Source: an optimization exercise on an open RTL-to-GDS flow (aim: small area, a short achievable clock period and few clock cycles). Production flows keep margins and buffers that such runs may drop.
At most, simulation tests tie the RTL to the original design; equivalence was not proved.
Not every run is shown, and edits may drop behaviour that the tests do not exercise.
Only the layout flow was run in runs 2 to 11; the RTL was not checked for function there.
Power and IR drop assume default switching activity.

### flow/config.mk
export PLATFORM = sky130hd
export DESIGN_NAME = SME
export DESIGN_NICKNAME = SME
export VERILOG_FILES = /design/flow/design.v
export SDC_FILE = /design/flow/constraint.sdc
export NUM_CORES = 4
export LEC_CHECK = 0
export CAP_MARGIN = 20
export CORE_MARGIN = 2
export CORE_UTILIZATION = 40
export SLEW_MARGIN = 20
### flow/constraint.sdc
create_clock -name core_clock -period 6.0 [get_ports {clk}]
set_input_delay 1.2000 -clock core_clock [delete_from_list [all_inputs] [get_ports {clk}]]
set_output_delay 1.2000 -clock core_clock [all_outputs]
set_load 0.01 [all_outputs]
### flow/design.v
module SME(clk,reset,chardata,isstring,ispattern,valid,match,match_index);
input clk;
input reset;
input [7:0] chardata;
input isstring;
input ispattern;
output match;
output [4:0] match_index;
output valid;
parameter S_idle = 3'b000 ;
parameter S_comp = 3'b001 ;
parameter S_finish = 3'b110 ;
parameter open = 2'b00 ;
parameter ending = 2'b01 ;
parameter space = 2'b10 ;
parameter others = 2'b11 ;
integer i ;
reg [7:0] string_mem[0:31];  
reg [7:0] pat_mem[0:7];  
reg [7:0] pattern[0:7];  
reg change_string, isstring_ff;  
reg start_compare, ispattern_ff;  
reg refresh_pat ;
reg var_length ;
reg [7:0] word_length_bi ;
reg [2:0] word_length_sum ;
reg [4:0] countdown;
reg found_it;
reg check_var;
reg [2:0]state_w, state_r ;
reg [2:0]progress_pat;
reg [4:0]progress_str;
assign valid = (state_r==S_finish) ;
assign match_index = countdown ;
assign match = found_it ;
always @(*) begin
    case(state_r)
        S_idle : begin
            if(start_compare) state_w = S_comp ;
            else state_w = S_idle ;
        end
        S_comp : begin
            if(found_it) state_w = S_finish ; 
            else begin
                if(countdown!=5'd0) state_w = S_comp ;
                else begin
                    state_w = S_finish ;
                end
            end
        end
        S_finish : begin
            state_w = S_idle ;
        end
        default : state_w = S_idle ;
    endcase
end
always @(*) begin
    change_string = (!isstring_ff & isstring) ;
    start_compare = ispattern_ff & !ispattern ; 
    refresh_pat = ispattern & !ispattern_ff ;
end
always @(*) begin
    if(pat_mem[0]==8'h5E) begin
        for(i=0;i<7;i=i+1) pattern[i] = pat_mem[i+1] ;
        pattern[7] = 8'h00 ;
    end
    else begin
        for(i=0;i<8;i=i+1) pattern[i] = pat_mem[i] ;
    end
end
always @(*) begin
    found_it = 
    (
    (word_length_sum==1)? (pattern[0]==string_mem[0]) :
    (word_length_sum==2)? (pattern[0]==string_mem[0])&&(pattern[1]==string_mem[1]) :
    (word_length_sum==3)? (pattern[0]==string_mem[0])&&(pattern[1]==string_mem[1])&&(pattern[2]==string_mem[2]):
    (word_length_sum==4)? (pattern[0]==string_mem[0])&&(pattern[1]==string_mem[1])&&(pattern[2]==string_mem[2])&&(pattern[3]==string_mem[3]):
    (word_length_sum==5)? (pattern[0]==string_mem[0])&&(pattern[1]==string_mem[1])&&(pattern[2]==string_mem[2])&&(pattern[3]==string_mem[3])&&(pattern[4]==string_mem[4]):
    (word_length_sum==6)? (pattern[0]==string_mem[0])&&(pattern[1]==string_mem[1])&&(pattern[2]==string_mem[2])&&(pattern[3]==string_mem[3])&&(pattern[4]==string_mem[4])&&(pattern[5]==string_mem[5]):
    (word_length_sum==7)? (pattern[0]==string_mem[0])&&(pattern[1]==string_mem[1])&&(pattern[2]==string_mem[2])&&(pattern[3]==string_mem[3])&&(pattern[4]==string_mem[4])&&(pattern[5]==string_mem[5])&&(pattern[6]==string_mem[6]):
    (word_length_sum==8)? (pattern[0]==string_mem[0])&&(pattern[1]==string_mem[1])&&(pattern[2]==string_mem[2])&&(pattern[3]==string_mem[3])&&(pattern[4]==string_mem[4])&&(pattern[5]==string_mem[5])&&(pattern[6]==string_mem[6])&&(pattern[7]==string_mem[7]) :
    0 );
end
always @(*) begin
    check_var = (chardata==8'h5E)||(chardata==8'h2E)||(chardata==8'h2A) ;  
end
always @(*) begin
    var_length = (pat_mem[0]==8'h2A)|| (pat_mem[1]==8'h2A)|| (pat_mem[2]==8'h2A)|| (pat_mem[3]==8'h2A)|| (pat_mem[4]==8'h2A)|| (pat_mem[5]==8'h2A)||(pat_mem[6]==8'h2A)||(pat_mem[7]==8'h2A) ;
end
always @(*) begin
    if(pat_mem[0]==8'h5E) begin
        for(i=1;i<8;i=i+1) begin
            word_length_bi[i] = (pat_mem[i]!=8'hff) && (pat_mem[i]!=8'h24) ;
        end
        word_length_bi[0] = 0 ; 
    end
    else if (var_length) begin
        for(i=0;i<8;i=i+1) begin
            word_length_bi[i] = 1 ;
        end
    end
    else begin
        for(i=0;i<8;i=i+1) begin
            word_length_bi[i] = (pat_mem[i]!=8'hff) && (pat_mem[i]!=8'h24) ;
        end
    end
end
always @(*) begin
    if(pat_mem[0]==8'h5E) begin  
        word_length_sum[2:0] = (!pat_mem[2])? 1: (!pat_mem[3])? 2:  (!pat_mem[4])? 3:  (!pat_mem[5])? 4:  (!pat_mem[6])? 5:  (!pat_mem[7])? 6 : 7 ;
    end
    else begin  
        word_length_sum[2:0] = (!pat_mem[1])? 1:(!pat_mem[2])? 2: (!pat_mem[3])? 3:  (!pat_mem[4])? 4:  (!pat_mem[5])? 5:  (!pat_mem[6])?6 : (!pat_mem[7])? 7 : 0 ;
    end
end
always @(posedge clk or posedge reset) begin
    if(reset) begin
        isstring_ff <= 1'b0 ;
        ispattern_ff <= 1'b0 ;
    end
    else begin
        isstring_ff <= isstring ;
        ispattern_ff <= ispattern ;
    end
end
always @(posedge clk or posedge reset) begin
    if(reset) begin
        for(i=0;i<32;i=i+1) begin
            string_mem[i] <= 0 ;
        end
    end
    else begin
        if(isstring) begin
            string_mem[0] <= (progress_str==0)? chardata : string_mem[0] ;
            for(i=1;i<32;i=i+1) begin
                if(i==progress_str) string_mem[i] <= chardata ;
                else string_mem[i] <= string_mem[i] ;
           end
        end
        else begin 
            if(state_r==S_comp) begin
                for(i=0;i<31;i=i+1) begin
                    string_mem[i] <= string_mem[i+1] ;
                end
                string_mem[31] <= string_mem[0] ;
            end
            else if (state_r==S_finish) begin
                for(i=0;i<32;i=i+1) begin
                    string_mem[i] <= string_mem[i] ;
                end
            end
            else begin
                for(i=0;i<32;i=i+1) begin
                    string_mem[i] <= string_mem[i] ;
                end
            end
        end
    end
end
always @(posedge clk or posedge reset) begin
    if(reset) begin
        progress_pat <= 0 ;
        progress_str <= 0 ;
    end
    else begin
        if(ispattern) begin
            progress_pat <= progress_pat + 3'd1 ;
            progress_str <= 0 ;
        end
        else if (isstring) begin
            progress_pat <= 0 ;
            progress_str <= progress_str + 3'd1 ;
        end
        else begin
            progress_pat <= 0 ;
            progress_str <= 0 ;
        end
    end
end
always @(posedge clk or posedge reset) begin
    if(reset) begin
        countdown <= 0 ;
    end
    else begin
        if(start_compare || (state_r== S_comp) )  countdown <= countdown + 1 ;
        else countdown <= 0 ;
    end
end
always @(posedge clk or posedge reset) begin
    if(reset) begin
            for(i=0;i<8;i=i+1) begin
                pat_mem[i] <= 8'hff ;
            end
    end
    else begin
        if(ispattern) begin
            pat_mem[0] <= (progress_pat==0)? chardata : pat_mem[0] ;
            for(i=1;i<8;i=i+1) begin
                if(i==progress_pat) pat_mem[i] <= chardata ;
                else pat_mem[i] <= pat_mem[i] ;
           end
        end
        else if (progress_pat!=3'd0) begin
            for(i=1;i<8;i=i+1) begin
                if(i==progress_pat) pat_mem[i] <= 8'h00 ;
                else pat_mem[i] <= pat_mem[i] ;
           end
        end
        else begin 
            for(i=0;i<8;i=i+1) begin
                pat_mem[i] <= pat_mem[i] ;
            end
        end
    end
end
always @(posedge clk or posedge reset) begin
    if(reset) begin
        state_r <= S_idle ;
    end
    else begin
        state_r <= state_w ;
    end
end
endmodule
### flow/run.sh
#!/bin/bash
# synth_recipe.tcl (not shown) runs the flow's synth.tcl, then flattens the netlist and writes it again
# the make line also repeats each setting of config.mk as NAME=value (left out here)
make -C /OpenROAD-flow-scripts/flow DESIGN_CONFIG=/design/flow/config.mk WORK_HOME=/design/flow/orfs CLKGATE_MAP_FILE= SYNTH_SCRIPT=/design/flow/synth_recipe.tcl finish
Fig. 1: run 1, clock tree branches
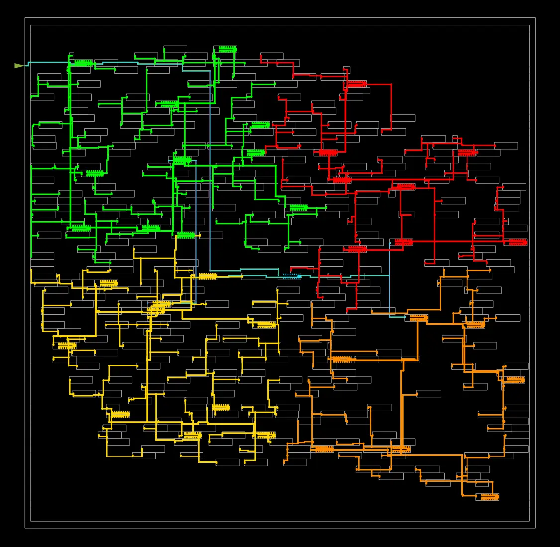
root buffer cell: clkbuf_16
Seq cells: 336
H-tree Lvls: 2
Num CTS Buffers: 37

Fig. 2: run 1, wiring heat map
Scale: 2 px per um. 20 x 20 tiles, from dark purple (low) to yellow (high), scaled to the fullest tile. Values are wire area over tile area, all layers added.
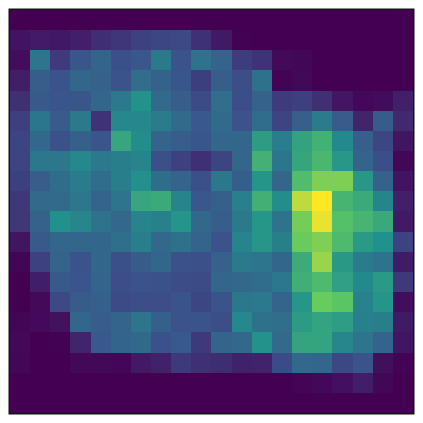
The fullest tile reaches 0.63. 13% of the tiles are over half the peak. The mean over all tiles is 0.16. 23% of the tiles are nearly empty.
final wirelength: 41.1 mm
via count: 12284
Global Route Usage Sum: 20.2%

==> results.sh, run 1 <==
export IMPL_synth_cells=1707
export IMPL_path_cells="nand4b_4, nor4_4, buf_4, mux2i_1, nor2_1, or4_1, nor4_2, o311ai_1, a21boi_1, clkdlybuf4s50_1"
export IMPL_pwr_share_seq_pct=48.4
export IMPL_top_regs="string_mem: 256 flops, pat_mem: 64 flops"
export IMPL_crit_start="pat_mem[0][3]$_DFFE_PP1P_"
export IMPL_synthSimpleGateAreaFrac_pct=13.0
export IMPL_seq_share_pct=48.8
export IMPL_worstSetupPathType="flip-flop to output port"
export IMPL_synth_compound_area_share_pct=22.7
export IMPL_core_area_um2=38600
export IMPL_buffers_excl_clock=32
export IMPL_grt_pass1_vias=11720
export IMPL_dp_cells=2140
export IMPL_r2r_start="pat_mem[0][3]$_DFFE_PP1P_"
export IMPL_yosysSeqAreaShare_pct=54.4
export IMPL_hold_viol_final=0
export IMPL_clock_sinks=336
export IMPL_busiest_layer="met2"
export IMPL_postSynthAreaPerCell_um2=9.14
export IMPL_power_density_nw_per_um2=444
export IMPL_cts_buffer_depth=3
export IMPL_largest_reg_flops=256
export IMPL_ir_drop_mv=0.190
export IMPL_pre_cts_ws_ns=1.22
export IMPL_r2r_end="state_r[0]$_DFF_PP0_"
export IMPL_placed_area_um2=16100
export IMPL_fmax_ghz=0.186
export IMPL_largestClassByArea="sequential cells"
export IMPL_numPortBuffers=18
export IMPL_p_comb_share_pct=22.9
export IMPL_hold_end="string_mem[18][7]$_DFFE_PP0P_"
export IMPL_muxShareOfSynthArea_pct=1.69
export IMPL_skew_ns=0.0158
export IMPL_cap_violations=0
export IMPL_met3WireLength_mm=2.16
export IMPL_slowest_stage="nor4_4"
export IMPL_drcViolationCount=0
export IMPL_drive_gt1_share_pct=10.5
export IMPL_detail_route_antenna_nets=0
export IMPL_path_buf_inv=2
export IMPL_synthTopCellsByArea="dfrtp_1 44%, a21oi_1 15%, dfstp_2 11%"
export IMPL_hold_buffers=0
export IMPL_setup_tns_final_ns=0
export IMPL_setup_viol=0
export IMPL_grt_pass1_wl_mm=66.1
export IMPL_pg_seq_mw=3.74
export IMPL_postLayoutCellArea_um2=17400
export IMPL_postLayoutCoreUtil_pct=45.1
export IMPL_r2r_slack_ns=2.85
export IMPL_synth_seq_cells=336
export IMPL_final_clk_cell_share_pct=6.75
export IMPL_path_depth=10
export IMPL_path_max_fanout=10
export IMPL_finalPower_mw=7.71
export IMPL_path_delay_family="simple AND/OR/NAND/NOR gates"
export IMPL_worst_setup_path_start_kind="flip-flop"
export IMPL_area_share_nonclk_buffers_pct=1.90
export IMPL_synthTopCellsByCount="463 x a21oi_1, 272 x dfrtp_1, 222 x nor2_1"
export IMPL_whs_path_depth=2
export IMPL_num_io_pins=19
export IMPL_die_h_um=202
export IMPL_rsz0062_at_grt="no"
export IMPL_synth_edf_count=0
export IMPL_gr_usage_met3_pct=3.40
export IMPL_antenna_found_initial=1
export IMPL_critPathRequiredTime_ns=4.80
export IMPL_top_layer="met4"
export IMPL_multi_input_gates=1228
export IMPL_clock_buffers=56
export IMPL_final_nets=1691
export IMPL_internal_power_mw=5.09
export IMPL_comb_power_mw=1.76
export IMPL_status="complete, no violations"
export IMPL_synthXorXnorAreaFrac_pct=3.48
export IMPL_synth_ff_type="dfrtp_1"
export IMPL_cp_end_kind="output port"
export IMPL_post_cts_resized=0
export IMPL_reg2regPathDepth=9
export IMPL_gp_congestion=0.952
export IMPL_p_leak_nw=6.95
export IMPL_yosysTopAreaCell="dfrtp_1"
export IMPL_synthAdderAreaFrac_pct=1.12
export IMPL_worst_pin_slew_ns=1.01
export IMPL_wl_met1_mm=19.0
export IMPL_clock_power_share_pct=28.7
export IMPL_use_met1_pct=28.7
export IMPL_instances_no_fill=2211
export IMPL_syn_area_um2=15600
export IMPL_layout_worst_path_cycle_share_pct=89.7
export IMPL_register_area_um2=8490
export IMPL_drv_slew=0
export IMPL_post_cts_buffers=0
export IMPL_powerClk_mw=2.21
export IMPL_gr_total_overflow=0
export IMPL_maxPowerGroup="registers"
export IMPL_top_register="string_mem"
export IMPL_multi_input_area_um2=6630
export IMPL_whs_ns=0.477
export IMPL_syn_nets=1733
export IMPL_hold_start="string_mem[18][7]$_DFFE_PP0P_"
export IMPL_inv_count=30
export IMPL_die_w_um=202
export IMPL_clkLatencyLatePin_ns=0.54
export IMPL_row_count=72
export IMPL_drt_pass1_iterations=6
export IMPL_vias_per_cell=5.56
export IMPL_cpPeakStageDelay_ns=0.64
export IMPL_min_path_type="flip-flop to flip-flop"
export IMPL_synth_most_common_cell="a21oi_1"
export IMPL_synth_top_area_share_pct=43.6
export IMPL_layout_commonest_cell="a21oi_1"
export IMPL_cts_tree="done"
export IMPL_crit_arrival_ns=4.18
export IMPL_met2_usage_pct=31.0
export IMPL_die_area_um2=40600
export IMPL_swShare_pct=34.0
export IMPL_grt_max_degree=185
export IMPL_yosysUniqueCellTypes=66
export IMPL_async_flop_share_pct=100
export IMPL_cp_endpoint="match"
export IMPL_synth_top_family_by_area="compound AO/OA/AOI/OAI gates"
Testbench counts for the RTL of run 1, summed over its fixed seeds: cycles 10,295.
Fig. 3: run 1, metal layers overlaid
Scale: 2 px per um.
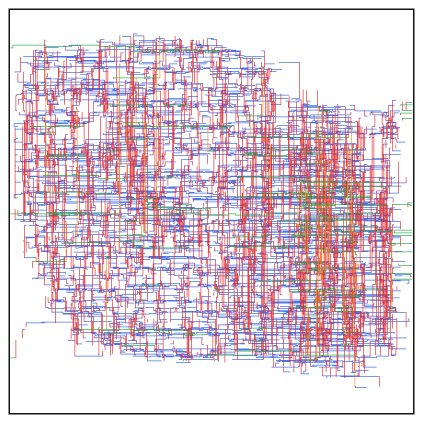
Blue stands for met1, wire length 19000 um. Red stands for met2, wire length 18400 um. Green stands for met3, wire length 2160 um. Orange stands for met4, wire length 1420 um.
wire per inst: 18.6 um

Fig. 4: run 1, layout detail
Region (131, 30) to (171, 70) um. Cells in gray, sequential cells in the stronger gray; small squares are vias.
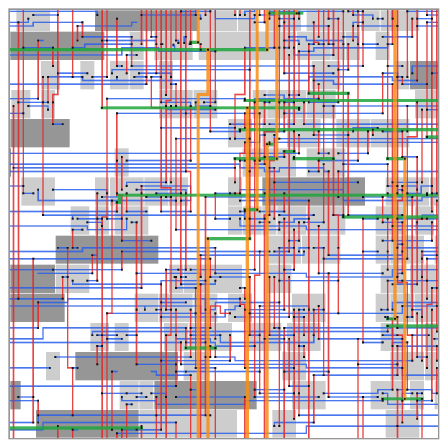
Orange stands for met4. Green stands for met3. Red stands for met2. Blue stands for met1.
107 logic cells have their middle in the window. Sequential cells in the window: 9. Most frequent: nand2_1 (20), o21ai_0 (10), dfstp_2 (8). Netlist names of flops here include pat_mem (8), string_mem (1).

Fig. 5: run 1, placement view
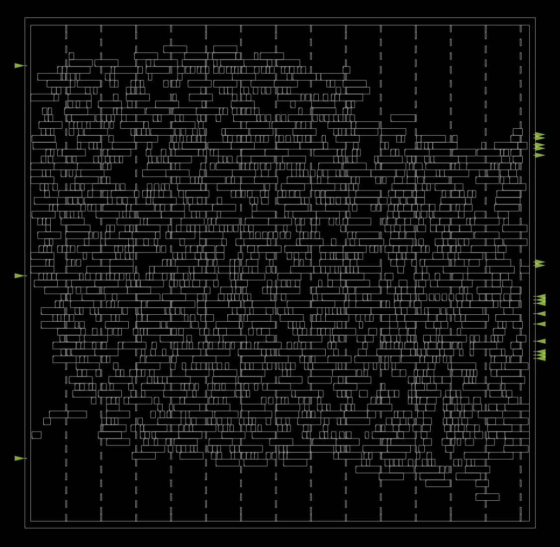

==> inputs of run 2 (changes only) <==
==> flow/design.v (replaced) <==
module SME(clk,reset,chardata,isstring,ispattern,valid,match,match_index);
input clk;
input reset;
input [7:0] chardata;
input isstring;
input ispattern;
output match;
output [4:0] match_index;
output valid;
integer i;
reg [7:0] S [0:31];      
reg [7:0] pst [2:7];     
reg [4:0] off;           
reg [4:0] wp;            
reg       pat_ff;        
reg [3:0] jcnt;          
reg       caret;         
reg       stopped;       
reg       rep;           
reg       rend;          
reg [31:0] c;            
reg [4:0] b;             
reg [4:0] nb;            
reg [4:0] d;             
reg       valid_r, match_r;
reg [4:0] idx_r;
assign valid = valid_r;
assign match = match_r;
assign match_index = idx_r;
wire       pv   = ispattern | rep;
wire [7:0] rsrc = (jcnt[2:0] == 3'd2) ? pst[2] :
                  (jcnt[2:0] == 3'd3) ? pst[3] :
                  (jcnt[2:0] == 3'd4) ? pst[4] :
                  (jcnt[2:0] == 3'd5) ? pst[5] :
                  (jcnt[2:0] == 3'd6) ? pst[6] :
                  (jcnt[2:0] == 3'd7) ? pst[7] : 8'h00;
wire [7:0] src  = rep ? rsrc : chardata;
wire       first = (jcnt == 4'd0);
wire       isC  = (src == 8'h5E);
wire       zero = (src == 8'h00);
wire       stopc = zero & (~caret | (jcnt != 4'd1));
wire       cmp  = first ? ~isC : (~stopped & ~stopc);
reg [31:0] eq;
always @(*) begin
    for (i = 0; i < 32; i = i + 1) eq[i] = (S[i] == src);
end
wire [31:0] x = (first ? 32'hFFFFFFFF : c) & eq;
wire term    = pat_ff & ~ispattern;
wire repgo   = term & caret & (jcnt == 4'd1);
wire endc    = (term & ~repgo) | rend;
wire noterm  = ~caret & ~stopped & jcnt[3];
reg [31:0] M;
always @(*) begin
    for (i = 0; i < 32; i = i + 1) M[i] = (i >= b);
end
wire [31:0] hi = c & M;
wire [31:0] v  = (|hi) ? hi : c;
reg  [31:0] f;
reg         seen;
always @(*) begin
    seen = 1'b0;
    for (i = 0; i < 32; i = i + 1) begin
        f[i] = v[i] & ~seen;
        seen = seen | v[i];
    end
end
reg [4:0] ks;
always @(*) begin
    ks = 5'd0;
    for (i = 0; i < 32; i = i + 1) if (f[i]) ks = ks | i[4:0];
end
wire found = (|c) & ~noterm;
wire nxt   = |(f & {c[0], c[31:1]});
wire [4:0] idx  = ks + nb;
wire [4:0] offn = ks + d;
wire [4:0] off_next = (endc & found) ? offn : off;
always @(posedge clk or posedge reset) begin
    if (reset) begin
        for (i = 0; i < 32; i = i + 1) S[i] <= 8'h00;
    end else if (isstring) begin
        for (i = 0; i < 32; i = i + 1) if (wp == i) S[i] <= chardata;
    end
end
always @(posedge clk or posedge reset) begin
    if (reset) begin
        for (i = 2; i < 8; i = i + 1) pst[i] <= 8'hFF;
    end else begin
        for (i = 2; i < 8; i = i + 1) begin
            if (ispattern && jcnt == i) pst[i] <= chardata;
            else if (term && jcnt == i) pst[i] <= 8'h00;
        end
    end
end
always @(posedge clk or posedge reset) begin
    if (reset) begin
        off <= 5'd0;
        wp <= 5'd0;
        pat_ff <= 1'b0;
        jcnt <= 4'd0;
        caret <= 1'b0;
        stopped <= 1'b0;
        rep <= 1'b0;
        rend <= 1'b0;
        c <= 32'd0;
        b <= 5'd0;
        nb <= 5'd0;
        d <= 5'd0;
        valid_r <= 1'b0;
        match_r <= 1'b0;
        idx_r <= 5'd0;
    end else begin
        pat_ff <= ispattern;
        off <= off_next;
        wp <= isstring ? wp + 5'd1 : off_next;
        if (pv) jcnt <= jcnt + 4'd1;
        else if (repgo) jcnt <= 4'd1;
        else jcnt <= 4'd0;
        rep <= repgo | (rep & (jcnt != 4'd7));
        rend <= rep & (jcnt == 4'd7);
        if (pv) begin
            if (first) begin
                caret <= isC;
                stopped <= 1'b0;
                c <= isC ? 32'hFFFFFFFF : {x[30:0], x[31]};
                b <= off + {4'd0, ~isC};
                nb <= 5'd2 - off - {4'd0, ~isC};
                d <= 5'd1 - {4'd0, ~isC};
            end else begin
                if (stopc) stopped <= 1'b1;
                if (cmp) begin
                    c <= {x[30:0], x[31]};
                    b <= b + 5'd1;
                    nb <= nb - 5'd1;
                    d <= d - 5'd1;
                end
            end
        end
        valid_r <= endc;
        if (endc) begin
            match_r <= found & nxt;
            idx_r <= found ? idx : 5'd1;
        end
    end
end
endmodule
Fig. 6: run 2, placement view
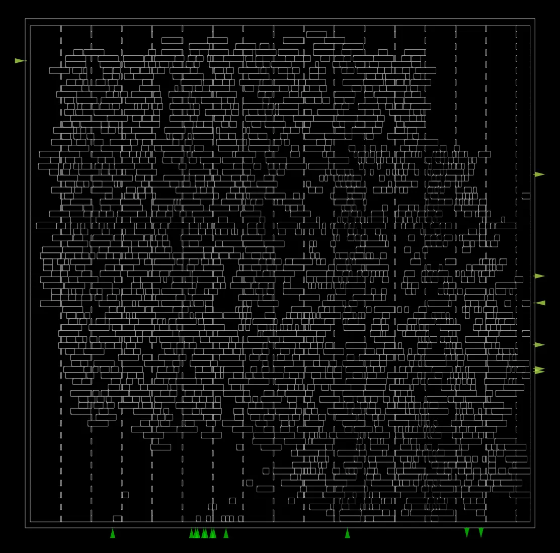
Layout fillers: 4808
Core Area: 51300 um2
Seq cells: 377
# Taps: 680

==> results.sh, run 2 <==
export IMPL_cts_inserted_buffers=44
export IMPL_largest_reg_flops=256
export IMPL_buffers_excl_clock=77
export IMPL_layout_commonest_cell="dfrtp_1"
export IMPL_clock_root_buffer="clkbuf_16"
export IMPL_grt_use_total_pct=23.8
export IMPL_status="complete, no violations"
export IMPL_swShare_pct=41.8
export IMPL_synth_top_area_share_pct=39.7
export IMPL_multi_input_area_um2=10600
export IMPL_cp_end_kind="flip-flop"
export IMPL_top_layer="met4"
export IMPL_synth_top_family_by_area="multiplexers"
export IMPL_syn_nets=1895
export IMPL_synthTopCellsByArea="dfrtp_1 40%, mux2_2 14%, dfstp_2 6.1%"
export IMPL_placed_area_um2=21800
export IMPL_critPathRequiredTime_ns=6.50
export IMPL_crit_start="b[1]$_DFFE_PP0P_"
export IMPL_cp_endpoint="wp[4]$_DFF_PP0_"
export IMPL_wirelength_mm=63.3
export IMPL_path_cells="inv_1, ha_1, o21bai_2, a2111oi_1, nor2_1, a211oi_1, and4_2, buf_12, a21o_1, a21oi_1, nand4_4, nor3_2, a221oi_1, nand4_1, ha_1, fa_1, a21o_1, a21oi_1, xnor2_1, or4b_1, a31oi_1"
export IMPL_drt_pass1_iterations=8
export IMPL_maxPowerGroup="combinational cells"
export IMPL_row_count=83
export IMPL_synth_compound_area_share_pct=13.2
export IMPL_top_register="S"
export IMPL_grt_pass1_wl_mm=96.5
export IMPL_post_cts_resized=0
export IMPL_fmax_ghz=0.179
export IMPL_htreeDepth=2
export IMPL_clock_sinks=377
export IMPL_slowest_stage="or4b_1"
export IMPL_hold_end="idx_r[1]$_DFFE_PP0P_"
export IMPL_largestClassByArea="multi-input gates"
export IMPL_grt_pass1_vias=15079
export IMPL_final_clk_cell_share_pct=6.01
export IMPL_min_path_type="flip-flop to flip-flop"
export IMPL_synth_seq_cells=377
export IMPL_synth_most_common_cell="dfrtp_1"
export IMPL_synthTopCellsByCount="329 x dfrtp_1, 259 x mux2_2, 137 x xor2_1"
export IMPL_pwr_share_seq_pct=33.4
export IMPL_gr_usage_met3_pct=3.17
export IMPL_crit_arrival_ns=6.09
export IMPL_skew_ns=0.0497
export IMPL_drv_slew=0
export IMPL_hold_start="idx_r[1]$_DFFE_PP0P_"
export IMPL_clock_power_share_pct=18.4
export IMPL_p_leak_nw=9.95
export IMPL_synthAdderAreaFrac_pct=2.22
export IMPL_post_cts_buffers=0
export IMPL_vias=15003
export IMPL_r2r_end="wp[4]$_DFF_PP0_"
export IMPL_r2r_slack_ns=0.41
export IMPL_rsz0062_at_grt="no"
export IMPL_multi_input_gates=1304
export IMPL_yosysTopAreaCell="dfrtp_1"
export IMPL_die_w_um=232
export IMPL_vias_per_cell=5.86
export IMPL_postLayoutCellArea_um2=23200
export IMPL_hold_viol_final=0
export IMPL_die_area_um2=53700
export IMPL_powerClk_mw=2.62
export IMPL_cpPeakStageDelay_ns=0.48
export IMPL_cts_tree="done"
export IMPL_comb_power_mw=6.87
export IMPL_synthSimpleGateAreaFrac_pct=9.23
export IMPL_path_depth=21
export IMPL_final_nets=1894
export IMPL_top_regs="S: 256 flops, pst: 48 flops, c: 32 flops"
export IMPL_setup_tns_final_ns=0
export IMPL_setup_viol=0
export IMPL_grt_max_degree=115
export IMPL_synthXorXnorAreaFrac_pct=11.4
export IMPL_wl_per_cell_um=24.8
export IMPL_gr_total_overflow=0
export IMPL_gp_congestion=0.962
export IMPL_clkLatencyLatePin_ns=0.59
export IMPL_worst_setup_path_start_kind="flip-flop"
export IMPL_met3WireLength_mm=3.43
export IMPL_cap_violations=0
export IMPL_muxShareOfSynthArea_pct=14.7
export IMPL_yosysSeqAreaShare_pct=45.8
export IMPL_detail_route_antenna_nets=0
export IMPL_worst_pin_slew_ns=1.07
export IMPL_yosysUniqueCellTypes=95
export IMPL_drive_gt1_share_pct=26.3
export IMPL_antenna_found_initial=0
export IMPL_power_density_nw_per_um2=615
export IMPL_r2r_start="b[1]$_DFFE_PP0P_"
export IMPL_use_met1_pct=35.7
export IMPL_reg2regPathDepth=21
export IMPL_path_max_fanout=26
export IMPL_async_flop_share_pct=100
export IMPL_path_delay_family="compound AO/OA/AOI/OAI gates"
export IMPL_synth_edf_count=0
export IMPL_whs_path_depth=2
export IMPL_die_h_um=232
export IMPL_syn_area_um2=20700
Fig. 7: run 2, sequential cells colored by netlist name
Scale: 3 px per um. Other sequential cells in the stronger gray, the rest of the logic in the fainter gray.
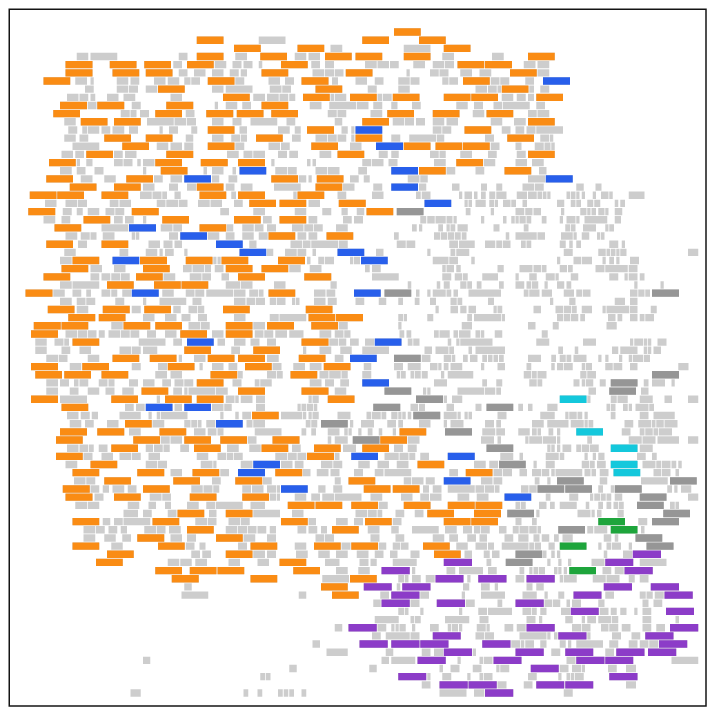
Orange stands for S, placed flops 256. Cyan stands for nb, placed flops 5. Blue stands for c, placed flops 32. Green stands for jcnt, placed flops 4, where south-east. Purple stands for pst, placed flops 48.
Another 32 sequential cells are not colored.
sequential cell area share: 41.0%
Layout Utilization: 45.2%
Storage cell area: 9490 um2
seq pwr: 4.77 mW

Fig. 8: run 2, layout detail
Region (154, 38) to (194, 78) um. Cells in gray, sequential cells in the stronger gray; small squares are vias.
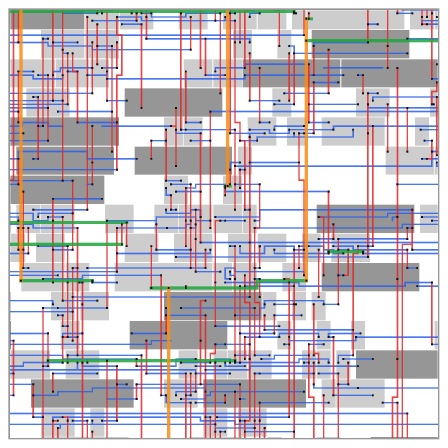

==> inputs of run 3 (changes only) <==
==> flow/design.v (replaced) <==
module SME(clk,reset,chardata,isstring,ispattern,valid,match,match_index);
input clk;
input reset;
input [7:0] chardata;
input isstring;
input ispattern;
output match;
output [4:0] match_index;
output valid;
integer i;
reg [7:0] S [0:31];      
reg [7:0] pst [2:7];     
reg [4:0] off;           
reg [4:0] wp;            
reg       str_ff;        
reg       pat_ff;        
reg [3:0] jcnt;          
reg       rep;           
reg       rend;          
reg       valid_r;
reg       caret;         
reg       stopped;       
reg [31:0] c;            
reg [4:0] b;             
reg [4:0] nb;            
reg [4:0] d;             
reg       match_r;
reg [4:0] idx_r;
assign valid = valid_r;
assign match = match_r;
assign match_index = idx_r;
function [6:0] pe32;
    input [31:0] v;
    input [31:0] pb;
    reg [31:0] a, p;
    reg [4:0] ix [0:31];
    integer n, k;
    begin
        a = v; p = pb;
        for (k = 0; k < 32; k = k + 1) ix[k] = 5'd0;
        for (n = 0; n < 5; n = n + 1) begin
            for (k = 0; k < 32; k = k + 1) begin
                if (k % (2 << n) == 0) begin
                    if (!a[k]) begin
                        ix[k] = ix[k + (1 << n)] | (5'd1 << n);
                        p[k] = p[k + (1 << n)];
                    end
                    a[k] = a[k] | a[k + (1 << n)];
                end
            end
        end
        pe32 = {a[0], p[0], ix[0]};
    end
endfunction
wire       pv   = ispattern | rep;
reg  [7:0] rsrc;
always @(*) begin
    case (jcnt[2:0])
        3'd2: rsrc = pst[2];
        3'd3: rsrc = pst[3];
        3'd4: rsrc = pst[4];
        3'd5: rsrc = pst[5];
        3'd6: rsrc = pst[6];
        3'd7: rsrc = pst[7];
        default: rsrc = 8'h00;
    endcase
end
wire [7:0] src   = rep ? rsrc : chardata;
wire       first = (jcnt == 4'd0);
wire       isC   = (src == 8'h5E);
wire       zero  = (src == 8'h00);
wire       stopc = zero & (~caret | (jcnt != 4'd1));
wire       cmpn  = ~stopped & ~stopc;       
reg [31:0] eq;
always @(*) begin
    for (i = 0; i < 32; i = i + 1) eq[i] = (S[i] == src);
end
wire [31:0] x = (first ? 32'hFFFFFFFF : c) & eq;
wire term   = pat_ff & ~ispattern;
wire repgo  = term & caret & (jcnt == 4'd1);
wire endc   = (term & ~repgo) | rend;
wire noterm = ~caret & ~stopped & jcnt[3];
reg [31:0] M;
always @(*) begin
    for (i = 0; i < 32; i = i + 1) M[i] = (i >= b);
end
wire [31:0] pr = c & {c[0], c[31:1]};
wire [6:0] pa = pe32(c & M, pr & M);
wire [6:0] pc = pe32(c, pr);
wire [4:0] ks  = pa[6] ? pa[4:0] : pc[4:0];
wire       nxt = pa[6] ? pa[5] : pc[5];
wire found = pc[6] & ~noterm;
wire [4:0] idx  = ks + nb;
wire [4:0] offn = ks + d;
wire [4:0] slot = str_ff ? wp : off;
always @(posedge clk or posedge reset) begin
    if (reset) begin
        for (i = 0; i < 32; i = i + 1) S[i] <= 8'h00;
    end else if (isstring) begin
        for (i = 0; i < 32; i = i + 1) if (slot == i) S[i] <= chardata;
    end
end
always @(posedge clk or posedge reset) begin
    if (reset) begin
        for (i = 2; i < 8; i = i + 1) pst[i] <= 8'hFF;
    end else begin
        for (i = 2; i < 8; i = i + 1)
            if ((ispattern | term) && jcnt == i) pst[i] <= ispattern ? chardata : 8'h00;
    end
end
always @(posedge clk or posedge reset) begin
    if (reset) begin
        off <= 5'd0;
        wp <= 5'd0;
        str_ff <= 1'b0;
        pat_ff <= 1'b0;
        jcnt <= 4'd0;
        rep <= 1'b0;
        rend <= 1'b0;
        valid_r <= 1'b0;
    end else begin
        str_ff <= isstring;
        pat_ff <= ispattern;
        if (endc & found) off <= offn;
        wp <= slot + 5'd1;
        if (pv) jcnt <= jcnt + 4'd1;
        else if (repgo) jcnt <= 4'd1;
        else jcnt <= 4'd0;
        rep <= repgo | (rep & (jcnt != 4'd7));
        rend <= rep & (jcnt == 4'd7);
        valid_r <= endc;
    end
end
always @(posedge clk) begin
    if (pv) begin
        if (first) begin
            caret <= isC;
            stopped <= 1'b0;
            c <= isC ? 32'hFFFFFFFF : {x[30:0], x[31]};
            b <= isC ? off : off + 5'd1;
            nb <= isC ? 5'd2 - off : 5'd1 - off;
            d <= isC ? 5'd1 : 5'd0;
        end else begin
            if (stopc) stopped <= 1'b1;
            if (cmpn) begin
                c <= {x[30:0], x[31]};
                b <= b + 5'd1;
                nb <= nb - 5'd1;
                d <= d - 5'd1;
            end
        end
    end
    if (endc) begin
        match_r <= found & nxt;
        idx_r <= found ? idx : 5'd1;
    end
end
endmodule
Fig. 9: run 3, layout detail
Region (152, 37) to (192, 77) um. Cells in gray, sequential cells in the stronger gray; small squares are vias.
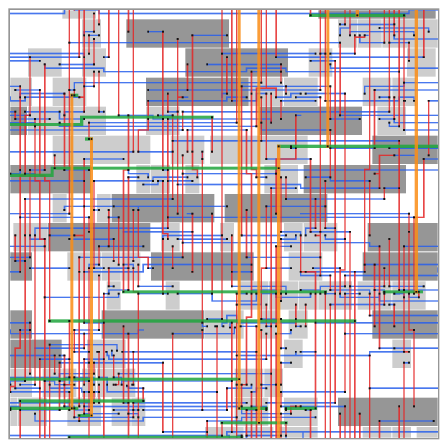
Orange stands for met4. Green stands for met3. Blue stands for met1. Red stands for met2.
Sequential cells in the window: 17. 80 logic cells have their middle in the window. Netlist names of flops here include pst (15). Most frequent: a22o_1 (15), dfstp_2 (15), nand2_1 (9).

Fig. 10: run 3, placement view
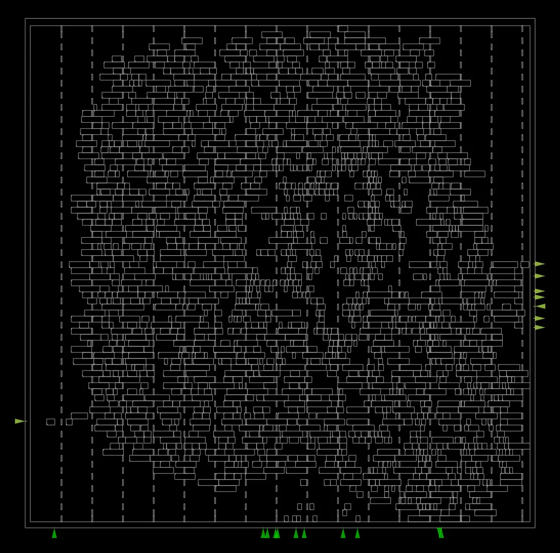
non-filler cells, final: 2461
sequential cell area share: 43.9%

==> results.sh, run 3 <==
export IMPL_final_clk_cell_share_pct=6.05
export IMPL_synthXorXnorAreaFrac_pct=12.2
export IMPL_path_clk_slew_ns=0.06
export IMPL_met2_usage_pct=36.0
export IMPL_buffers_excl_clock=45
export IMPL_r2r_start="b[4]$_DFFE_PP_"
export IMPL_vias=13898
export IMPL_crit_arrival_ns=4.89
export IMPL_cpPeakStageDelay_ns=0.79
export IMPL_synth_most_common_cell="dfrtp_1"
export IMPL_post_cts_resized=0
export IMPL_comb_power_mw=6.07
export IMPL_pwr_share_seq_pct=37.5
export IMPL_layout_commonest_cell="dfrtp_1"
export IMPL_synthSimpleGateAreaFrac_pct=8.26
export IMPL_final_nets=1798
export IMPL_grt_pass1_vias=14347
export IMPL_largestClassByArea="sequential cells"
export IMPL_p_comb_share_pct=44.1
export IMPL_core_area_um2=50100
export IMPL_tap_cells=672
export IMPL_synth_seq_cells=378
export IMPL_gp_congestion=0.908
export IMPL_status="complete, no violations"
export IMPL_postLayoutCellArea_um2=22300
export IMPL_min_path_type="flip-flop to flip-flop"
export IMPL_fillCellCount=4744
export IMPL_yosysSeqAreaShare_pct=48.3
export IMPL_multi_input_gates=1233
export IMPL_antennaDiodeCount=0
export IMPL_wl_per_cell_um=23.1
export IMPL_clock_root_buffer="clkbuf_16"
export IMPL_register_area_um2=9790
export IMPL_path_buf_inv=3
export IMPL_hold_start="pst[6][5]$_DFFE_PP1P_"
export IMPL_worst_pin_slew_ns=1.00
export IMPL_ir_drop_mv=0.278
export IMPL_drive_gt1_share_pct=24.2
export IMPL_max_slew_margin_pct=32.8
export IMPL_final_cell_mix="275 x dfrtp_1, 258 x mux2_2, 168 x xor2_1"
export IMPL_grt_use_total_pct=22.0
export IMPL_die_h_um=229
export IMPL_drv_slew=0
export IMPL_fmax_ghz=0.218
export IMPL_synthTopCellsByCount="275 x dfrtp_1, 258 x mux2_2, 168 x xor2_1"
export IMPL_ys_warnings_count=5
export IMPL_die_area_um2=52500
export IMPL_gr_total_overflow=0
export IMPL_met3WireLength_mm=2.18
export IMPL_num_io_pins=19
export IMPL_powerClk_mw=2.54
export IMPL_crit_start="b[4]$_DFFE_PP_"
export IMPL_layout_worst_path_cycle_share_pct=76.5
export IMPL_largest_reg_flops=256
export IMPL_setup_viol=0
export IMPL_synth_ff_type="dfrtp_1"
export IMPL_multi_input_area_um2=9750
export IMPL_row_count=82
export IMPL_swShare_pct=40.7
export IMPL_whs_ns=0.478
export IMPL_htreeDepth=2
export IMPL_clock_power_share_pct=18.4
export IMPL_synthAdderAreaFrac_pct=1.99
export IMPL_path_delay_family="compound AO/OA/AOI/OAI gates"
export IMPL_top_regs="S: 256 flops, pst: 48 flops, c: 32 flops"
export IMPL_power_density_nw_per_um2=618
export IMPL_whs_path_depth=2
export IMPL_placed_area_um2=21000
export IMPL_hold_viol_final=0
export IMPL_detail_route_antenna_nets=0
export IMPL_cp_endpoint="idx_r[4]$_SDFFCE_PN0N_"
export IMPL_synth_edf_count=55
export IMPL_slowest_stage="edfxtp_1"
export IMPL_cp_end_kind="flip-flop"
export IMPL_syn_nets=1822
export IMPL_synthTopCellsByArea="dfrtp_1 34%, mux2_2 14%, edfxtp_1 8.2%"
export IMPL_r2r_end="idx_r[4]$_SDFFCE_PN0N_"
export IMPL_maxPowerGroup="combinational cells"
export IMPL_seq_cell_count=378
export IMPL_worst_setup_path_start_kind="flip-flop"
export IMPL_multi_input_area_share_pct=43.7
export IMPL_reg2regPathDepth=16
export IMPL_cap_violations=0
export IMPL_top_layer="met4"
export IMPL_vias_per_cell=5.65
export IMPL_drt_iter0_markers=912
export IMPL_antenna_found_initial=0
export IMPL_cts_inserted_buffers=44
export IMPL_rsz0062_at_grt="no"
export IMPL_yosysTopAreaCell="dfrtp_1"
export IMPL_syn_area_um2=20300
export IMPL_post_cts_buffers=0
export IMPL_wirelength_mm=56.8
export IMPL_dp_cells=2381
export IMPL_grt_max_degree=116
export IMPL_use_met1_pct=30.3
export IMPL_yosysUniqueCellTypes=79
export IMPL_drt_pass1_iterations=5
export IMPL_r2r_slack_ns=1.41
export IMPL_hold_buffers=0
export IMPL_async_flop_share_pct=85.4
export IMPL_postSynthAreaPerCell_um2=11.4
export IMPL_path_max_fanout=18
export IMPL_skew_ns=0.0125
export IMPL_die_w_um=229
export IMPL_synth_top_family_by_area="multiplexers"
export IMPL_p_leak_nw=9.43
export IMPL_top_register="S"
export IMPL_path_cells="inv_1, o311a_1, a2111o_1, nand2b_1, a21oi_1, o21ai_1, a311oi_1, ha_1, inv_1, fa_1, inv_1, a21o_1, a21oi_1, xor2_1, xnor2_1, nor2_1"
export IMPL_hold_end="pst[6][5]$_DFFE_PP1P_"
export IMPL_clkLatencyLatePin_ns=0.57
export IMPL_setup_tns_final_ns=0
export IMPL_gr_usage_met3_pct=2.85
export IMPL_clock_sinks=378
export IMPL_path_depth=16
export IMPL_synth_top_area_share_pct=34.0
export IMPL_synth_compound_area_share_pct=10.7
export IMPL_postLayoutCoreUtil_pct=44.6
export IMPL_critPathRequiredTime_ns=6.30
export IMPL_worstSetupPathType="flip-flop to flip-flop"
export IMPL_areaGrowthSynthToFinish_pct=10.1
export IMPL_muxShareOfSynthArea_pct=14.7
export IMPL_grt_pass1_wl_mm=88.5
export IMPL_cts_tree="done"
export IMPL_pg_seq_mw=5.17
Fig. 11: run 3, wiring heat map
Scale: 1.5 px per um. 23 x 23 tiles, from dark purple (low) to yellow (high), scaled to the fullest tile. Values are wire area over tile area, all layers added.
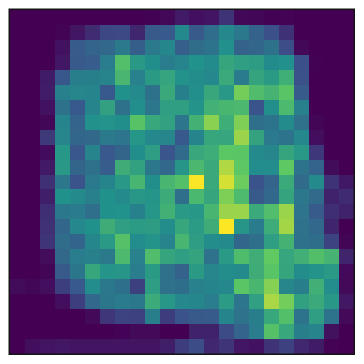

==> inputs of run 4 (changes only) <==
--- a/flow/config.mk
+++ b/flow/config.mk
@@ -7,2 +7,3 @@
 export LEC_CHECK = 0
+export ABC_CLOCK_PERIOD_IN_PS = 2000
 export CAP_MARGIN = 20
@@ -10,2 +11,3 @@
 export CORE_UTILIZATION = 40
+export SETUP_SLACK_MARGIN = 3.6
 export SLEW_MARGIN = 20
Fig. 12: run 4, wiring heat map
Scale: 1.5 px per um. 23 x 23 tiles, from dark purple (low) to yellow (high), scaled to the fullest tile. Values are wire area over tile area, all layers added.
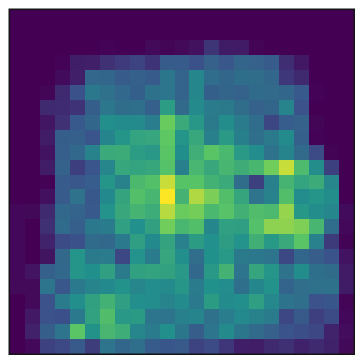
The densest ninth of the die: center. The mean over all tiles is 0.20. The emptiest ninth of the die: north-west. 23% of the tiles are nearly empty. The fullest tile reaches 0.66. 23% of the tiles are over half the peak.
wire per inst: 24.7 um
final wirelength: 65.4 mm

Fig. 13: run 4, clock tree branches
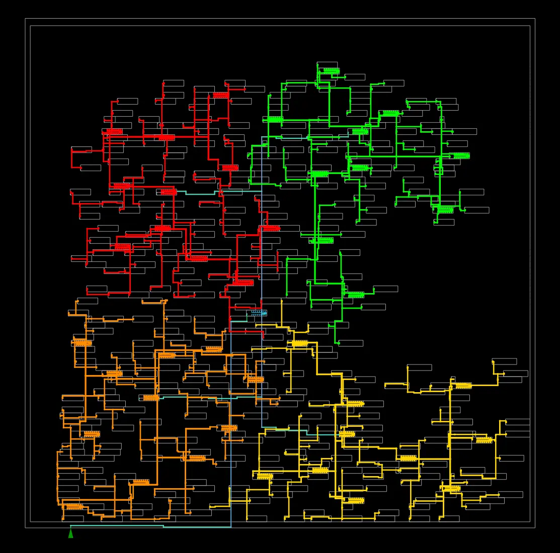
Num CTS Buffers: 43
CTS sink cnt: 378
Seq cells: 378

==> results.sh, run 4 <==
export IMPL_status="complete, no violations"
export IMPL_cap_violations=0
export IMPL_vias_per_cell=5.69
export IMPL_buffers_excl_clock=229
export IMPL_met3WireLength_mm=4.25
export IMPL_vias=15064
export IMPL_final_clk_cell_share_pct=5.22
export IMPL_synthTopCellsByArea="dfrtp_1 34%, mux2_2 14%, edfxtp_1 8.2%"
export IMPL_busiest_layer="met2"
export IMPL_drv_slew=0
export IMPL_top_register="S"
export IMPL_r2r_end="off[4]$_DFFE_PP0P_"
export IMPL_hold_start="pst[2][5]$_DFFE_PP1P_"
export IMPL_synthSimpleGateAreaFrac_pct=8.26
export IMPL_powerClk_mw=2.59
export IMPL_register_area_um2=9800
export IMPL_ir_drop_mv=0.255
export IMPL_max_slew_margin_pct=34.2
export IMPL_top_layer="met4"
export IMPL_dp_cells=2381
export IMPL_gr_total_overflow=0
export IMPL_worst_pin_slew_ns=0.985
export IMPL_hold_viol_final=0
export IMPL_rsz0062_at_grt="yes"
export IMPL_row_count=82
export IMPL_min_path_type="flip-flop to flip-flop"
export IMPL_slowest_stage="a2111o_1"
export IMPL_antenna_found_initial=0
export IMPL_path_buf_inv=2
export IMPL_path_depth=16
export IMPL_die_w_um=229
export IMPL_reg2regPathDepth=16
export IMPL_cts_tree="done"
export IMPL_synth_edf_count=55
export IMPL_swShare_pct=40.9
export IMPL_p_leak_nw=11.0
export IMPL_maxPowerGroup="combinational cells"
export IMPL_whs_ns=0.484
export IMPL_hold_buffers=0
export IMPL_path_delay_family="compound AO/OA/AOI/OAI gates"
export IMPL_gr_usage_met3_pct=4.57
export IMPL_synth_compound_area_share_pct=10.7
export IMPL_postSynthAreaPerCell_um2=11.4
export IMPL_syn_area_um2=20300
export IMPL_p_comb_share_pct=54.8
export IMPL_final_nets=1986
export IMPL_worst_setup_path_start_kind="flip-flop"
export IMPL_use_met1_pct=33.1
export IMPL_post_cts_resized=245
export IMPL_grt_pass1_vias=15186
export IMPL_fmax_ghz=0.267
export IMPL_antennaDiodeCount=0
export IMPL_clkLatencyLatePin_ns=0.57
export IMPL_grt_pass1_wl_mm=96.5
export IMPL_path_clk_slew_ns=0.06
export IMPL_setup_viol=0
export IMPL_path_max_fanout=6
export IMPL_htreeDepth=2
export IMPL_synthTopCellsByCount="275 x dfrtp_1, 258 x mux2_2, 168 x xor2_1"
export IMPL_pg_seq_mw=5.12
export IMPL_r2r_slack_ns=2.26
export IMPL_core_area_um2=50100
export IMPL_clock_root_buffer="clkbuf_16"
export IMPL_postLayoutCoreUtil_pct=52.5
export IMPL_cp_endpoint="off[4]$_DFFE_PP0P_"
export IMPL_synthAdderAreaFrac_pct=1.99
export IMPL_multi_input_gates=1237
export IMPL_multi_input_area_share_pct=43.2
export IMPL_comb_power_mw=9.34
export IMPL_muxShareOfSynthArea_pct=14.7
export IMPL_yosysSeqAreaShare_pct=48.3
export IMPL_post_cts_buffers=94
export IMPL_layout_worst_path_cycle_share_pct=62.4
export IMPL_top_regs="S: 256 flops, pst: 48 flops, c: 32 flops"
export IMPL_met2_usage_pct=37.8
export IMPL_synth_seq_cells=378
export IMPL_grt_max_degree=81
export IMPL_detail_route_antenna_nets=0
export IMPL_whs_path_depth=2
export IMPL_tap_cells=672
export IMPL_postLayoutCellArea_um2=26300
export IMPL_clock_power_share_pct=15.2
export IMPL_synth_top_family_by_area="multiplexers"
export IMPL_synth_ff_type="dfrtp_1"
export IMPL_syn_nets=1822
export IMPL_placed_area_um2=21100
export IMPL_power_density_nw_per_um2=649
export IMPL_seq_share_pct=37.3
export IMPL_synthXorXnorAreaFrac_pct=12.2
export IMPL_cpPeakStageDelay_ns=0.42
export IMPL_die_area_um2=52500
export IMPL_final_cell_mix="272 x dfrtp_1, 258 x mux2_2, 141 x xor2_1"
export IMPL_synth_most_common_cell="dfrtp_1"
export IMPL_areaGrowthSynthToFinish_pct=29.7
export IMPL_fillCellCount=4328
export IMPL_skew_ns=0.0121
export IMPL_grt_use_total_pct=24.2
export IMPL_num_io_pins=19
export IMPL_async_flop_share_pct=85.4
export IMPL_largestClassByArea="multi-input gates"
export IMPL_gp_congestion=0.897
export IMPL_drt_iter0_markers=1113
export IMPL_cp_end_kind="flip-flop"
export IMPL_path_cells="buf_6, inv_4, ha_4, o21bai_4, o211a_1, a2111o_1, nand3b_1, a211oi_4, a311oi_2, ha_2, fa_2, a21o_1, a21oi_2, xor2_1, xnor2_1, o21ai_1"
export IMPL_ys_warnings_count=5
export IMPL_drive_gt1_share_pct=42.4
export IMPL_drt_pass1_iterations=5
export IMPL_critPathRequiredTime_ns=6.45
export IMPL_multi_input_area_um2=11300
export IMPL_crit_start="b[1]$_DFFE_PP_"
export IMPL_die_h_um=229
export IMPL_instances_no_fill=2649
export IMPL_largest_reg_flops=256
export IMPL_worstSetupPathType="flip-flop to flip-flop"
Fig. 14: run 4, metal layers overlaid
Scale: 2 px per um.
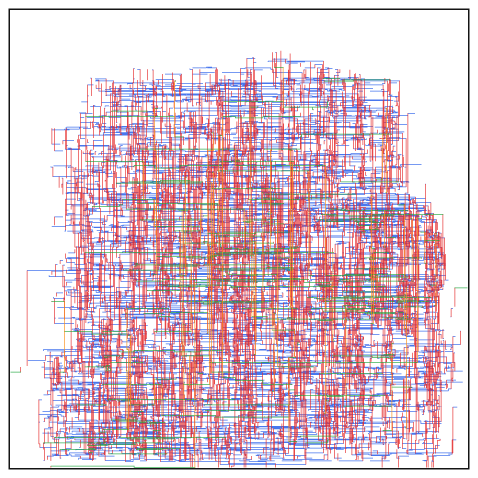

==> inputs of run 5 (changes only) <==
--- a/flow/design.v
+++ b/flow/design.v
@@ -23,5 +23,5 @@
 reg [31:0] c;            
-reg [4:0] b;             
+reg [31:0] M;            
 reg [4:0] nb;            
-reg [4:0] d;             
+reg [7:0] rb;            
 reg       match_r;
@@ -34,4 +34,6 @@
     input [31:0] pb;
+    input [4:0] add;
     reg [31:0] a, p;
-    reg [4:0] ix [0:31];
+    reg [5:0] sm [0:31];
+    reg h;
     integer n, k;
@@ -39,3 +41,3 @@
         a = v; p = pb;
-        for (k = 0; k < 32; k = k + 1) ix[k] = 5'd0;
+        for (k = 0; k < 32; k = k + 1) sm[k] = 6'd0;
         for (n = 0; n < 5; n = n + 1) begin
@@ -43,6 +45,9 @@
                 if (k % (2 << n) == 0) begin
-                    if (!a[k]) begin
-                        ix[k] = ix[k + (1 << n)] | (5'd1 << n);
+                    h = ~a[k];
+                    if (h) begin
+                        sm[k] = sm[k + (1 << n)];
                         p[k] = p[k + (1 << n)];
                     end
+                    sm[k] = (sm[k] & ((6'd1 << n) - 6'd1)) |
+                            (({5'd0, sm[k][n]} + {5'd0, h} + {5'd0, add[n]}) << n);
                     a[k] = a[k] | a[k + (1 << n)];
@@ -51,3 +56,3 @@
         end
-        pe32 = {a[0], p[0], ix[0]};
+        pe32 = {a[0], p[0], sm[0][4:0]};
     end
@@ -55,15 +60,15 @@
 wire       pv   = ispattern | rep;
-reg  [7:0] rsrc;
+reg  [7:0] rnext;                
 always @(*) begin
     case (jcnt[2:0])
-        3'd2: rsrc = pst[2];
-        3'd3: rsrc = pst[3];
-        3'd4: rsrc = pst[4];
-        3'd5: rsrc = pst[5];
-        3'd6: rsrc = pst[6];
-        3'd7: rsrc = pst[7];
-        default: rsrc = 8'h00;
+        3'd1: rnext = pst[2];
+        3'd2: rnext = pst[3];
+        3'd3: rnext = pst[4];
+        3'd4: rnext = pst[5];
+        3'd5: rnext = pst[6];
+        3'd6: rnext = pst[7];
+        default: rnext = 8'h00;
     endcase
 end
-wire [7:0] src   = rep ? rsrc : chardata;
+wire [7:0] src   = rep ? rb : chardata;
 wire       first = (jcnt == 4'd0);
@@ -82,14 +87,17 @@
 wire noterm = ~caret & ~stopped & jcnt[3];
-reg [31:0] M;
-always @(*) begin
-    for (i = 0; i < 32; i = i + 1) M[i] = (i >= b);
-end
 wire [31:0] pr = c & {c[0], c[31:1]};
-wire [6:0] pa = pe32(c & M, pr & M);
-wire [6:0] pc = pe32(c, pr);
-wire [4:0] ks  = pa[6] ? pa[4:0] : pc[4:0];
+wire [6:0] pa = pe32(c & M, pr & M, nb);
+wire [6:0] pc = pe32(c, pr, nb);
+wire [4:0] idx = pa[6] ? pa[4:0] : pc[4:0];
 wire       nxt = pa[6] ? pa[5] : pc[5];
 wire found = pc[6] & ~noterm;
-wire [4:0] idx  = ks + nb;
-wire [4:0] offn = ks + d;
+wire [4:0] offn = idx + offm1;    
+wire [4:0] offm1 = off - 5'd1;
+reg [31:0] T0, T1;                
+always @(*) begin
+    for (i = 0; i < 32; i = i + 1) begin
+        T0[i] = (i >= off);
+        T1[i] = (i >= off + 1) | (off == 5'd31);
+    end
+end
 wire [4:0] slot = str_ff ? wp : off;
@@ -139,5 +147,4 @@
             c <= isC ? 32'hFFFFFFFF : {x[30:0], x[31]};
-            b <= isC ? off : off + 5'd1;
+            M <= isC ? T0 : T1;
             nb <= isC ? 5'd2 - off : 5'd1 - off;
-            d <= isC ? 5'd1 : 5'd0;
         end else begin
@@ -146,5 +153,4 @@
                 c <= {x[30:0], x[31]};
-                b <= b + 5'd1;
+                M <= M[30] ? {M[30:0], 1'b0} : 32'hFFFFFFFF;
                 nb <= nb - 5'd1;
-                d <= d - 5'd1;
             end
@@ -152,2 +158,3 @@
     end
+    rb <= rep ? rnext : 8'h00;
     if (endc) begin
--- a/flow/config.mk
+++ b/flow/config.mk
@@ -7,3 +7,2 @@
 export LEC_CHECK = 0
-export ABC_CLOCK_PERIOD_IN_PS = 2000
 export CAP_MARGIN = 20
@@ -11,3 +10,3 @@
 export CORE_UTILIZATION = 40
-export SETUP_SLACK_MARGIN = 3.6
+export SETUP_SLACK_MARGIN = 3.7
 export SLEW_MARGIN = 20
Fig. 15: run 5, metal layers overlaid
Scale: 2 px per um.
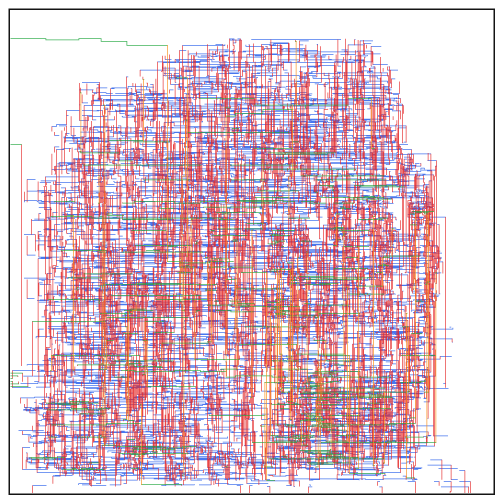
Red stands for met2, wire length 36.2 mm. Blue stands for met1, wire length 32.4 mm. Orange stands for met4, wire length 3660 um. Green stands for met3, wire length 4320 um.
final wirelength: 76.6 mm
Global Route Usage Sum: 25.6%

==> results.sh, run 5 <==
export IMPL_areaGrowthSynthToFinish_pct=36.1
export IMPL_layout_worst_path_cycle_share_pct=74.2
export IMPL_wl_per_cell_um=24.9
export IMPL_dp_hpwl_mm=41.9
export IMPL_yosysSeqAreaShare_pct=47.0
export IMPL_cp_endpoint="off[4]$_DFFE_PP0P_"
export IMPL_clkLatencyLatePin_ns=0.60
export IMPL_seq_cell_count=408
export IMPL_synthTopCellsByArea="dfrtp_1 30%, mux2_2 14%, edfxtp_1 10%"
export IMPL_crit_start="c[8]$_DFFE_PP_"
export IMPL_synth_ff_type="dfrtp_1"
export IMPL_drive_gt1_share_pct=45.1
export IMPL_crit_arrival_ns=4.97
export IMPL_worst_setup_path_start_kind="flip-flop"
export IMPL_ir_drop_mv=0.365
export IMPL_hold_buffers=0
export IMPL_cts_buffer_depth=3
export IMPL_r2r_start="c[8]$_DFFE_PP_"
export IMPL_fmax_ghz=0.225
export IMPL_antennaDiodeCount=0
export IMPL_buffers_excl_clock=354
export IMPL_postLayoutCoreUtil_pct=54.8
export IMPL_multi_input_gates=1411
export IMPL_busiest_layer="met2"
export IMPL_post_cts_buffers=216
export IMPL_row_count=87
export IMPL_clock_buffers=70
export IMPL_tap_cells=756
export IMPL_p_switching_mw=8.61
export IMPL_met3WireLength_mm=4.32
export IMPL_vias=17656
export IMPL_path_buf_inv=2
export IMPL_wl_met1_mm=32.4
export IMPL_inv_count=57
export IMPL_pre_cts_ws_ns=1.20
export IMPL_max_slew_margin_pct=38.4
export IMPL_path_clk_slew_ns=0.06
export IMPL_whs_path_depth=2
export IMPL_cap_violations=0
export IMPL_die_area_um2=58400
export IMPL_finalCriticalPeriod_ns=4.45
export IMPL_detail_route_antenna_nets=0
export IMPL_timing_final_ws_setup_ns=1.55
export IMPL_num_io_pins=19
export IMPL_fillCellCount=4610
export IMPL_grt_max_degree=130
export IMPL_synthSimpleGateAreaFrac_pct=8.81
export IMPL_clock_sinks=408
export IMPL_pwr_share_seq_pct=26.8
export IMPL_powerClk_mw=2.84
export IMPL_swShare_pct=41.1
export IMPL_area_share_nonclk_buffers_pct=14.3
export IMPL_critPathRequiredTime_ns=6.52
export IMPL_path_delay_family="adder cells"
export IMPL_finalPower_mw=21.0
export IMPL_internal_power_mw=12.4
export IMPL_clock_power_share_pct=13.6
export IMPL_postLayoutCellArea_um2=30800
export IMPL_yosysTopAreaCell="dfrtp_1"
export IMPL_use_met1_pct=34.3
export IMPL_grt_pass1_vias=17874
export IMPL_clock_root_buffer="clkbuf_16"
export IMPL_hold_start="pst[2][2]$_DFFE_PP1P_"
export IMPL_ys_warnings_count=5
export IMPL_post_cts_resized=393
export IMPL_cpPeakStageDelay_ns=0.48
export IMPL_hold_end="pst[2][2]$_DFFE_PP1P_"
export IMPL_hold_viol_final=0
export IMPL_gp_congestion=0.912
export IMPL_synth_edf_count=77
export IMPL_cts_inserted_buffers=46
export IMPL_gr_usage_met3_pct=3.22
export IMPL_power_density_nw_per_um2=681
export IMPL_numPortBuffers=18
export IMPL_crit_path_frequent_cell="a21oi_2"
export IMPL_synth_seq_cells=408
export IMPL_min_path_type="flip-flop to flip-flop"
export IMPL_core_area_um2=56200
export IMPL_multi_input_area_share_pct=42.3
export IMPL_syn_area_um2=22600
export IMPL_synthXorXnorAreaFrac_pct=10.6
export IMPL_final_clk_cell_share_pct=4.93
export IMPL_synth_most_common_cell="dfrtp_1"
export IMPL_met2_usage_pct=41.8
export IMPL_antenna_found_initial=0
export IMPL_setup_tns_final_ns=0
export IMPL_r2r_slack_ns=1.55
export IMPL_p_comb_share_pct=59.7
export IMPL_rsz0062_at_grt="yes"
export IMPL_instances_no_fill=3072
export IMPL_seq_share_pct=34.6
export IMPL_final_nets=2366
export IMPL_synth_compound_area_share_pct=10.0
export IMPL_multi_input_area_um2=13000
export IMPL_postSynthAreaPerCell_um2=11.3
export IMPL_setup_viol=0
export IMPL_cp_end_kind="flip-flop"
export IMPL_top_register="S"
export IMPL_comb_power_mw=12.5
export IMPL_final_cell_mix="269 x dfrtp_1, 268 x mux2_2, 176 x buf_4"
export IMPL_die_h_um=242
export IMPL_reg2regPathDepth=20
export IMPL_start_util_pct=40.2
export IMPL_top_layer="met4"
export IMPL_synth_top_family_by_area="multiplexers"
export IMPL_async_flop_share_pct=79.2
export IMPL_cts_tree="done"
export IMPL_path_depth=20
export IMPL_drt_iter0_markers=1677
export IMPL_worst_pin_slew_ns=0.923
export IMPL_skew_ns=0.0268
export IMPL_largest_reg_flops=256
export IMPL_worstSetupPathType="flip-flop to flip-flop"
export IMPL_largestClassByArea="multi-input gates"
export IMPL_status="complete, no violations"
export IMPL_register_area_um2=10600
export IMPL_htreeDepth=2
export IMPL_dp_cells=2682
export IMPL_grt_pass1_wl_mm=115
export IMPL_path_max_fanout=6
export IMPL_die_w_um=242
export IMPL_drcViolationCount=0
export IMPL_placed_area_um2=23800
export IMPL_top_regs="S: 256 flops, pst: 48 flops"
export IMPL_slowest_stage="edfxtp_1"
export IMPL_met2_length_mm=36.2
export IMPL_maxPowerGroup="combinational cells"
export IMPL_pg_seq_mw=5.61
export IMPL_p_leak_nw=12.7
export IMPL_synth_top_area_share_pct=30.4
export IMPL_whs_ns=0.475
export IMPL_r2r_end="off[4]$_DFFE_PP0P_"
export IMPL_layout_commonest_cell="dfrtp_1"
export IMPL_drt_pass1_iterations=6
export IMPL_syn_nets=2089
export IMPL_synthTopCellsByCount="275 x dfrtp_1, 272 x mux2_2, 146 x o21ai_0"
export IMPL_path_cells="buf_4, a21oi_2, ha_2, fa_2, mux2i_2, fa_2, mux2_4, fa_1, mux2_4, nor2_4, a31oi_4, ha_4, inv_2, ha_4, a21oi_2, xor2_1, xnor2_1, or3_1, a21oi_2, xor2_1"
export IMPL_vias_per_cell=5.75
export IMPL_synth_cells=2001
export IMPL_synthAdderAreaFrac_pct=5.17
export IMPL_muxShareOfSynthArea_pct=15.1
export IMPL_gr_total_overflow=0
export IMPL_yosysUniqueCellTypes=77
export IMPL_drv_slew=0
Fig. 16: run 5, layout detail
Region (161, 40) to (201, 80) um. Cells in gray, sequential cells in the stronger gray; small squares are vias.
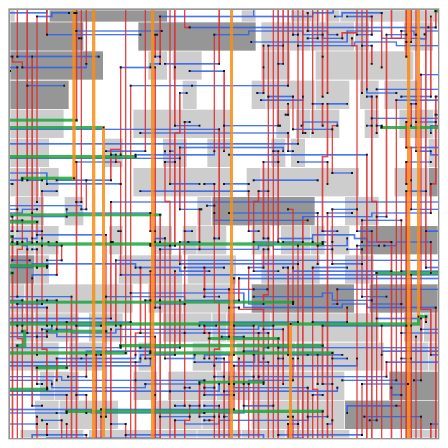
Green stands for met3. Red stands for met2. Orange stands for met4. Blue stands for met1.
96 logic cells have their middle in the window. Sequential cells in the window: 9. Netlist names of flops here include M (5), off (3). Most frequent: inv_1 (9), ha_1 (8), buf_4 (7).

Fig. 17: run 5, clock tree branches
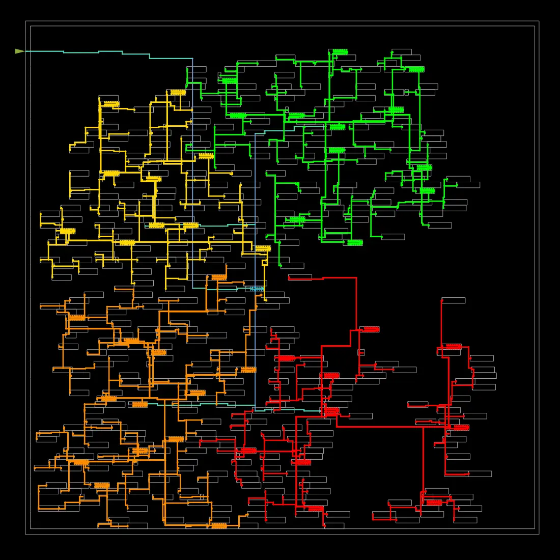

==> inputs of run 6 (changes only) <==
--- a/flow/config.mk
+++ b/flow/config.mk
@@ -10,3 +10,2 @@
 export CORE_UTILIZATION = 40
-export SETUP_SLACK_MARGIN = 3.7
 export SLEW_MARGIN = 20
Fig. 18: run 6, clock tree branches
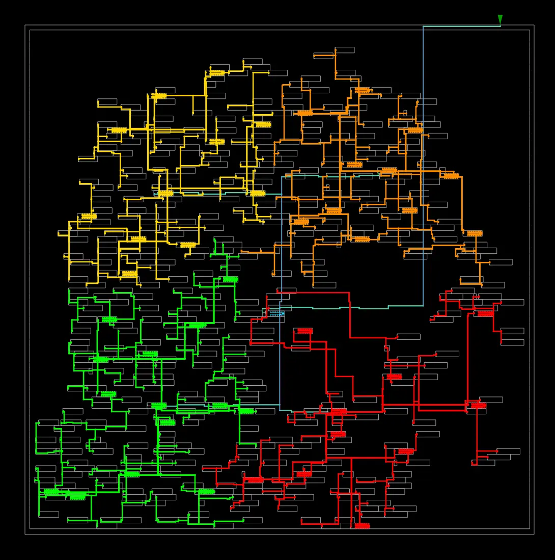
Seq cells: 408
Num CTS Buffers: 47
CTS sink cnt: 408

Fig. 19: run 6, layout detail
Region (161, 40) to (201, 80) um. Cells in gray, sequential cells in the stronger gray; small squares are vias.
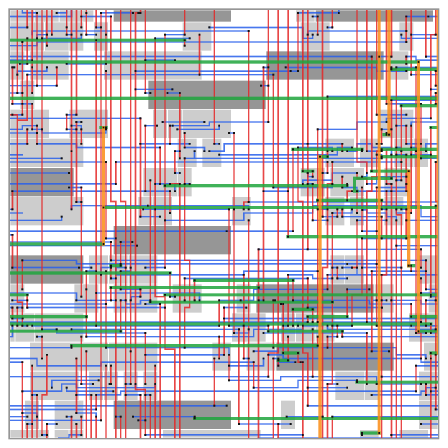
Blue stands for met1. Red stands for met2. Green stands for met3. Orange stands for met4.
Sequential cells in the window: 8. Most frequent: edfxtp_1 (8), inv_1 (8), o21ai_0 (8). Netlist names of flops here include M (7), nb (1). 80 logic cells have their middle in the window.

==> results.sh, run 6 <==
export IMPL_status="complete, no violations"
export IMPL_synthXorXnorAreaFrac_pct=10.6
export IMPL_internal_power_mw=9.60
export IMPL_whs_path_depth=2
export IMPL_synth_cells=2001
export IMPL_yosysTopAreaCell="dfrtp_1"
export IMPL_synth_compound_area_share_pct=10.0
export IMPL_seq_share_pct=42.3
export IMPL_use_met1_pct=29.5
export IMPL_grt_max_degree=122
export IMPL_grt_use_total_pct=21.1
export IMPL_pre_cts_ws_ns=1.18
export IMPL_core_area_um2=56200
export IMPL_antenna_found_initial=0
export IMPL_p_switching_mw=6.80
export IMPL_path_max_fanout=12
export IMPL_hold_start="pst[2][5]$_DFFE_PP1P_"
export IMPL_fmax_ghz=0.205
export IMPL_dp_cells=2677
export IMPL_antennaDiodeCount=0
export IMPL_placed_area_um2=23500
export IMPL_clkLatencyLatePin_ns=0.60
export IMPL_final_clk_cell_share_pct=6.31
export IMPL_pwr_share_seq_pct=34.7
export IMPL_synthSimpleGateAreaFrac_pct=8.81
export IMPL_num_io_pins=19
export IMPL_path_delay_family="adder cells"
export IMPL_postLayoutCoreUtil_pct=44.7
export IMPL_max_slew_margin_pct=34.7
export IMPL_grt_pass1_wl_mm=96.6
export IMPL_powerClk_mw=2.93
export IMPL_timing_final_ws_setup_ns=1.12
export IMPL_p_leak_nw=10.2
export IMPL_r2r_end="off[4]$_DFFE_PP0P_"
export IMPL_setup_viol=0
export IMPL_met2_usage_pct=34.1
export IMPL_numPortBuffers=18
export IMPL_clock_power_share_pct=17.9
export IMPL_final_cell_mix="275 x dfrtp_1, 272 x mux2_2, 146 x o21ai_0"
export IMPL_hold_viol_final=0
export IMPL_final_nets=2058
export IMPL_hold_end="pst[2][5]$_DFFE_PP1P_"
export IMPL_die_area_um2=58400
export IMPL_finalPower_mw=16.4
export IMPL_wl_per_cell_um=22.3
export IMPL_hold_buffers=0
export IMPL_power_density_nw_per_um2=654
export IMPL_areaGrowthSynthToFinish_pct=11.0
export IMPL_multi_input_area_um2=11300
export IMPL_synth_most_common_cell="dfrtp_1"
export IMPL_register_area_um2=10600
export IMPL_fillCellCount=5267
export IMPL_path_buf_inv=2
export IMPL_area_share_nonclk_buffers_pct=1.71
export IMPL_ir_drop_mv=0.350
export IMPL_p_comb_share_pct=47.4
export IMPL_skew_ns=0.0293
export IMPL_crit_start="c[0]$_DFFE_PP_"
export IMPL_multi_input_gates=1410
export IMPL_inv_count=54
export IMPL_row_count=87
export IMPL_htreeDepth=2
export IMPL_synthTopCellsByCount="275 x dfrtp_1, 272 x mux2_2, 146 x o21ai_0"
export IMPL_pg_seq_mw=5.70
export IMPL_clock_root_buffer="clkbuf_16"
export IMPL_wl_met1_mm=28.5
export IMPL_postLayoutCellArea_um2=25100
export IMPL_rsz0062_at_grt="no"
export IMPL_drt_iter0_markers=1128
export IMPL_reg2regPathDepth=17
export IMPL_met3WireLength_mm=2.98
export IMPL_crit_arrival_ns=5.40
export IMPL_drive_gt1_share_pct=23.1
export IMPL_die_w_um=242
export IMPL_path_depth=17
export IMPL_maxPowerGroup="combinational cells"
export IMPL_cts_buffer_depth=3
export IMPL_syn_area_um2=22600
export IMPL_top_regs="S: 256 flops, pst: 48 flops"
export IMPL_met2_length_mm=28.7
export IMPL_setup_tns_final_ns=0
export IMPL_top_layer="met4"
export IMPL_synthAdderAreaFrac_pct=5.17
export IMPL_slowest_stage="edfxtp_1"
export IMPL_r2r_start="c[0]$_DFFE_PP_"
export IMPL_gp_congestion=0.925
export IMPL_start_util_pct=40.2
export IMPL_cts_tree="done"
export IMPL_post_cts_buffers=0
export IMPL_cp_endpoint="off[4]$_DFFE_PP0P_"
export IMPL_synth_top_area_share_pct=30.4
export IMPL_cap_violations=0
export IMPL_path_clk_slew_ns=0.06
export IMPL_gr_usage_met3_pct=3.29
export IMPL_synth_edf_count=77
export IMPL_postSynthAreaPerCell_um2=11.3
export IMPL_tap_cells=756
export IMPL_min_path_type="flip-flop to flip-flop"
export IMPL_syn_nets=2089
export IMPL_ys_warnings_count=5
export IMPL_whs_ns=0.476
export IMPL_synth_top_family_by_area="multiplexers"
export IMPL_synth_seq_cells=408
export IMPL_async_flop_share_pct=79.2
export IMPL_muxShareOfSynthArea_pct=15.1
export IMPL_instances_no_fill=2761
export IMPL_top_register="S"
export IMPL_synth_ff_type="dfrtp_1"
export IMPL_dp_hpwl_mm=40.1
export IMPL_worst_setup_path_start_kind="flip-flop"
export IMPL_critPathRequiredTime_ns=6.51
export IMPL_clock_buffers=67
export IMPL_drt_pass1_iterations=6
export IMPL_swShare_pct=41.5
export IMPL_buffers_excl_clock=49
export IMPL_r2r_slack_ns=1.12
export IMPL_synthTopCellsByArea="dfrtp_1 30%, mux2_2 14%, edfxtp_1 10%"
export IMPL_worst_pin_slew_ns=0.979
export IMPL_drcViolationCount=0
export IMPL_vias=15609
export IMPL_yosysUniqueCellTypes=77
export IMPL_cpPeakStageDelay_ns=0.61
export IMPL_layout_worst_path_cycle_share_pct=81.4
export IMPL_layout_commonest_cell="dfrtp_1"
export IMPL_largest_reg_flops=256
export IMPL_wirelength_mm=61.5
export IMPL_detail_route_antenna_nets=0
export IMPL_gr_total_overflow=0
export IMPL_finalCriticalPeriod_ns=4.88
export IMPL_largestClassByArea="multi-input gates"
export IMPL_yosysSeqAreaShare_pct=47.0
export IMPL_worstSetupPathType="flip-flop to flip-flop"
export IMPL_path_cells="nor4_2, inv_1, fa_1, mux2_2, fa_1, mux2_2, nor2_1, a31oi_1, ha_1, inv_1, ha_1, a21oi_1, xor2_1, xnor2_1, or3_1, a21oi_2, xor2_1"
export IMPL_vias_per_cell=5.65
export IMPL_post_cts_resized=0
export IMPL_cp_end_kind="flip-flop"
export IMPL_busiest_layer="met2"
export IMPL_drv_slew=0
export IMPL_comb_power_mw=7.78
export IMPL_multi_input_area_share_pct=45.1
export IMPL_grt_pass1_vias=16006
export IMPL_die_h_um=242
Fig. 20: run 6, sequential cells colored by netlist name
Scale: 3 px per um. Other sequential cells in the stronger gray, the rest of the logic in the fainter gray.
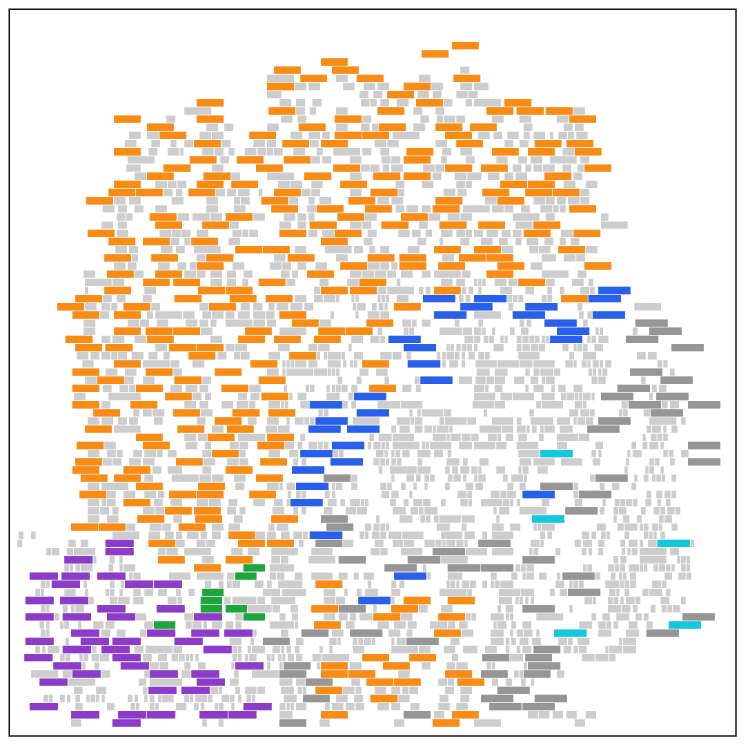

==> inputs of run 7 (changes only) <==
--- a/flow/design.v
+++ b/flow/design.v
@@ -37,3 +37,3 @@
     reg [5:0] sm [0:31];
-    reg h;
+    reg h, t;
     integer n, k;
@@ -50,4 +50,5 @@
                     end
-                    sm[k] = (sm[k] & ((6'd1 << n) - 6'd1)) |
-                            (({5'd0, sm[k][n]} + {5'd0, h} + {5'd0, add[n]}) << n);
+                    t = sm[k][n];
+                    sm[k][n] = t ^ h ^ add[n];
+                    sm[k][n+1] = (t & h) | (t & add[n]) | (h & add[n]);
                     a[k] = a[k] | a[k + (1 << n)];
@@ -57,2 +58,26 @@
         pe32 = {a[0], p[0], sm[0][4:0]};
+    end
+endfunction
+function [4:0] add5;
+    input [4:0] a, b;
+    reg cy;
+    integer n;
+    begin
+        cy = 1'b0;
+        for (n = 0; n < 5; n = n + 1) begin
+            add5[n] = a[n] ^ b[n] ^ cy;
+            cy = (a[n] & b[n]) | (cy & (a[n] ^ b[n]));
+        end
+    end
+endfunction
+function [31:0] thermo;
+    input [4:0] a;
+    reg on;
+    integer n;
+    begin
+        on = 1'b0;
+        for (n = 0; n < 32; n = n + 1) begin
+            on = on | (a == n);
+            thermo[n] = on;
+        end
     end
@@ -93,11 +118,6 @@
 wire found = pc[6] & ~noterm;
-wire [4:0] offn = idx + offm1;    
+wire [4:0] offn = add5(idx, offm1);    
 wire [4:0] offm1 = off - 5'd1;
-reg [31:0] T0, T1;                
-always @(*) begin
-    for (i = 0; i < 32; i = i + 1) begin
-        T0[i] = (i >= off);
-        T1[i] = (i >= off + 1) | (off == 5'd31);
-    end
-end
+wire [31:0] T0 = thermo(off);                           
+wire [31:0] T1 = T0[30] ? {T0[30:0], 1'b0} : 32'hFFFFFFFF;  
 wire [4:0] slot = str_ff ? wp : off;
Fig. 21: run 7, sequential cells colored by netlist name
Scale: 3 px per um. Other sequential cells in the stronger gray, the rest of the logic in the fainter gray.
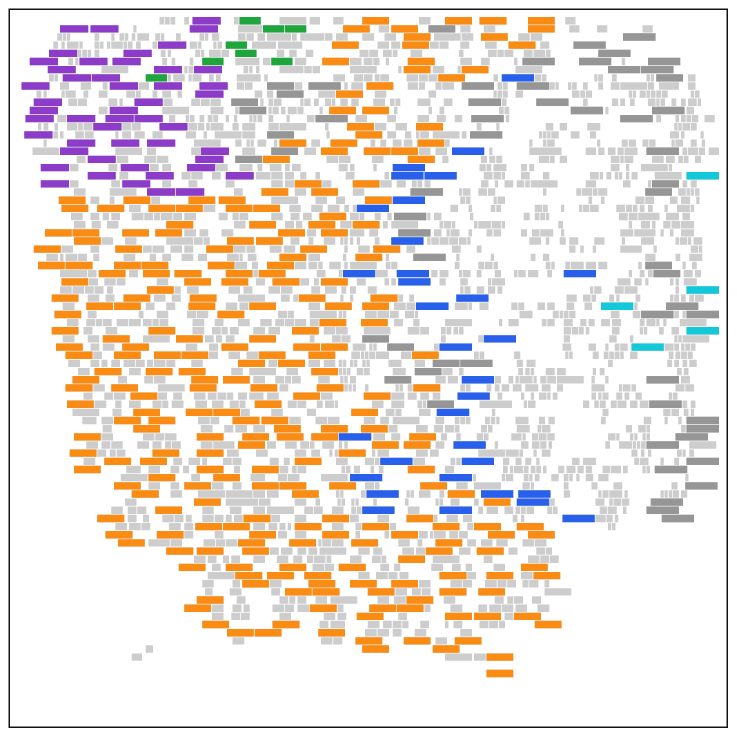
Purple stands for pst, placed flops 48, where north-west. Green stands for rb, placed flops 8. Orange stands for S, placed flops 256. Cyan stands for nb, placed flops 5, where east. Blue stands for c, placed flops 32.
sequential cell area share: 43.4%
Layout Utilization: 44.6%
seq pwr: 5.64 mW

==> results.sh, run 7 <==
export IMPL_gr_usage_met3_pct=3.23
export IMPL_r2r_end="off[4]$_DFFE_PP0P_"
export IMPL_whs_path_depth=2
export IMPL_multi_input_gates=1421
export IMPL_cap_violations=0
export IMPL_synth_ff_type="dfrtp_1"
export IMPL_synth_most_common_cell="dfrtp_1"
export IMPL_slowest_stage="edfxtp_1"
export IMPL_path_delay_family="adder cells"
export IMPL_finalCriticalPeriod_ns=4.80
export IMPL_layout_commonest_cell="dfrtp_1"
export IMPL_top_layer="met4"
export IMPL_areaGrowthSynthToFinish_pct=10.8
export IMPL_postSynthAreaPerCell_um2=11.0
export IMPL_grt_pass1_vias=15660
export IMPL_synth_top_family_by_area="multiplexers"
export IMPL_multi_input_area_share_pct=44.4
export IMPL_synth_seq_cells=408
export IMPL_post_cts_buffers=0
export IMPL_crit_start="c[8]$_DFFE_PP_"
export IMPL_drt_pass1_iterations=6
export IMPL_dp_hpwl_mm=41.3
export IMPL_die_h_um=239
export IMPL_wl_met1_mm=29.5
export IMPL_min_path_type="flip-flop to flip-flop"
export IMPL_start_util_pct=40.3
export IMPL_clock_buffers=68
export IMPL_syn_nets=2058
export IMPL_drv_slew=0
export IMPL_final_nets=2024
export IMPL_max_slew_margin_pct=23.3
export IMPL_vias=15749
export IMPL_die_w_um=239
export IMPL_register_area_um2=10600
export IMPL_seq_cell_count=408
export IMPL_setup_tns_final_ns=0
export IMPL_ys_warnings_count=5
export IMPL_worst_setup_path_start_kind="flip-flop"
export IMPL_final_cell_mix="275 x dfrtp_1, 267 x mux2_2, 156 x xnor2_1"
export IMPL_fillCellCount=5071
export IMPL_row_count=86
export IMPL_final_clk_cell_share_pct=6.17
export IMPL_status="complete, no violations"
export IMPL_cpPeakStageDelay_ns=0.55
export IMPL_tap_cells=704
export IMPL_path_depth=20
export IMPL_pre_cts_ws_ns=1.30
export IMPL_cts_tree="done"
export IMPL_hold_buffers=0
export IMPL_muxShareOfSynthArea_pct=14.6
export IMPL_path_buf_inv=3
export IMPL_wirelength_mm=64.1
export IMPL_gp_congestion=0.932
export IMPL_antenna_found_initial=0
export IMPL_die_area_um2=57000
export IMPL_skew_ns=0.0528
export IMPL_clock_sinks=408
export IMPL_cp_endpoint="off[4]$_DFFE_PP0P_"
export IMPL_path_max_fanout=8
export IMPL_reg2regPathDepth=20
export IMPL_pwr_share_seq_pct=36.1
export IMPL_inv_count=43
export IMPL_antennaDiodeCount=0
export IMPL_path_clk_slew_ns=0.06
export IMPL_r2r_slack_ns=1.20
export IMPL_synth_edf_count=77
export IMPL_clkLatencyLatePin_ns=0.64
export IMPL_yosysSeqAreaShare_pct=48.1
export IMPL_p_leak_nw=10.0
export IMPL_detail_route_antenna_nets=0
export IMPL_cp_end_kind="flip-flop"
export IMPL_htreeDepth=2
export IMPL_setup_viol=0
export IMPL_use_met1_pct=31.4
export IMPL_met3WireLength_mm=3.22
export IMPL_instances_no_fill=2713
export IMPL_clock_root_buffer="clkbuf_16"
export IMPL_synthTopCellsByArea="dfrtp_1 31%, mux2_2 14%, edfxtp_1 10%"
export IMPL_post_cts_resized=0
export IMPL_grt_pass1_wl_mm=97.5
export IMPL_p_switching_mw=6.51
export IMPL_num_io_pins=19
export IMPL_finalPower_mw=15.6
export IMPL_comb_power_mw=7.18
export IMPL_synth_top_area_share_pct=31.2
export IMPL_met2_usage_pct=35.4
export IMPL_dp_cells=2628
Fig. 22: run 7, clock tree branches
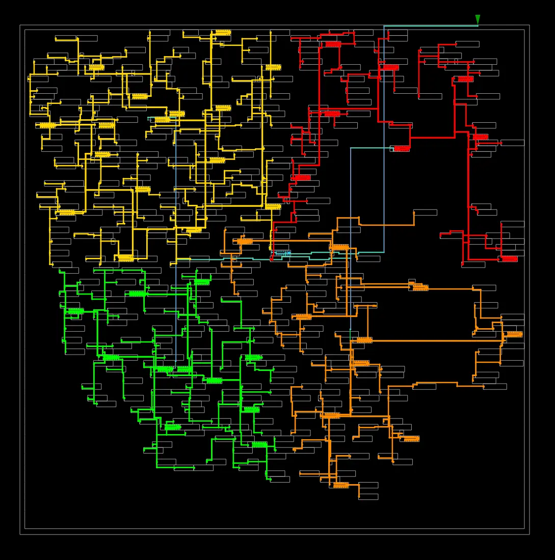
Num CTS Buffers: 46

Fig. 23: run 7, wiring heat map
Scale: 1.5 px per um. 24 x 24 tiles, from dark purple (low) to yellow (high), scaled to the fullest tile. Values are wire area over tile area, all layers added.
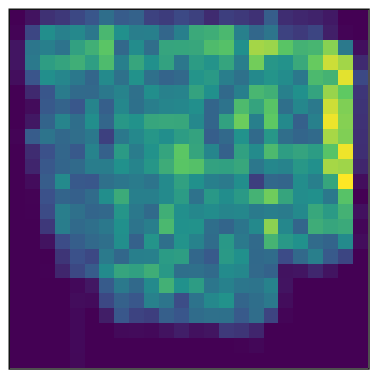

==> inputs of run 8 (changes only) <==
--- a/flow/config.mk
+++ b/flow/config.mk
@@ -10,2 +10,3 @@
 export CORE_UTILIZATION = 40
+export SETUP_SLACK_MARGIN = 3.7
 export SLEW_MARGIN = 20
Fig. 24: run 8, wiring heat map
Scale: 1.5 px per um. 24 x 24 tiles, from dark purple (low) to yellow (high), scaled to the fullest tile. Values are wire area over tile area, all layers added.
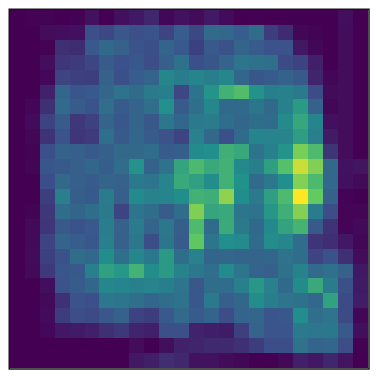
The fullest tile reaches 0.80. 17% of the tiles are nearly empty. The densest ninth of the die: center. The mean over all tiles is 0.21. 9.0% of the tiles are over half the peak.
via count: 17367
final wirelength: 74.3 mm
Global Route Usage Sum: 25.5%
wire per inst: 25.2 um

Fig. 25: run 8, sequential cells colored by netlist name
Scale: 3 px per um. Other sequential cells in the stronger gray, the rest of the logic in the fainter gray.
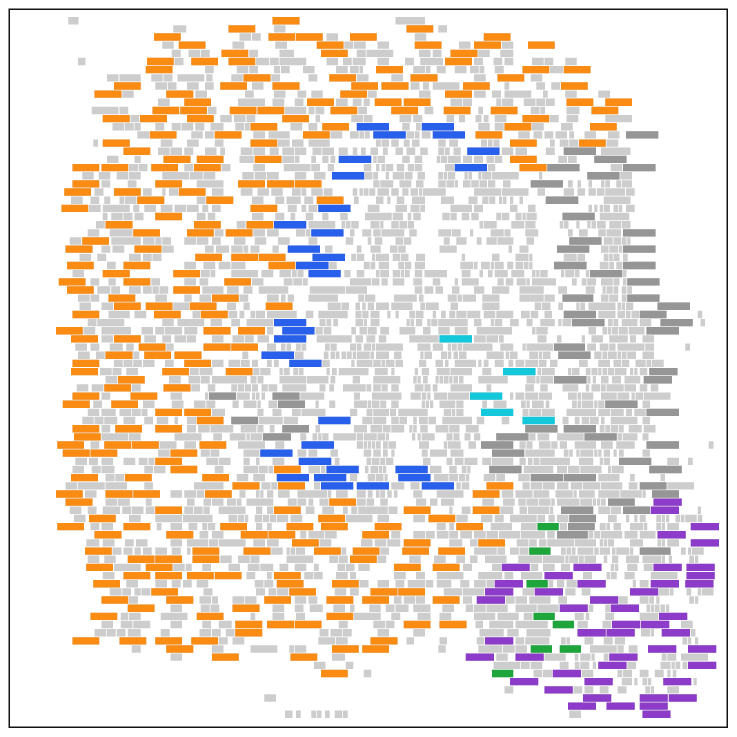
Purple stands for pst, placed flops 48, where south-east. Orange stands for S, placed flops 256. Green stands for rb, placed flops 8, where south-east. Blue stands for c, placed flops 32. Cyan stands for nb, placed flops 5.
Layout Utilization: 52.8%
seq pwr: 5.58 mW
Storage cell area: 10600 um2
sequential cell area share: 36.7%

==> results.sh, run 8 <==
export IMPL_pre_cts_ws_ns=1.41
export IMPL_grt_pass1_wl_mm=110
export IMPL_cp_end_kind="flip-flop"
export IMPL_ys_warnings_count=5
export IMPL_clock_sinks=408
export IMPL_drv_slew=0
export IMPL_final_nets=2257
export IMPL_dp_hpwl_mm=39.9
export IMPL_clock_buffers=65
export IMPL_gr_usage_met3_pct=4.28
export IMPL_p_leak_nw=11.9
export IMPL_synth_seq_cells=408
export IMPL_areaGrowthSynthToFinish_pct=31.2
export IMPL_postSynthAreaPerCell_um2=11.0
export IMPL_detail_route_antenna_nets=0
export IMPL_synthTopCellsByArea="dfrtp_1 31%, mux2_2 14%, edfxtp_1 10%"
export IMPL_met2_usage_pct=40.0
export IMPL_layout_commonest_cell="dfrtp_1"
export IMPL_tap_cells=704
export IMPL_synth_edf_count=77
export IMPL_use_met1_pct=35.4
export IMPL_crit_start="c[25]$_DFFE_PP_"
export IMPL_hold_viol_final=0
export IMPL_skew_ns=0.0158
export IMPL_pwr_share_seq_pct=28.8
export IMPL_die_w_um=239
export IMPL_multi_input_area_share_pct=43.1
export IMPL_reg2regPathDepth=19
export IMPL_drt_pass1_iterations=6
export IMPL_path_buf_inv=3
export IMPL_multi_input_gates=1424
export IMPL_path_delay_family="adder cells"
export IMPL_status="complete, no violations"
export IMPL_num_io_pins=19
export IMPL_synth_ff_type="dfrtp_1"
export IMPL_antenna_found_initial=0
export IMPL_cts_inserted_buffers=46
export IMPL_finalPower_mw=19.4
export IMPL_setup_viol=0
export IMPL_clkLatencyLatePin_ns=0.59
export IMPL_min_path_type="flip-flop to flip-flop"
export IMPL_cp_endpoint="off[4]$_DFFE_PP0P_"
export IMPL_muxShareOfSynthArea_pct=14.6
export IMPL_start_util_pct=40.3
export IMPL_fillCellCount=4570
export IMPL_hold_buffers=0
export IMPL_path_depth=19
export IMPL_top_layer="met4"
export IMPL_post_cts_resized=291
export IMPL_syn_nets=2058
export IMPL_slowest_stage="edfxtp_1"
export IMPL_cap_violations=0
export IMPL_whs_path_depth=2
export IMPL_row_count=86
export IMPL_antennaDiodeCount=0
export IMPL_synth_top_area_share_pct=31.2
export IMPL_grt_pass1_vias=17473
export IMPL_path_max_fanout=5
export IMPL_met3WireLength_mm=4.79
export IMPL_cpPeakStageDelay_ns=0.48
export IMPL_finalCriticalPeriod_ns=4.25
export IMPL_dp_cells=2625
export IMPL_yosysSeqAreaShare_pct=48.1
export IMPL_post_cts_buffers=159
export IMPL_final_clk_cell_share_pct=5.10
export IMPL_htreeDepth=2
export IMPL_max_slew_margin_pct=40.5
Fig. 26: run 8, metal layers overlaid
Scale: 2 px per um.
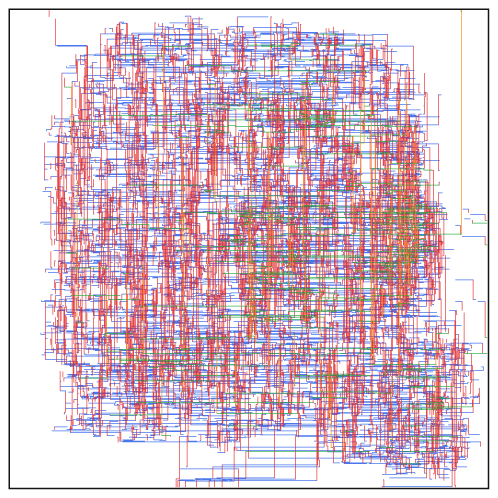

==> inputs of run 9 (changes only) <==
--- a/flow/design.v
+++ b/flow/design.v
@@ -25,2 +25,3 @@
 reg [4:0] nb;            
+reg [4:0] d;             
 reg [7:0] rb;            
@@ -34,6 +35,4 @@
     input [31:0] pb;
-    input [4:0] add;
     reg [31:0] a, p;
-    reg [5:0] sm [0:31];
-    reg h, t;
+    reg [4:0] ix [0:31];
     integer n, k;
@@ -41,3 +40,3 @@
         a = v; p = pb;
-        for (k = 0; k < 32; k = k + 1) sm[k] = 6'd0;
+        for (k = 0; k < 32; k = k + 1) ix[k] = 5'd0;
         for (n = 0; n < 5; n = n + 1) begin
@@ -45,10 +44,7 @@
                 if (k % (2 << n) == 0) begin
-                    h = ~a[k];
-                    if (h) begin
-                        sm[k] = sm[k + (1 << n)];
+                    if (!a[k]) begin
+                        ix[k] = ix[k + (1 << n)];
                         p[k] = p[k + (1 << n)];
                     end
-                    t = sm[k][n];
-                    sm[k][n] = t ^ h ^ add[n];
-                    sm[k][n+1] = (t & h) | (t & add[n]) | (h & add[n]);
+                    ix[k][n] = ~a[k];
                     a[k] = a[k] | a[k + (1 << n)];
@@ -57,3 +53,3 @@
         end
-        pe32 = {a[0], p[0], sm[0][4:0]};
+        pe32 = {a[0], p[0], ix[0]};
     end
@@ -67,4 +63,4 @@
         for (n = 0; n < 5; n = n + 1) begin
-            add5[n] = a[n] ^ b[n] ^ cy;
-            cy = (a[n] & b[n]) | (cy & (a[n] ^ b[n]));
+            add5[n] = cy ? ~(a[n] ^ b[n]) : (a[n] ^ b[n]);
+            cy = (a[n] ^ b[n]) ? cy : a[n];
         end
@@ -113,9 +109,9 @@
 wire [31:0] pr = c & {c[0], c[31:1]};
-wire [6:0] pa = pe32(c & M, pr & M, nb);
-wire [6:0] pc = pe32(c, pr, nb);
-wire [4:0] idx = pa[6] ? pa[4:0] : pc[4:0];
+wire [6:0] pa = pe32(c & M, pr & M);
+wire [6:0] pc = pe32(c, pr);
+wire [4:0] ks  = pa[6] ? pa[4:0] : pc[4:0];    
+wire [4:0] idx = add5(ks, nb);
 wire       nxt = pa[6] ? pa[5] : pc[5];
 wire found = pc[6] & ~noterm;
-wire [4:0] offn = add5(idx, offm1);    
-wire [4:0] offm1 = off - 5'd1;
+wire [4:0] offn = add5(ks, d);         
 wire [31:0] T0 = thermo(off);                           
@@ -169,2 +165,3 @@
             nb <= isC ? 5'd2 - off : 5'd1 - off;
+            d <= isC ? 5'd1 : 5'd0;
         end else begin
@@ -175,2 +172,3 @@
                 nb <= nb - 5'd1;
+                d <= d - 5'd1;
             end
--- a/flow/config.mk
+++ b/flow/config.mk
@@ -10,3 +10,3 @@
 export CORE_UTILIZATION = 40
-export SETUP_SLACK_MARGIN = 3.7
+export SETUP_SLACK_MARGIN = 3.5
 export SLEW_MARGIN = 20
Fig. 27: run 9, metal layers overlaid
Scale: 2 px per um.
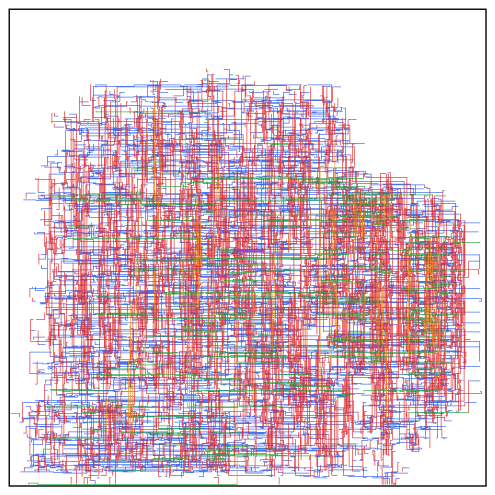
Orange stands for met4, wire length 2910 um. Red stands for met2, wire length 33.6 mm. Blue stands for met1, wire length 31.3 mm. Purple stands for met5, wire length 13.8 um. Green stands for met3, wire length 5970 um.
final wirelength: 73.8 mm
wire per inst: 25.7 um
Global Route Usage Sum: 25.6%
via count: 17224

Fig. 28: run 9, sequential cells colored by netlist name
Scale: 3 px per um. Other sequential cells in the stronger gray, the rest of the logic in the fainter gray.
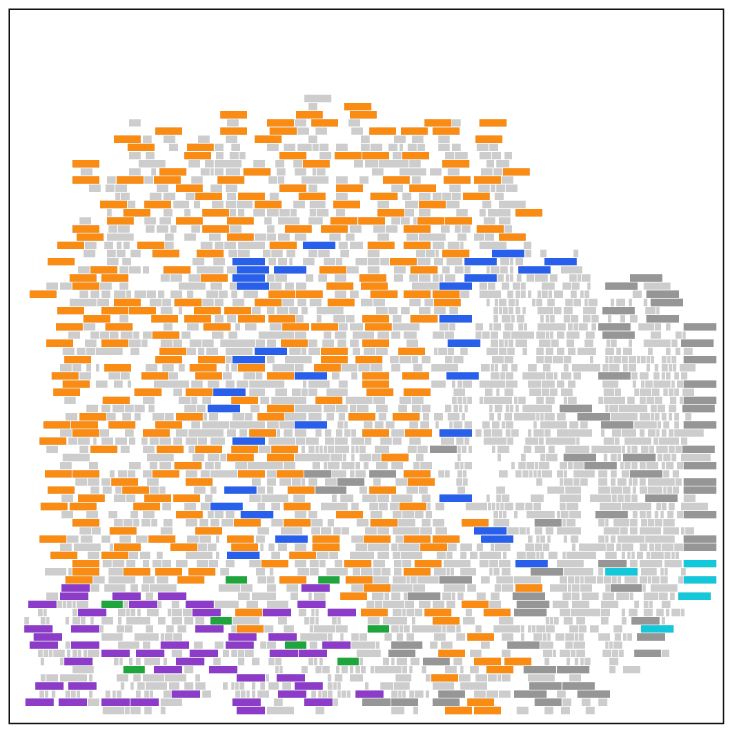
Cyan stands for nb, placed flops 5, where south-east. Orange stands for S, placed flops 256. Green stands for rb, placed flops 8. Blue stands for c, placed flops 32. Purple stands for pst, placed flops 48.
seq pwr: 5.73 mW
Storage cell area: 10800 um2
Layout Utilization: 51.7%
sequential cell area share: 38.7%

==> results.sh, run 9 <==
export IMPL_cts_inserted_buffers=46
export IMPL_grt_pass1_vias=17460
export IMPL_worstSetupPathType="flip-flop to flip-flop"
export IMPL_finalPower_mw=18.1
export IMPL_placed_area_um2=22800
export IMPL_internal_power_mw=10.6
export IMPL_antennaDiodeCount=0
export IMPL_path_clk_slew_ns=0.06
export IMPL_p_switching_mw=7.46
export IMPL_status="complete, no violations"
export IMPL_r2r_end="idx_r[4]$_SDFFCE_PN0N_"
export IMPL_path_max_fanout=4
export IMPL_swShare_pct=41.3
export IMPL_path_buf_inv=3
export IMPL_synth_top_family_by_area="multiplexers"
export IMPL_top_layer="met5"
export IMPL_gr_total_overflow=0
export IMPL_syn_area_um2=21800
export IMPL_synth_cells=1979
export IMPL_clock_power_share_pct=15.2
export IMPL_drt_iter0_markers=1816
export IMPL_crit_start="c[23]$_DFFE_PP_"
export IMPL_synth_seq_cells=413
export IMPL_cpPeakStageDelay_ns=0.48
export IMPL_die_w_um=238
export IMPL_reg2regPathDepth=17
export IMPL_synth_top_area_share_pct=31.5
export IMPL_inv_count=36
export IMPL_worst_setup_path_start_kind="flip-flop"
export IMPL_cp_endpoint="idx_r[4]$_SDFFCE_PN0N_"
export IMPL_dp_cells=2592
export IMPL_p_comb_share_pct=53.1
export IMPL_whs_path_depth=2
export IMPL_pre_cts_ws_ns=1.83
export IMPL_path_cells="buf_4, buf_6, a22oi_2, nand3_2, o211ai_1, a22o_1, a221oi_4, a31oi_4, a221oi_4, ha_2, buf_4, nand2_1, o21ai_2, o32ai_4, a21boi_2, o21a_1, o21ba_1"
export IMPL_top_regs="S: 256 flops, pst: 48 flops"
export IMPL_layout_worst_path_cycle_share_pct=59.4
export IMPL_timing_final_ws_setup_ns=2.44
export IMPL_drt_pass1_iterations=6
export IMPL_cap_violations=0
export IMPL_postSynthAreaPerCell_um2=11.0
export IMPL_hold_buffers=0
export IMPL_synthAdderAreaFrac_pct=1.36
export IMPL_hold_start="pst[2][0]$_DFFE_PP1P_"
export IMPL_finalCriticalPeriod_ns=3.56
export IMPL_syn_nets=2013
export IMPL_area_share_nonclk_buffers_pct=10.5
export IMPL_detail_route_antenna_nets=0
export IMPL_worst_pin_slew_ns=0.784
export IMPL_buffers_excl_clock=242
export IMPL_postLayoutCellArea_um2=27900
export IMPL_path_depth=17
export IMPL_final_nets=2173
export IMPL_gr_usage_met3_pct=4.68
export IMPL_htreeDepth=2
export IMPL_ir_drop_mv=0.267
export IMPL_yosysTopAreaCell="dfrtp_1"
export IMPL_path_delay_family="compound AO/OA/AOI/OAI gates"
export IMPL_powerClk_mw=2.74
export IMPL_core_area_um2=53900
export IMPL_max_slew_margin_pct=47.6
export IMPL_met2_length_mm=33.6
export IMPL_multi_input_area_um2=11700
export IMPL_row_count=85
export IMPL_layout_commonest_cell="mux2_2"
export IMPL_pwr_share_seq_pct=31.7
export IMPL_rsz0062_at_grt="yes"
export IMPL_grt_max_degree=121
export IMPL_grt_pass1_wl_mm=109
export IMPL_min_path_type="flip-flop to flip-flop"
export IMPL_synthXorXnorAreaFrac_pct=10.4
export IMPL_cp_end_kind="flip-flop"
export IMPL_comb_power_mw=9.60
export IMPL_final_clk_cell_share_pct=5.20
export IMPL_post_cts_resized=270
export IMPL_vias_per_cell=6.00
export IMPL_top_register="S"
export IMPL_critPathRequiredTime_ns=6.33
export IMPL_numPortBuffers=18
export IMPL_gp_congestion=0.900
export IMPL_whs_ns=0.479
export IMPL_instances_no_fill=2870
export IMPL_num_io_pins=19
export IMPL_drv_slew=0
export IMPL_synth_edf_count=82
export IMPL_muxShareOfSynthArea_pct=14.6
export IMPL_slowest_stage="edfxtp_1"
export IMPL_drcViolationCount=0
export IMPL_clkLatencyLatePin_ns=0.59
export IMPL_final_cell_mix="270 x mux2_2, 268 x dfrtp_1, 168 x xnor2_1"
export IMPL_met3WireLength_mm=5.97
export IMPL_use_met1_pct=35.0
export IMPL_fillCellCount=4606
export IMPL_cts_buffer_depth=3
export IMPL_synth_most_common_cell="dfrtp_1"
export IMPL_synthSimpleGateAreaFrac_pct=9.94
export IMPL_clock_buffers=72
export IMPL_busiest_layer="met2"
export IMPL_wl_met1_mm=31.3
export IMPL_p_leak_nw=11.3
export IMPL_post_cts_buffers=133
export IMPL_crit_arrival_ns=3.90
export IMPL_setup_tns_final_ns=0
export IMPL_seq_cell_count=413
export IMPL_maxPowerGroup="combinational cells"
export IMPL_areaGrowthSynthToFinish_pct=27.7
export IMPL_synthTopCellsByCount="275 x dfrtp_1, 270 x mux2_2, 191 x nand2_1"
export IMPL_start_util_pct=40.5
export IMPL_hold_viol_final=0
export IMPL_async_flop_share_pct=78.2
export IMPL_tap_cells=696
export IMPL_setup_viol=0
export IMPL_multi_input_gates=1400
export IMPL_r2r_slack_ns=2.44
export IMPL_synthTopCellsByArea="dfrtp_1 32%, mux2_2 14%, edfxtp_1 11%"
export IMPL_yosysUniqueCellTypes=81
export IMPL_dp_hpwl_mm=38.8
export IMPL_largest_reg_flops=256
export IMPL_synth_compound_area_share_pct=11.3
export IMPL_fmax_ghz=0.281
export IMPL_die_area_um2=56400
export IMPL_antenna_found_initial=2
export IMPL_die_h_um=238
export IMPL_clock_root_buffer="clkbuf_16"
export IMPL_hold_end="pst[2][0]$_DFFE_PP1P_"
export IMPL_skew_ns=0.0195
export IMPL_met2_usage_pct=40.5
export IMPL_clock_sinks=413
export IMPL_drive_gt1_share_pct=39.3
export IMPL_power_density_nw_per_um2=648
export IMPL_r2r_start="c[23]$_DFFE_PP_"
export IMPL_ys_warnings_count=5
export IMPL_largestClassByArea="multi-input gates"
export IMPL_multi_input_area_share_pct=42.0
export IMPL_yosysSeqAreaShare_pct=49.3
export IMPL_synth_ff_type="dfrtp_1"
export IMPL_cts_tree="done"
Fig. 29: run 9, placement view
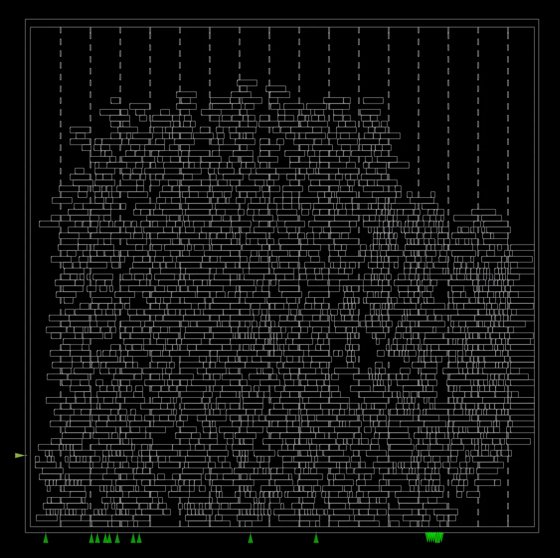

==> inputs of run 10 (changes only) <==
--- a/flow/config.mk
+++ b/flow/config.mk
@@ -10,3 +10,2 @@
 export CORE_UTILIZATION = 40
-export SETUP_SLACK_MARGIN = 3.5
 export SLEW_MARGIN = 20
Fig. 30: run 10, placement view
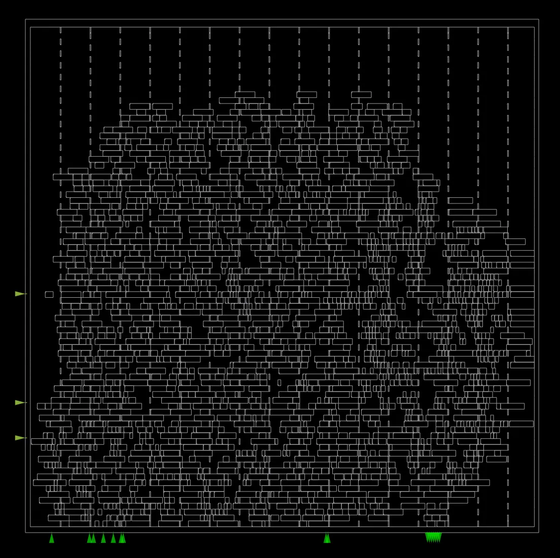
Core Area: 53900 um2
non-filler cells, final: 2674
Layout fillers: 4932

Fig. 31: run 10, sequential cells colored by netlist name
Scale: 3 px per um. Other sequential cells in the stronger gray, the rest of the logic in the fainter gray.
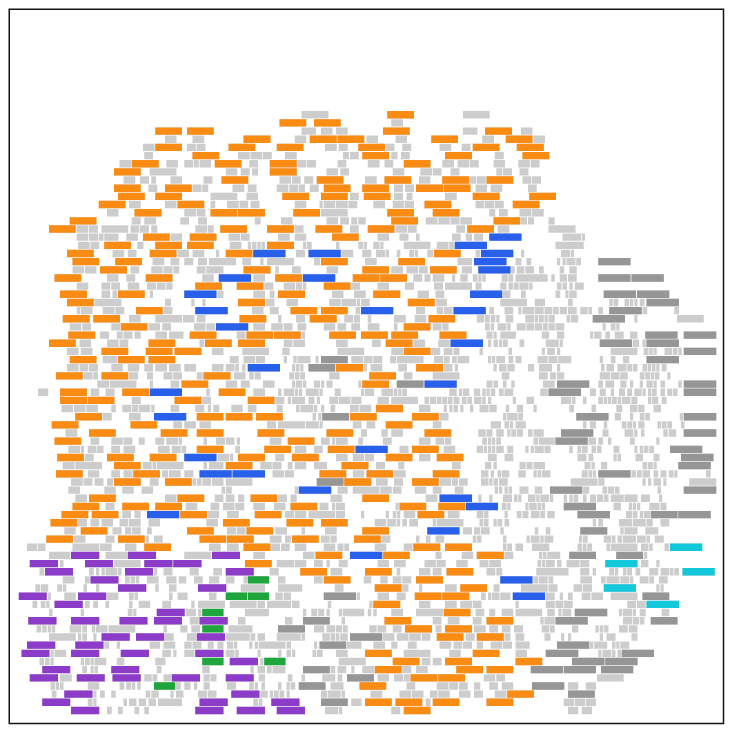
Blue stands for c, placed flops 32, where center. Cyan stands for nb, placed flops 5, where south-east. Green stands for rb, placed flops 8. Purple stands for pst, placed flops 48, where south-west. Orange stands for S, placed flops 256.
Another 64 sequential cells are not colored.
Layout Utilization: 44.8%
sequential cell area share: 44.5%
seq pwr: 5.75 mW
Storage cell area: 10800 um2

==> results.sh, run 10 <==
export IMPL_gr_usage_met3_pct=3.04
export IMPL_multi_input_area_um2=10500
export IMPL_comb_power_mw=6.47
export IMPL_vias=15469
export IMPL_p_comb_share_pct=43.1
export IMPL_postLayoutCellArea_um2=24200
export IMPL_gr_total_overflow=0
export IMPL_whs_ns=0.480
export IMPL_inv_count=36
export IMPL_top_layer="met4"
export IMPL_hold_viol_final=0
export IMPL_met2_length_mm=27.7
export IMPL_cp_endpoint="idx_r[4]$_SDFFCE_PN0N_"
export IMPL_path_depth=13
export IMPL_min_path_type="flip-flop to flip-flop"
export IMPL_synth_top_area_share_pct=31.5
export IMPL_pre_cts_ws_ns=1.86
export IMPL_final_nets=1974
export IMPL_grt_use_total_pct=21.4
export IMPL_path_max_fanout=10
export IMPL_crit_start="c[20]$_DFFE_PP_"
export IMPL_areaGrowthSynthToFinish_pct=10.8
export IMPL_r2r_start="c[20]$_DFFE_PP_"
export IMPL_crit_arrival_ns=4.59
export IMPL_synth_cells=1979
export IMPL_wl_met1_mm=27.4
export IMPL_max_slew_margin_pct=29.3
export IMPL_synthXorXnorAreaFrac_pct=10.4
export IMPL_vias_per_cell=5.78
export IMPL_powerClk_mw=2.79
export IMPL_wirelength_mm=59.9
export IMPL_cts_tree="done"
export IMPL_met2_usage_pct=34.2
export IMPL_skew_ns=0.0370
export IMPL_antennaDiodeCount=0
export IMPL_die_area_um2=56400
export IMPL_numPortBuffers=18
export IMPL_layout_commonest_cell="dfrtp_1"
export IMPL_power_density_nw_per_um2=620
export IMPL_start_util_pct=40.5
export IMPL_dp_hpwl_mm=36.8
export IMPL_synth_edf_count=82
export IMPL_drcViolationCount=0
export IMPL_finalCriticalPeriod_ns=4.25
export IMPL_yosysTopAreaCell="dfrtp_1"
export IMPL_grt_max_degree=180
export IMPL_path_buf_inv=0
export IMPL_cts_buffer_depth=3
export IMPL_largest_reg_flops=256
export IMPL_multi_input_area_share_pct=43.5
export IMPL_largestClassByArea="sequential cells"
export IMPL_post_cts_buffers=0
export IMPL_top_regs="S: 256 flops, pst: 48 flops"
export IMPL_grt_pass1_wl_mm=93.2
export IMPL_path_cells="or4_1, nor4b_2, o2111ai_1, nand3_1, a31oi_1, a221oi_1, ha_1, nand2_1, o32ai_1, o32ai_1, a21boi_1, nor3_1, o21ba_1"
export IMPL_cap_violations=0
export IMPL_dp_cells=2588
export IMPL_clock_sinks=413
export IMPL_seq_cell_count=413
export IMPL_path_clk_slew_ns=0.06
export IMPL_synthSimpleGateAreaFrac_pct=9.94
export IMPL_status="complete, no violations"
export IMPL_clock_buffers=71
export IMPL_maxPowerGroup="combinational cells"
export IMPL_synth_seq_cells=413
export IMPL_drive_gt1_share_pct=23.1
export IMPL_clock_power_share_pct=18.6
export IMPL_clock_root_buffer="clkbuf_16"
export IMPL_area_share_nonclk_buffers_pct=1.60
export IMPL_worstSetupPathType="flip-flop to flip-flop"
export IMPL_htreeDepth=2
export IMPL_drt_pass1_iterations=6
export IMPL_p_switching_mw=6.07
Fig. 32: run 10, clock tree branches
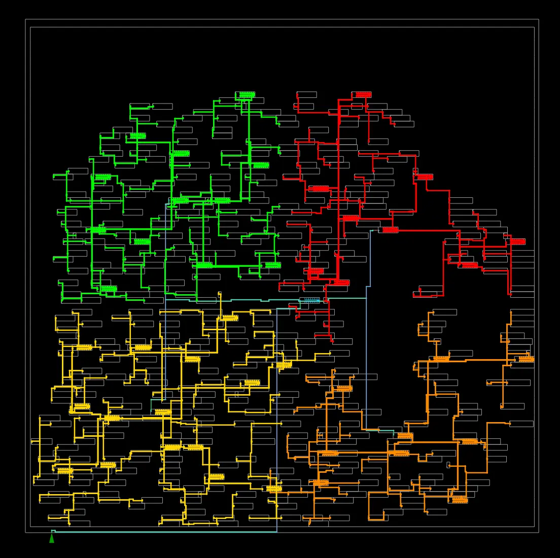

==> inputs of run 11 (changes only) <==
--- a/flow/design.v
+++ b/flow/design.v
@@ -70,9 +70,10 @@
     input [4:0] a;
-    reg on;
-    integer n;
+    reg le;
+    integer n, k;
     begin
-        on = 1'b0;
-        for (n = 0; n < 32; n = n + 1) begin
-            on = on | (a == n);
-            thermo[n] = on;
+        for (k = 0; k < 32; k = k + 1) begin
+            le = 1'b1;                       
+            for (n = 0; n < 5; n = n + 1)
+                le = (a[n] == k[n]) ? le : k[n];
+            thermo[k] = le;
         end
@@ -95,4 +96,4 @@
 wire       first = (jcnt == 4'd0);
-wire       isC   = (src == 8'h5E);
-wire       zero  = (src == 8'h00);
+wire       isC   = rep ? (rb == 8'h5E) : (chardata == 8'h5E);
+wire       zero  = rep ? (rb == 8'h00) : (chardata == 8'h00);
 wire       stopc = zero & (~caret | (jcnt != 4'd1));
@@ -162,2 +163,16 @@
             stopped <= 1'b0;
+        end else if (stopc) stopped <= 1'b1;
+    end
+    rb <= rep ? rnext : 8'h00;
+    match_r <= found & nxt;
+    idx_r <= found ? idx : 5'd1;
+end
+always @(posedge clk or posedge reset) begin
+    if (reset) begin
+        c <= 32'd0;
+        M <= 32'd0;
+        nb <= 5'd0;
+        d <= 5'd0;
+    end else if (pv) begin
+        if (first) begin
             c <= isC ? 32'hFFFFFFFF : {x[30:0], x[31]};
@@ -166,16 +181,8 @@
             d <= isC ? 5'd1 : 5'd0;
-        end else begin
-            if (stopc) stopped <= 1'b1;
-            if (cmpn) begin
-                c <= {x[30:0], x[31]};
-                M <= M[30] ? {M[30:0], 1'b0} : 32'hFFFFFFFF;
-                nb <= nb - 5'd1;
-                d <= d - 5'd1;
-            end
+        end else if (cmpn) begin
+            c <= {x[30:0], x[31]};
+            M <= M[30] ? {M[30:0], 1'b0} : 32'hFFFFFFFF;
+            nb <= nb - 5'd1;
+            d <= d - 5'd1;
         end
-    end
-    rb <= rep ? rnext : 8'h00;
-    if (endc) begin
-        match_r <= found & nxt;
-        idx_r <= found ? idx : 5'd1;
     end
--- a/flow/config.mk
+++ b/flow/config.mk
@@ -10,2 +10,3 @@
 export CORE_UTILIZATION = 40
+export SETUP_SLACK_MARGIN = 3.5
 export SLEW_MARGIN = 20
Fig. 33: run 11, clock tree branches
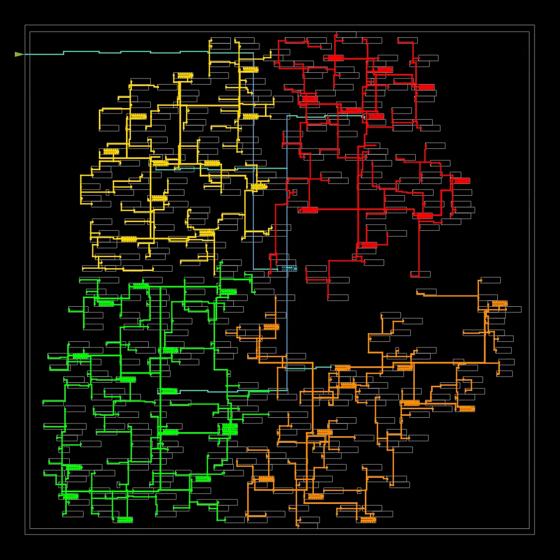
Seq cells: 413
CTS sink cnt: 413
Num CTS Buffers: 47

==> results.sh, run 11 <==
export IMPL_finalCriticalPeriod_ns=3.54
export IMPL_layout_commonest_cell="dfrtp_1"
export IMPL_status="complete, no violations"
export IMPL_worst_pin_slew_ns=0.892
export IMPL_core_area_um2=53700
export IMPL_path_cells="a32o_1, a22o_1, a22o_1, a22o_1, a22o_1, a22o_1, a221oi_4, a2bb2oi_4, ha_4, inv_2, nor2_2, a221oi_2, o31ai_2, maj3_2, xnor2_1, a21oi_1"
export IMPL_antennaDiodeCount=0
export IMPL_largest_reg_flops=256
export IMPL_whs_path_depth=2
export IMPL_drt_pass1_iterations=7
export IMPL_r2r_start="M[12]$_DFFE_PP0P_"
export IMPL_numPortBuffers=18
export IMPL_die_area_um2=56200
export IMPL_rsz0062_at_grt="yes"
export IMPL_drcViolationCount=0
export IMPL_setup_tns_final_ns=0
export IMPL_post_cts_buffers=61
export IMPL_cts_buffer_depth=3
export IMPL_inv_count=39
export IMPL_hold_viol_final=0
export IMPL_wl_met1_mm=30.8
export IMPL_met2_length_mm=32.7
export IMPL_worstSetupPathType="flip-flop to flip-flop"
export IMPL_min_path_type="flip-flop to flip-flop"
export IMPL_path_clk_slew_ns=0.06
export IMPL_synthSimpleGateAreaFrac_pct=10.1
export IMPL_power_density_nw_per_um2=622
export IMPL_dp_cells=2649
export IMPL_postLayoutCellArea_um2=27800
export IMPL_start_util_pct=40.4
export IMPL_synthTopCellsByArea="dfrtp_1 40%, mux2_2 14%, xnor2_1 5.8%"
export IMPL_path_max_fanout=5
export IMPL_p_switching_mw=7.15
export IMPL_clock_root_buffer="clkbuf_16"
export IMPL_cap_violations=0
export IMPL_max_slew_margin_pct=40.4
export IMPL_grt_max_degree=116
export IMPL_whs_ns=0.477
export IMPL_top_regs="S: 256 flops, pst: 48 flops"
export IMPL_skew_ns=0.0228
export IMPL_grt_pass1_wl_mm=101
export IMPL_cp_endpoint="off[4]$_DFFE_PP0P_"
export IMPL_wl_per_cell_um=24.7
export IMPL_areaGrowthSynthToFinish_pct=27.7
export IMPL_vias=17143
export IMPL_maxPowerGroup="combinational cells"
export IMPL_htreeDepth=2
export IMPL_synth_top_area_share_pct=40.2
export IMPL_synthXorXnorAreaFrac_pct=11.3
export IMPL_multi_input_area_um2=12100
export IMPL_clock_buffers=74
export IMPL_yosysTopAreaCell="dfrtp_1"
export IMPL_fillCellCount=4555
export IMPL_path_buf_inv=1
export IMPL_cts_tree="done"
export IMPL_final_nets=2196
export IMPL_clock_power_share_pct=16.6
export IMPL_crit_arrival_ns=4.00
export IMPL_crit_start="M[12]$_DFFE_PP0P_"
export IMPL_met2_usage_pct=37.5
export IMPL_synthTopCellsByCount="349 x dfrtp_1, 264 x mux2_2, 205 x nand2_1"
export IMPL_synth_seq_cells=413
export IMPL_path_depth=16
export IMPL_synth_cells=2048
export IMPL_comb_power_mw=9.30
export IMPL_wirelength_mm=71.4
export IMPL_synth_edf_count=2
export IMPL_area_share_nonclk_buffers_pct=9.84
export IMPL_dp_hpwl_mm=37.3
export IMPL_p_comb_share_pct=53.9
export IMPL_powerClk_mw=2.86
export IMPL_top_layer="met4"
export IMPL_largestClassByArea="multi-input gates"
Fig. 34: run 11, sequential cells colored by netlist name
Scale: 3 px per um. Other sequential cells in the stronger gray, the rest of the logic in the fainter gray.
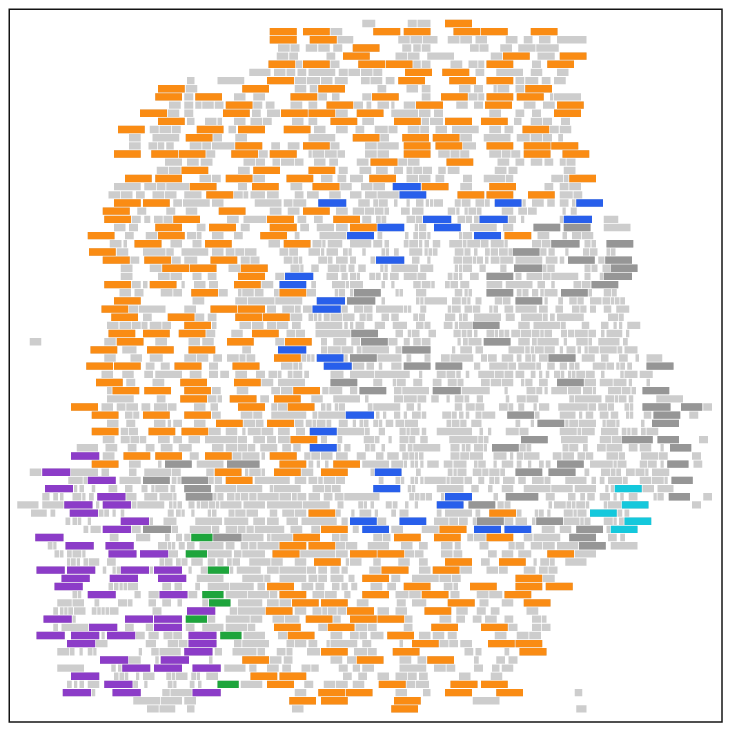
Cyan stands for nb, placed flops 5. Purple stands for pst, placed flops 48, where south-west. Blue stands for c, placed flops 32. Orange stands for S, placed flops 256. Green stands for rb, placed flops 8.
Another 64 sequential cells are not colored.
sequential cell area share: 37.4%
seq pwr: 5.09 mW
Layout Utilization: 51.7%
Storage cell area: 10400 um2


==> layout pictures side by side <==
Sequential cells colored by netlist name.
Scale: 3 px per um. Other sequential cells in the stronger gray, the rest of the logic in the fainter gray.
Plate I
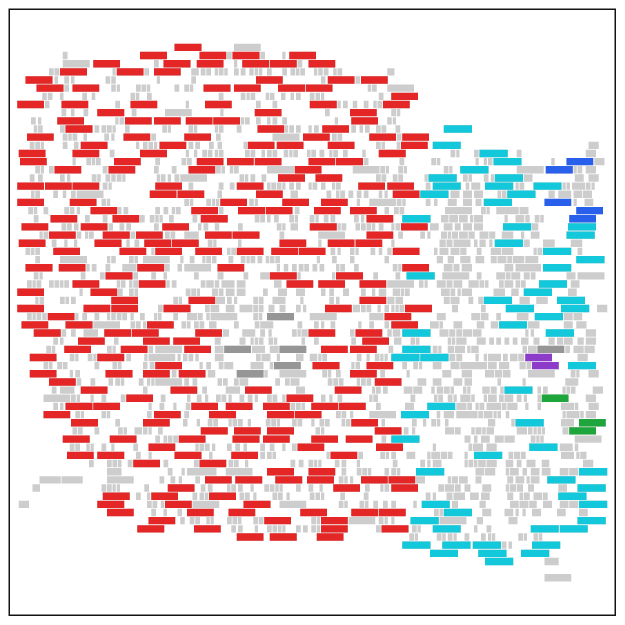
Plate II
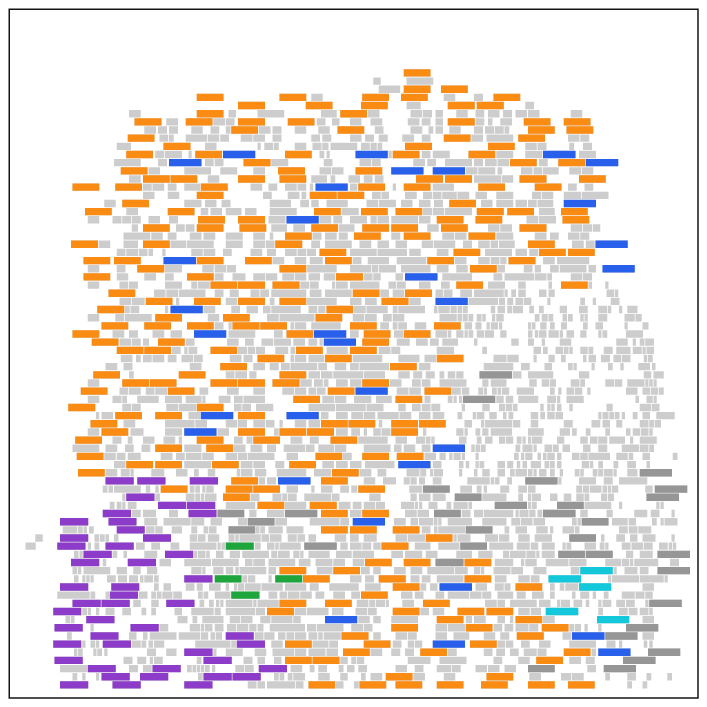
Plate III
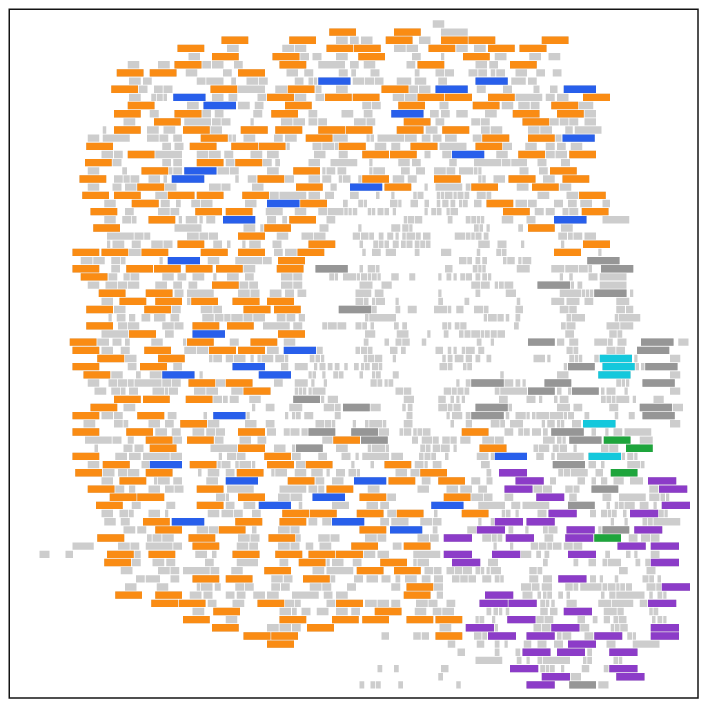
Plate IV
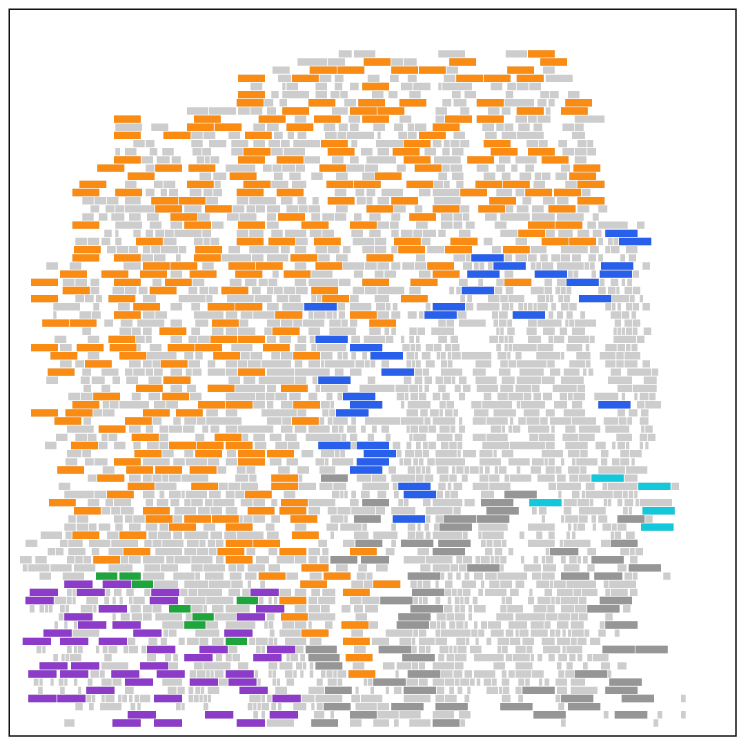
- run 4 = Plate II
- run 1 = Plate I
- run 5 = Plate IV
- run 3 = Plate III
Of these, most cells: Plate IV
Of these, smallest die: Plate I

Key to Plate I:
Red stands for string_mem, placed flops 256. Green stands for progress_pat, placed flops 3. Cyan stands for pat_mem, placed flops 64. Purple stands for state_r, placed flops 2. Blue stands for countdown, placed flops 5.
Another 6 sequential cells are not colored.

-- afterwards: timing with drivers on the ports --
The results above use ideal ports. As a check the final layouts listed here were re-extracted and re-timed, cells and wires unchanged. Step 1, drivers: a clkbuf_16 drives clk and a buf_2 each remaining input, both assumed. Step 2 times the ports against the registers' clock, not the clock port: input delays grow and output delays shrink by t, the midpoint of the rising clock arrivals with the driver on. Three values: no drivers, after step 1, after step 2; two values: the first two.
run	t (ns)	setup WS [ns]	worst setup path at the end
run 1	0.589	0.617 / 0.562 / 1.108	input to register
run 2	0.623	0.406 / 0.406 / 0.406	register to register
run 3	0.614	1.412 / 1.412 / 1.412	register to register
run 4	0.613	2.256 / 2.256 / 2.256	register to register
run 5	0.645	1.549 / 1.549 / 1.549	register to register
run 6	0.649	1.115 / 1.115 / 1.115	register to register
run 7	0.666	1.200 / 1.200 / 1.200	register to register
run 8	0.645	1.749 / 1.749 / 1.749	register to register
run 9	0.634	2.438 / 2.438 / 2.438	register to register
run 10	0.651	1.750 / 1.750 / 1.750	register to register
run 11	0.649	2.462 / 2.462 / 2.462	register to register
After both steps setup and hold are still met in every run listed.
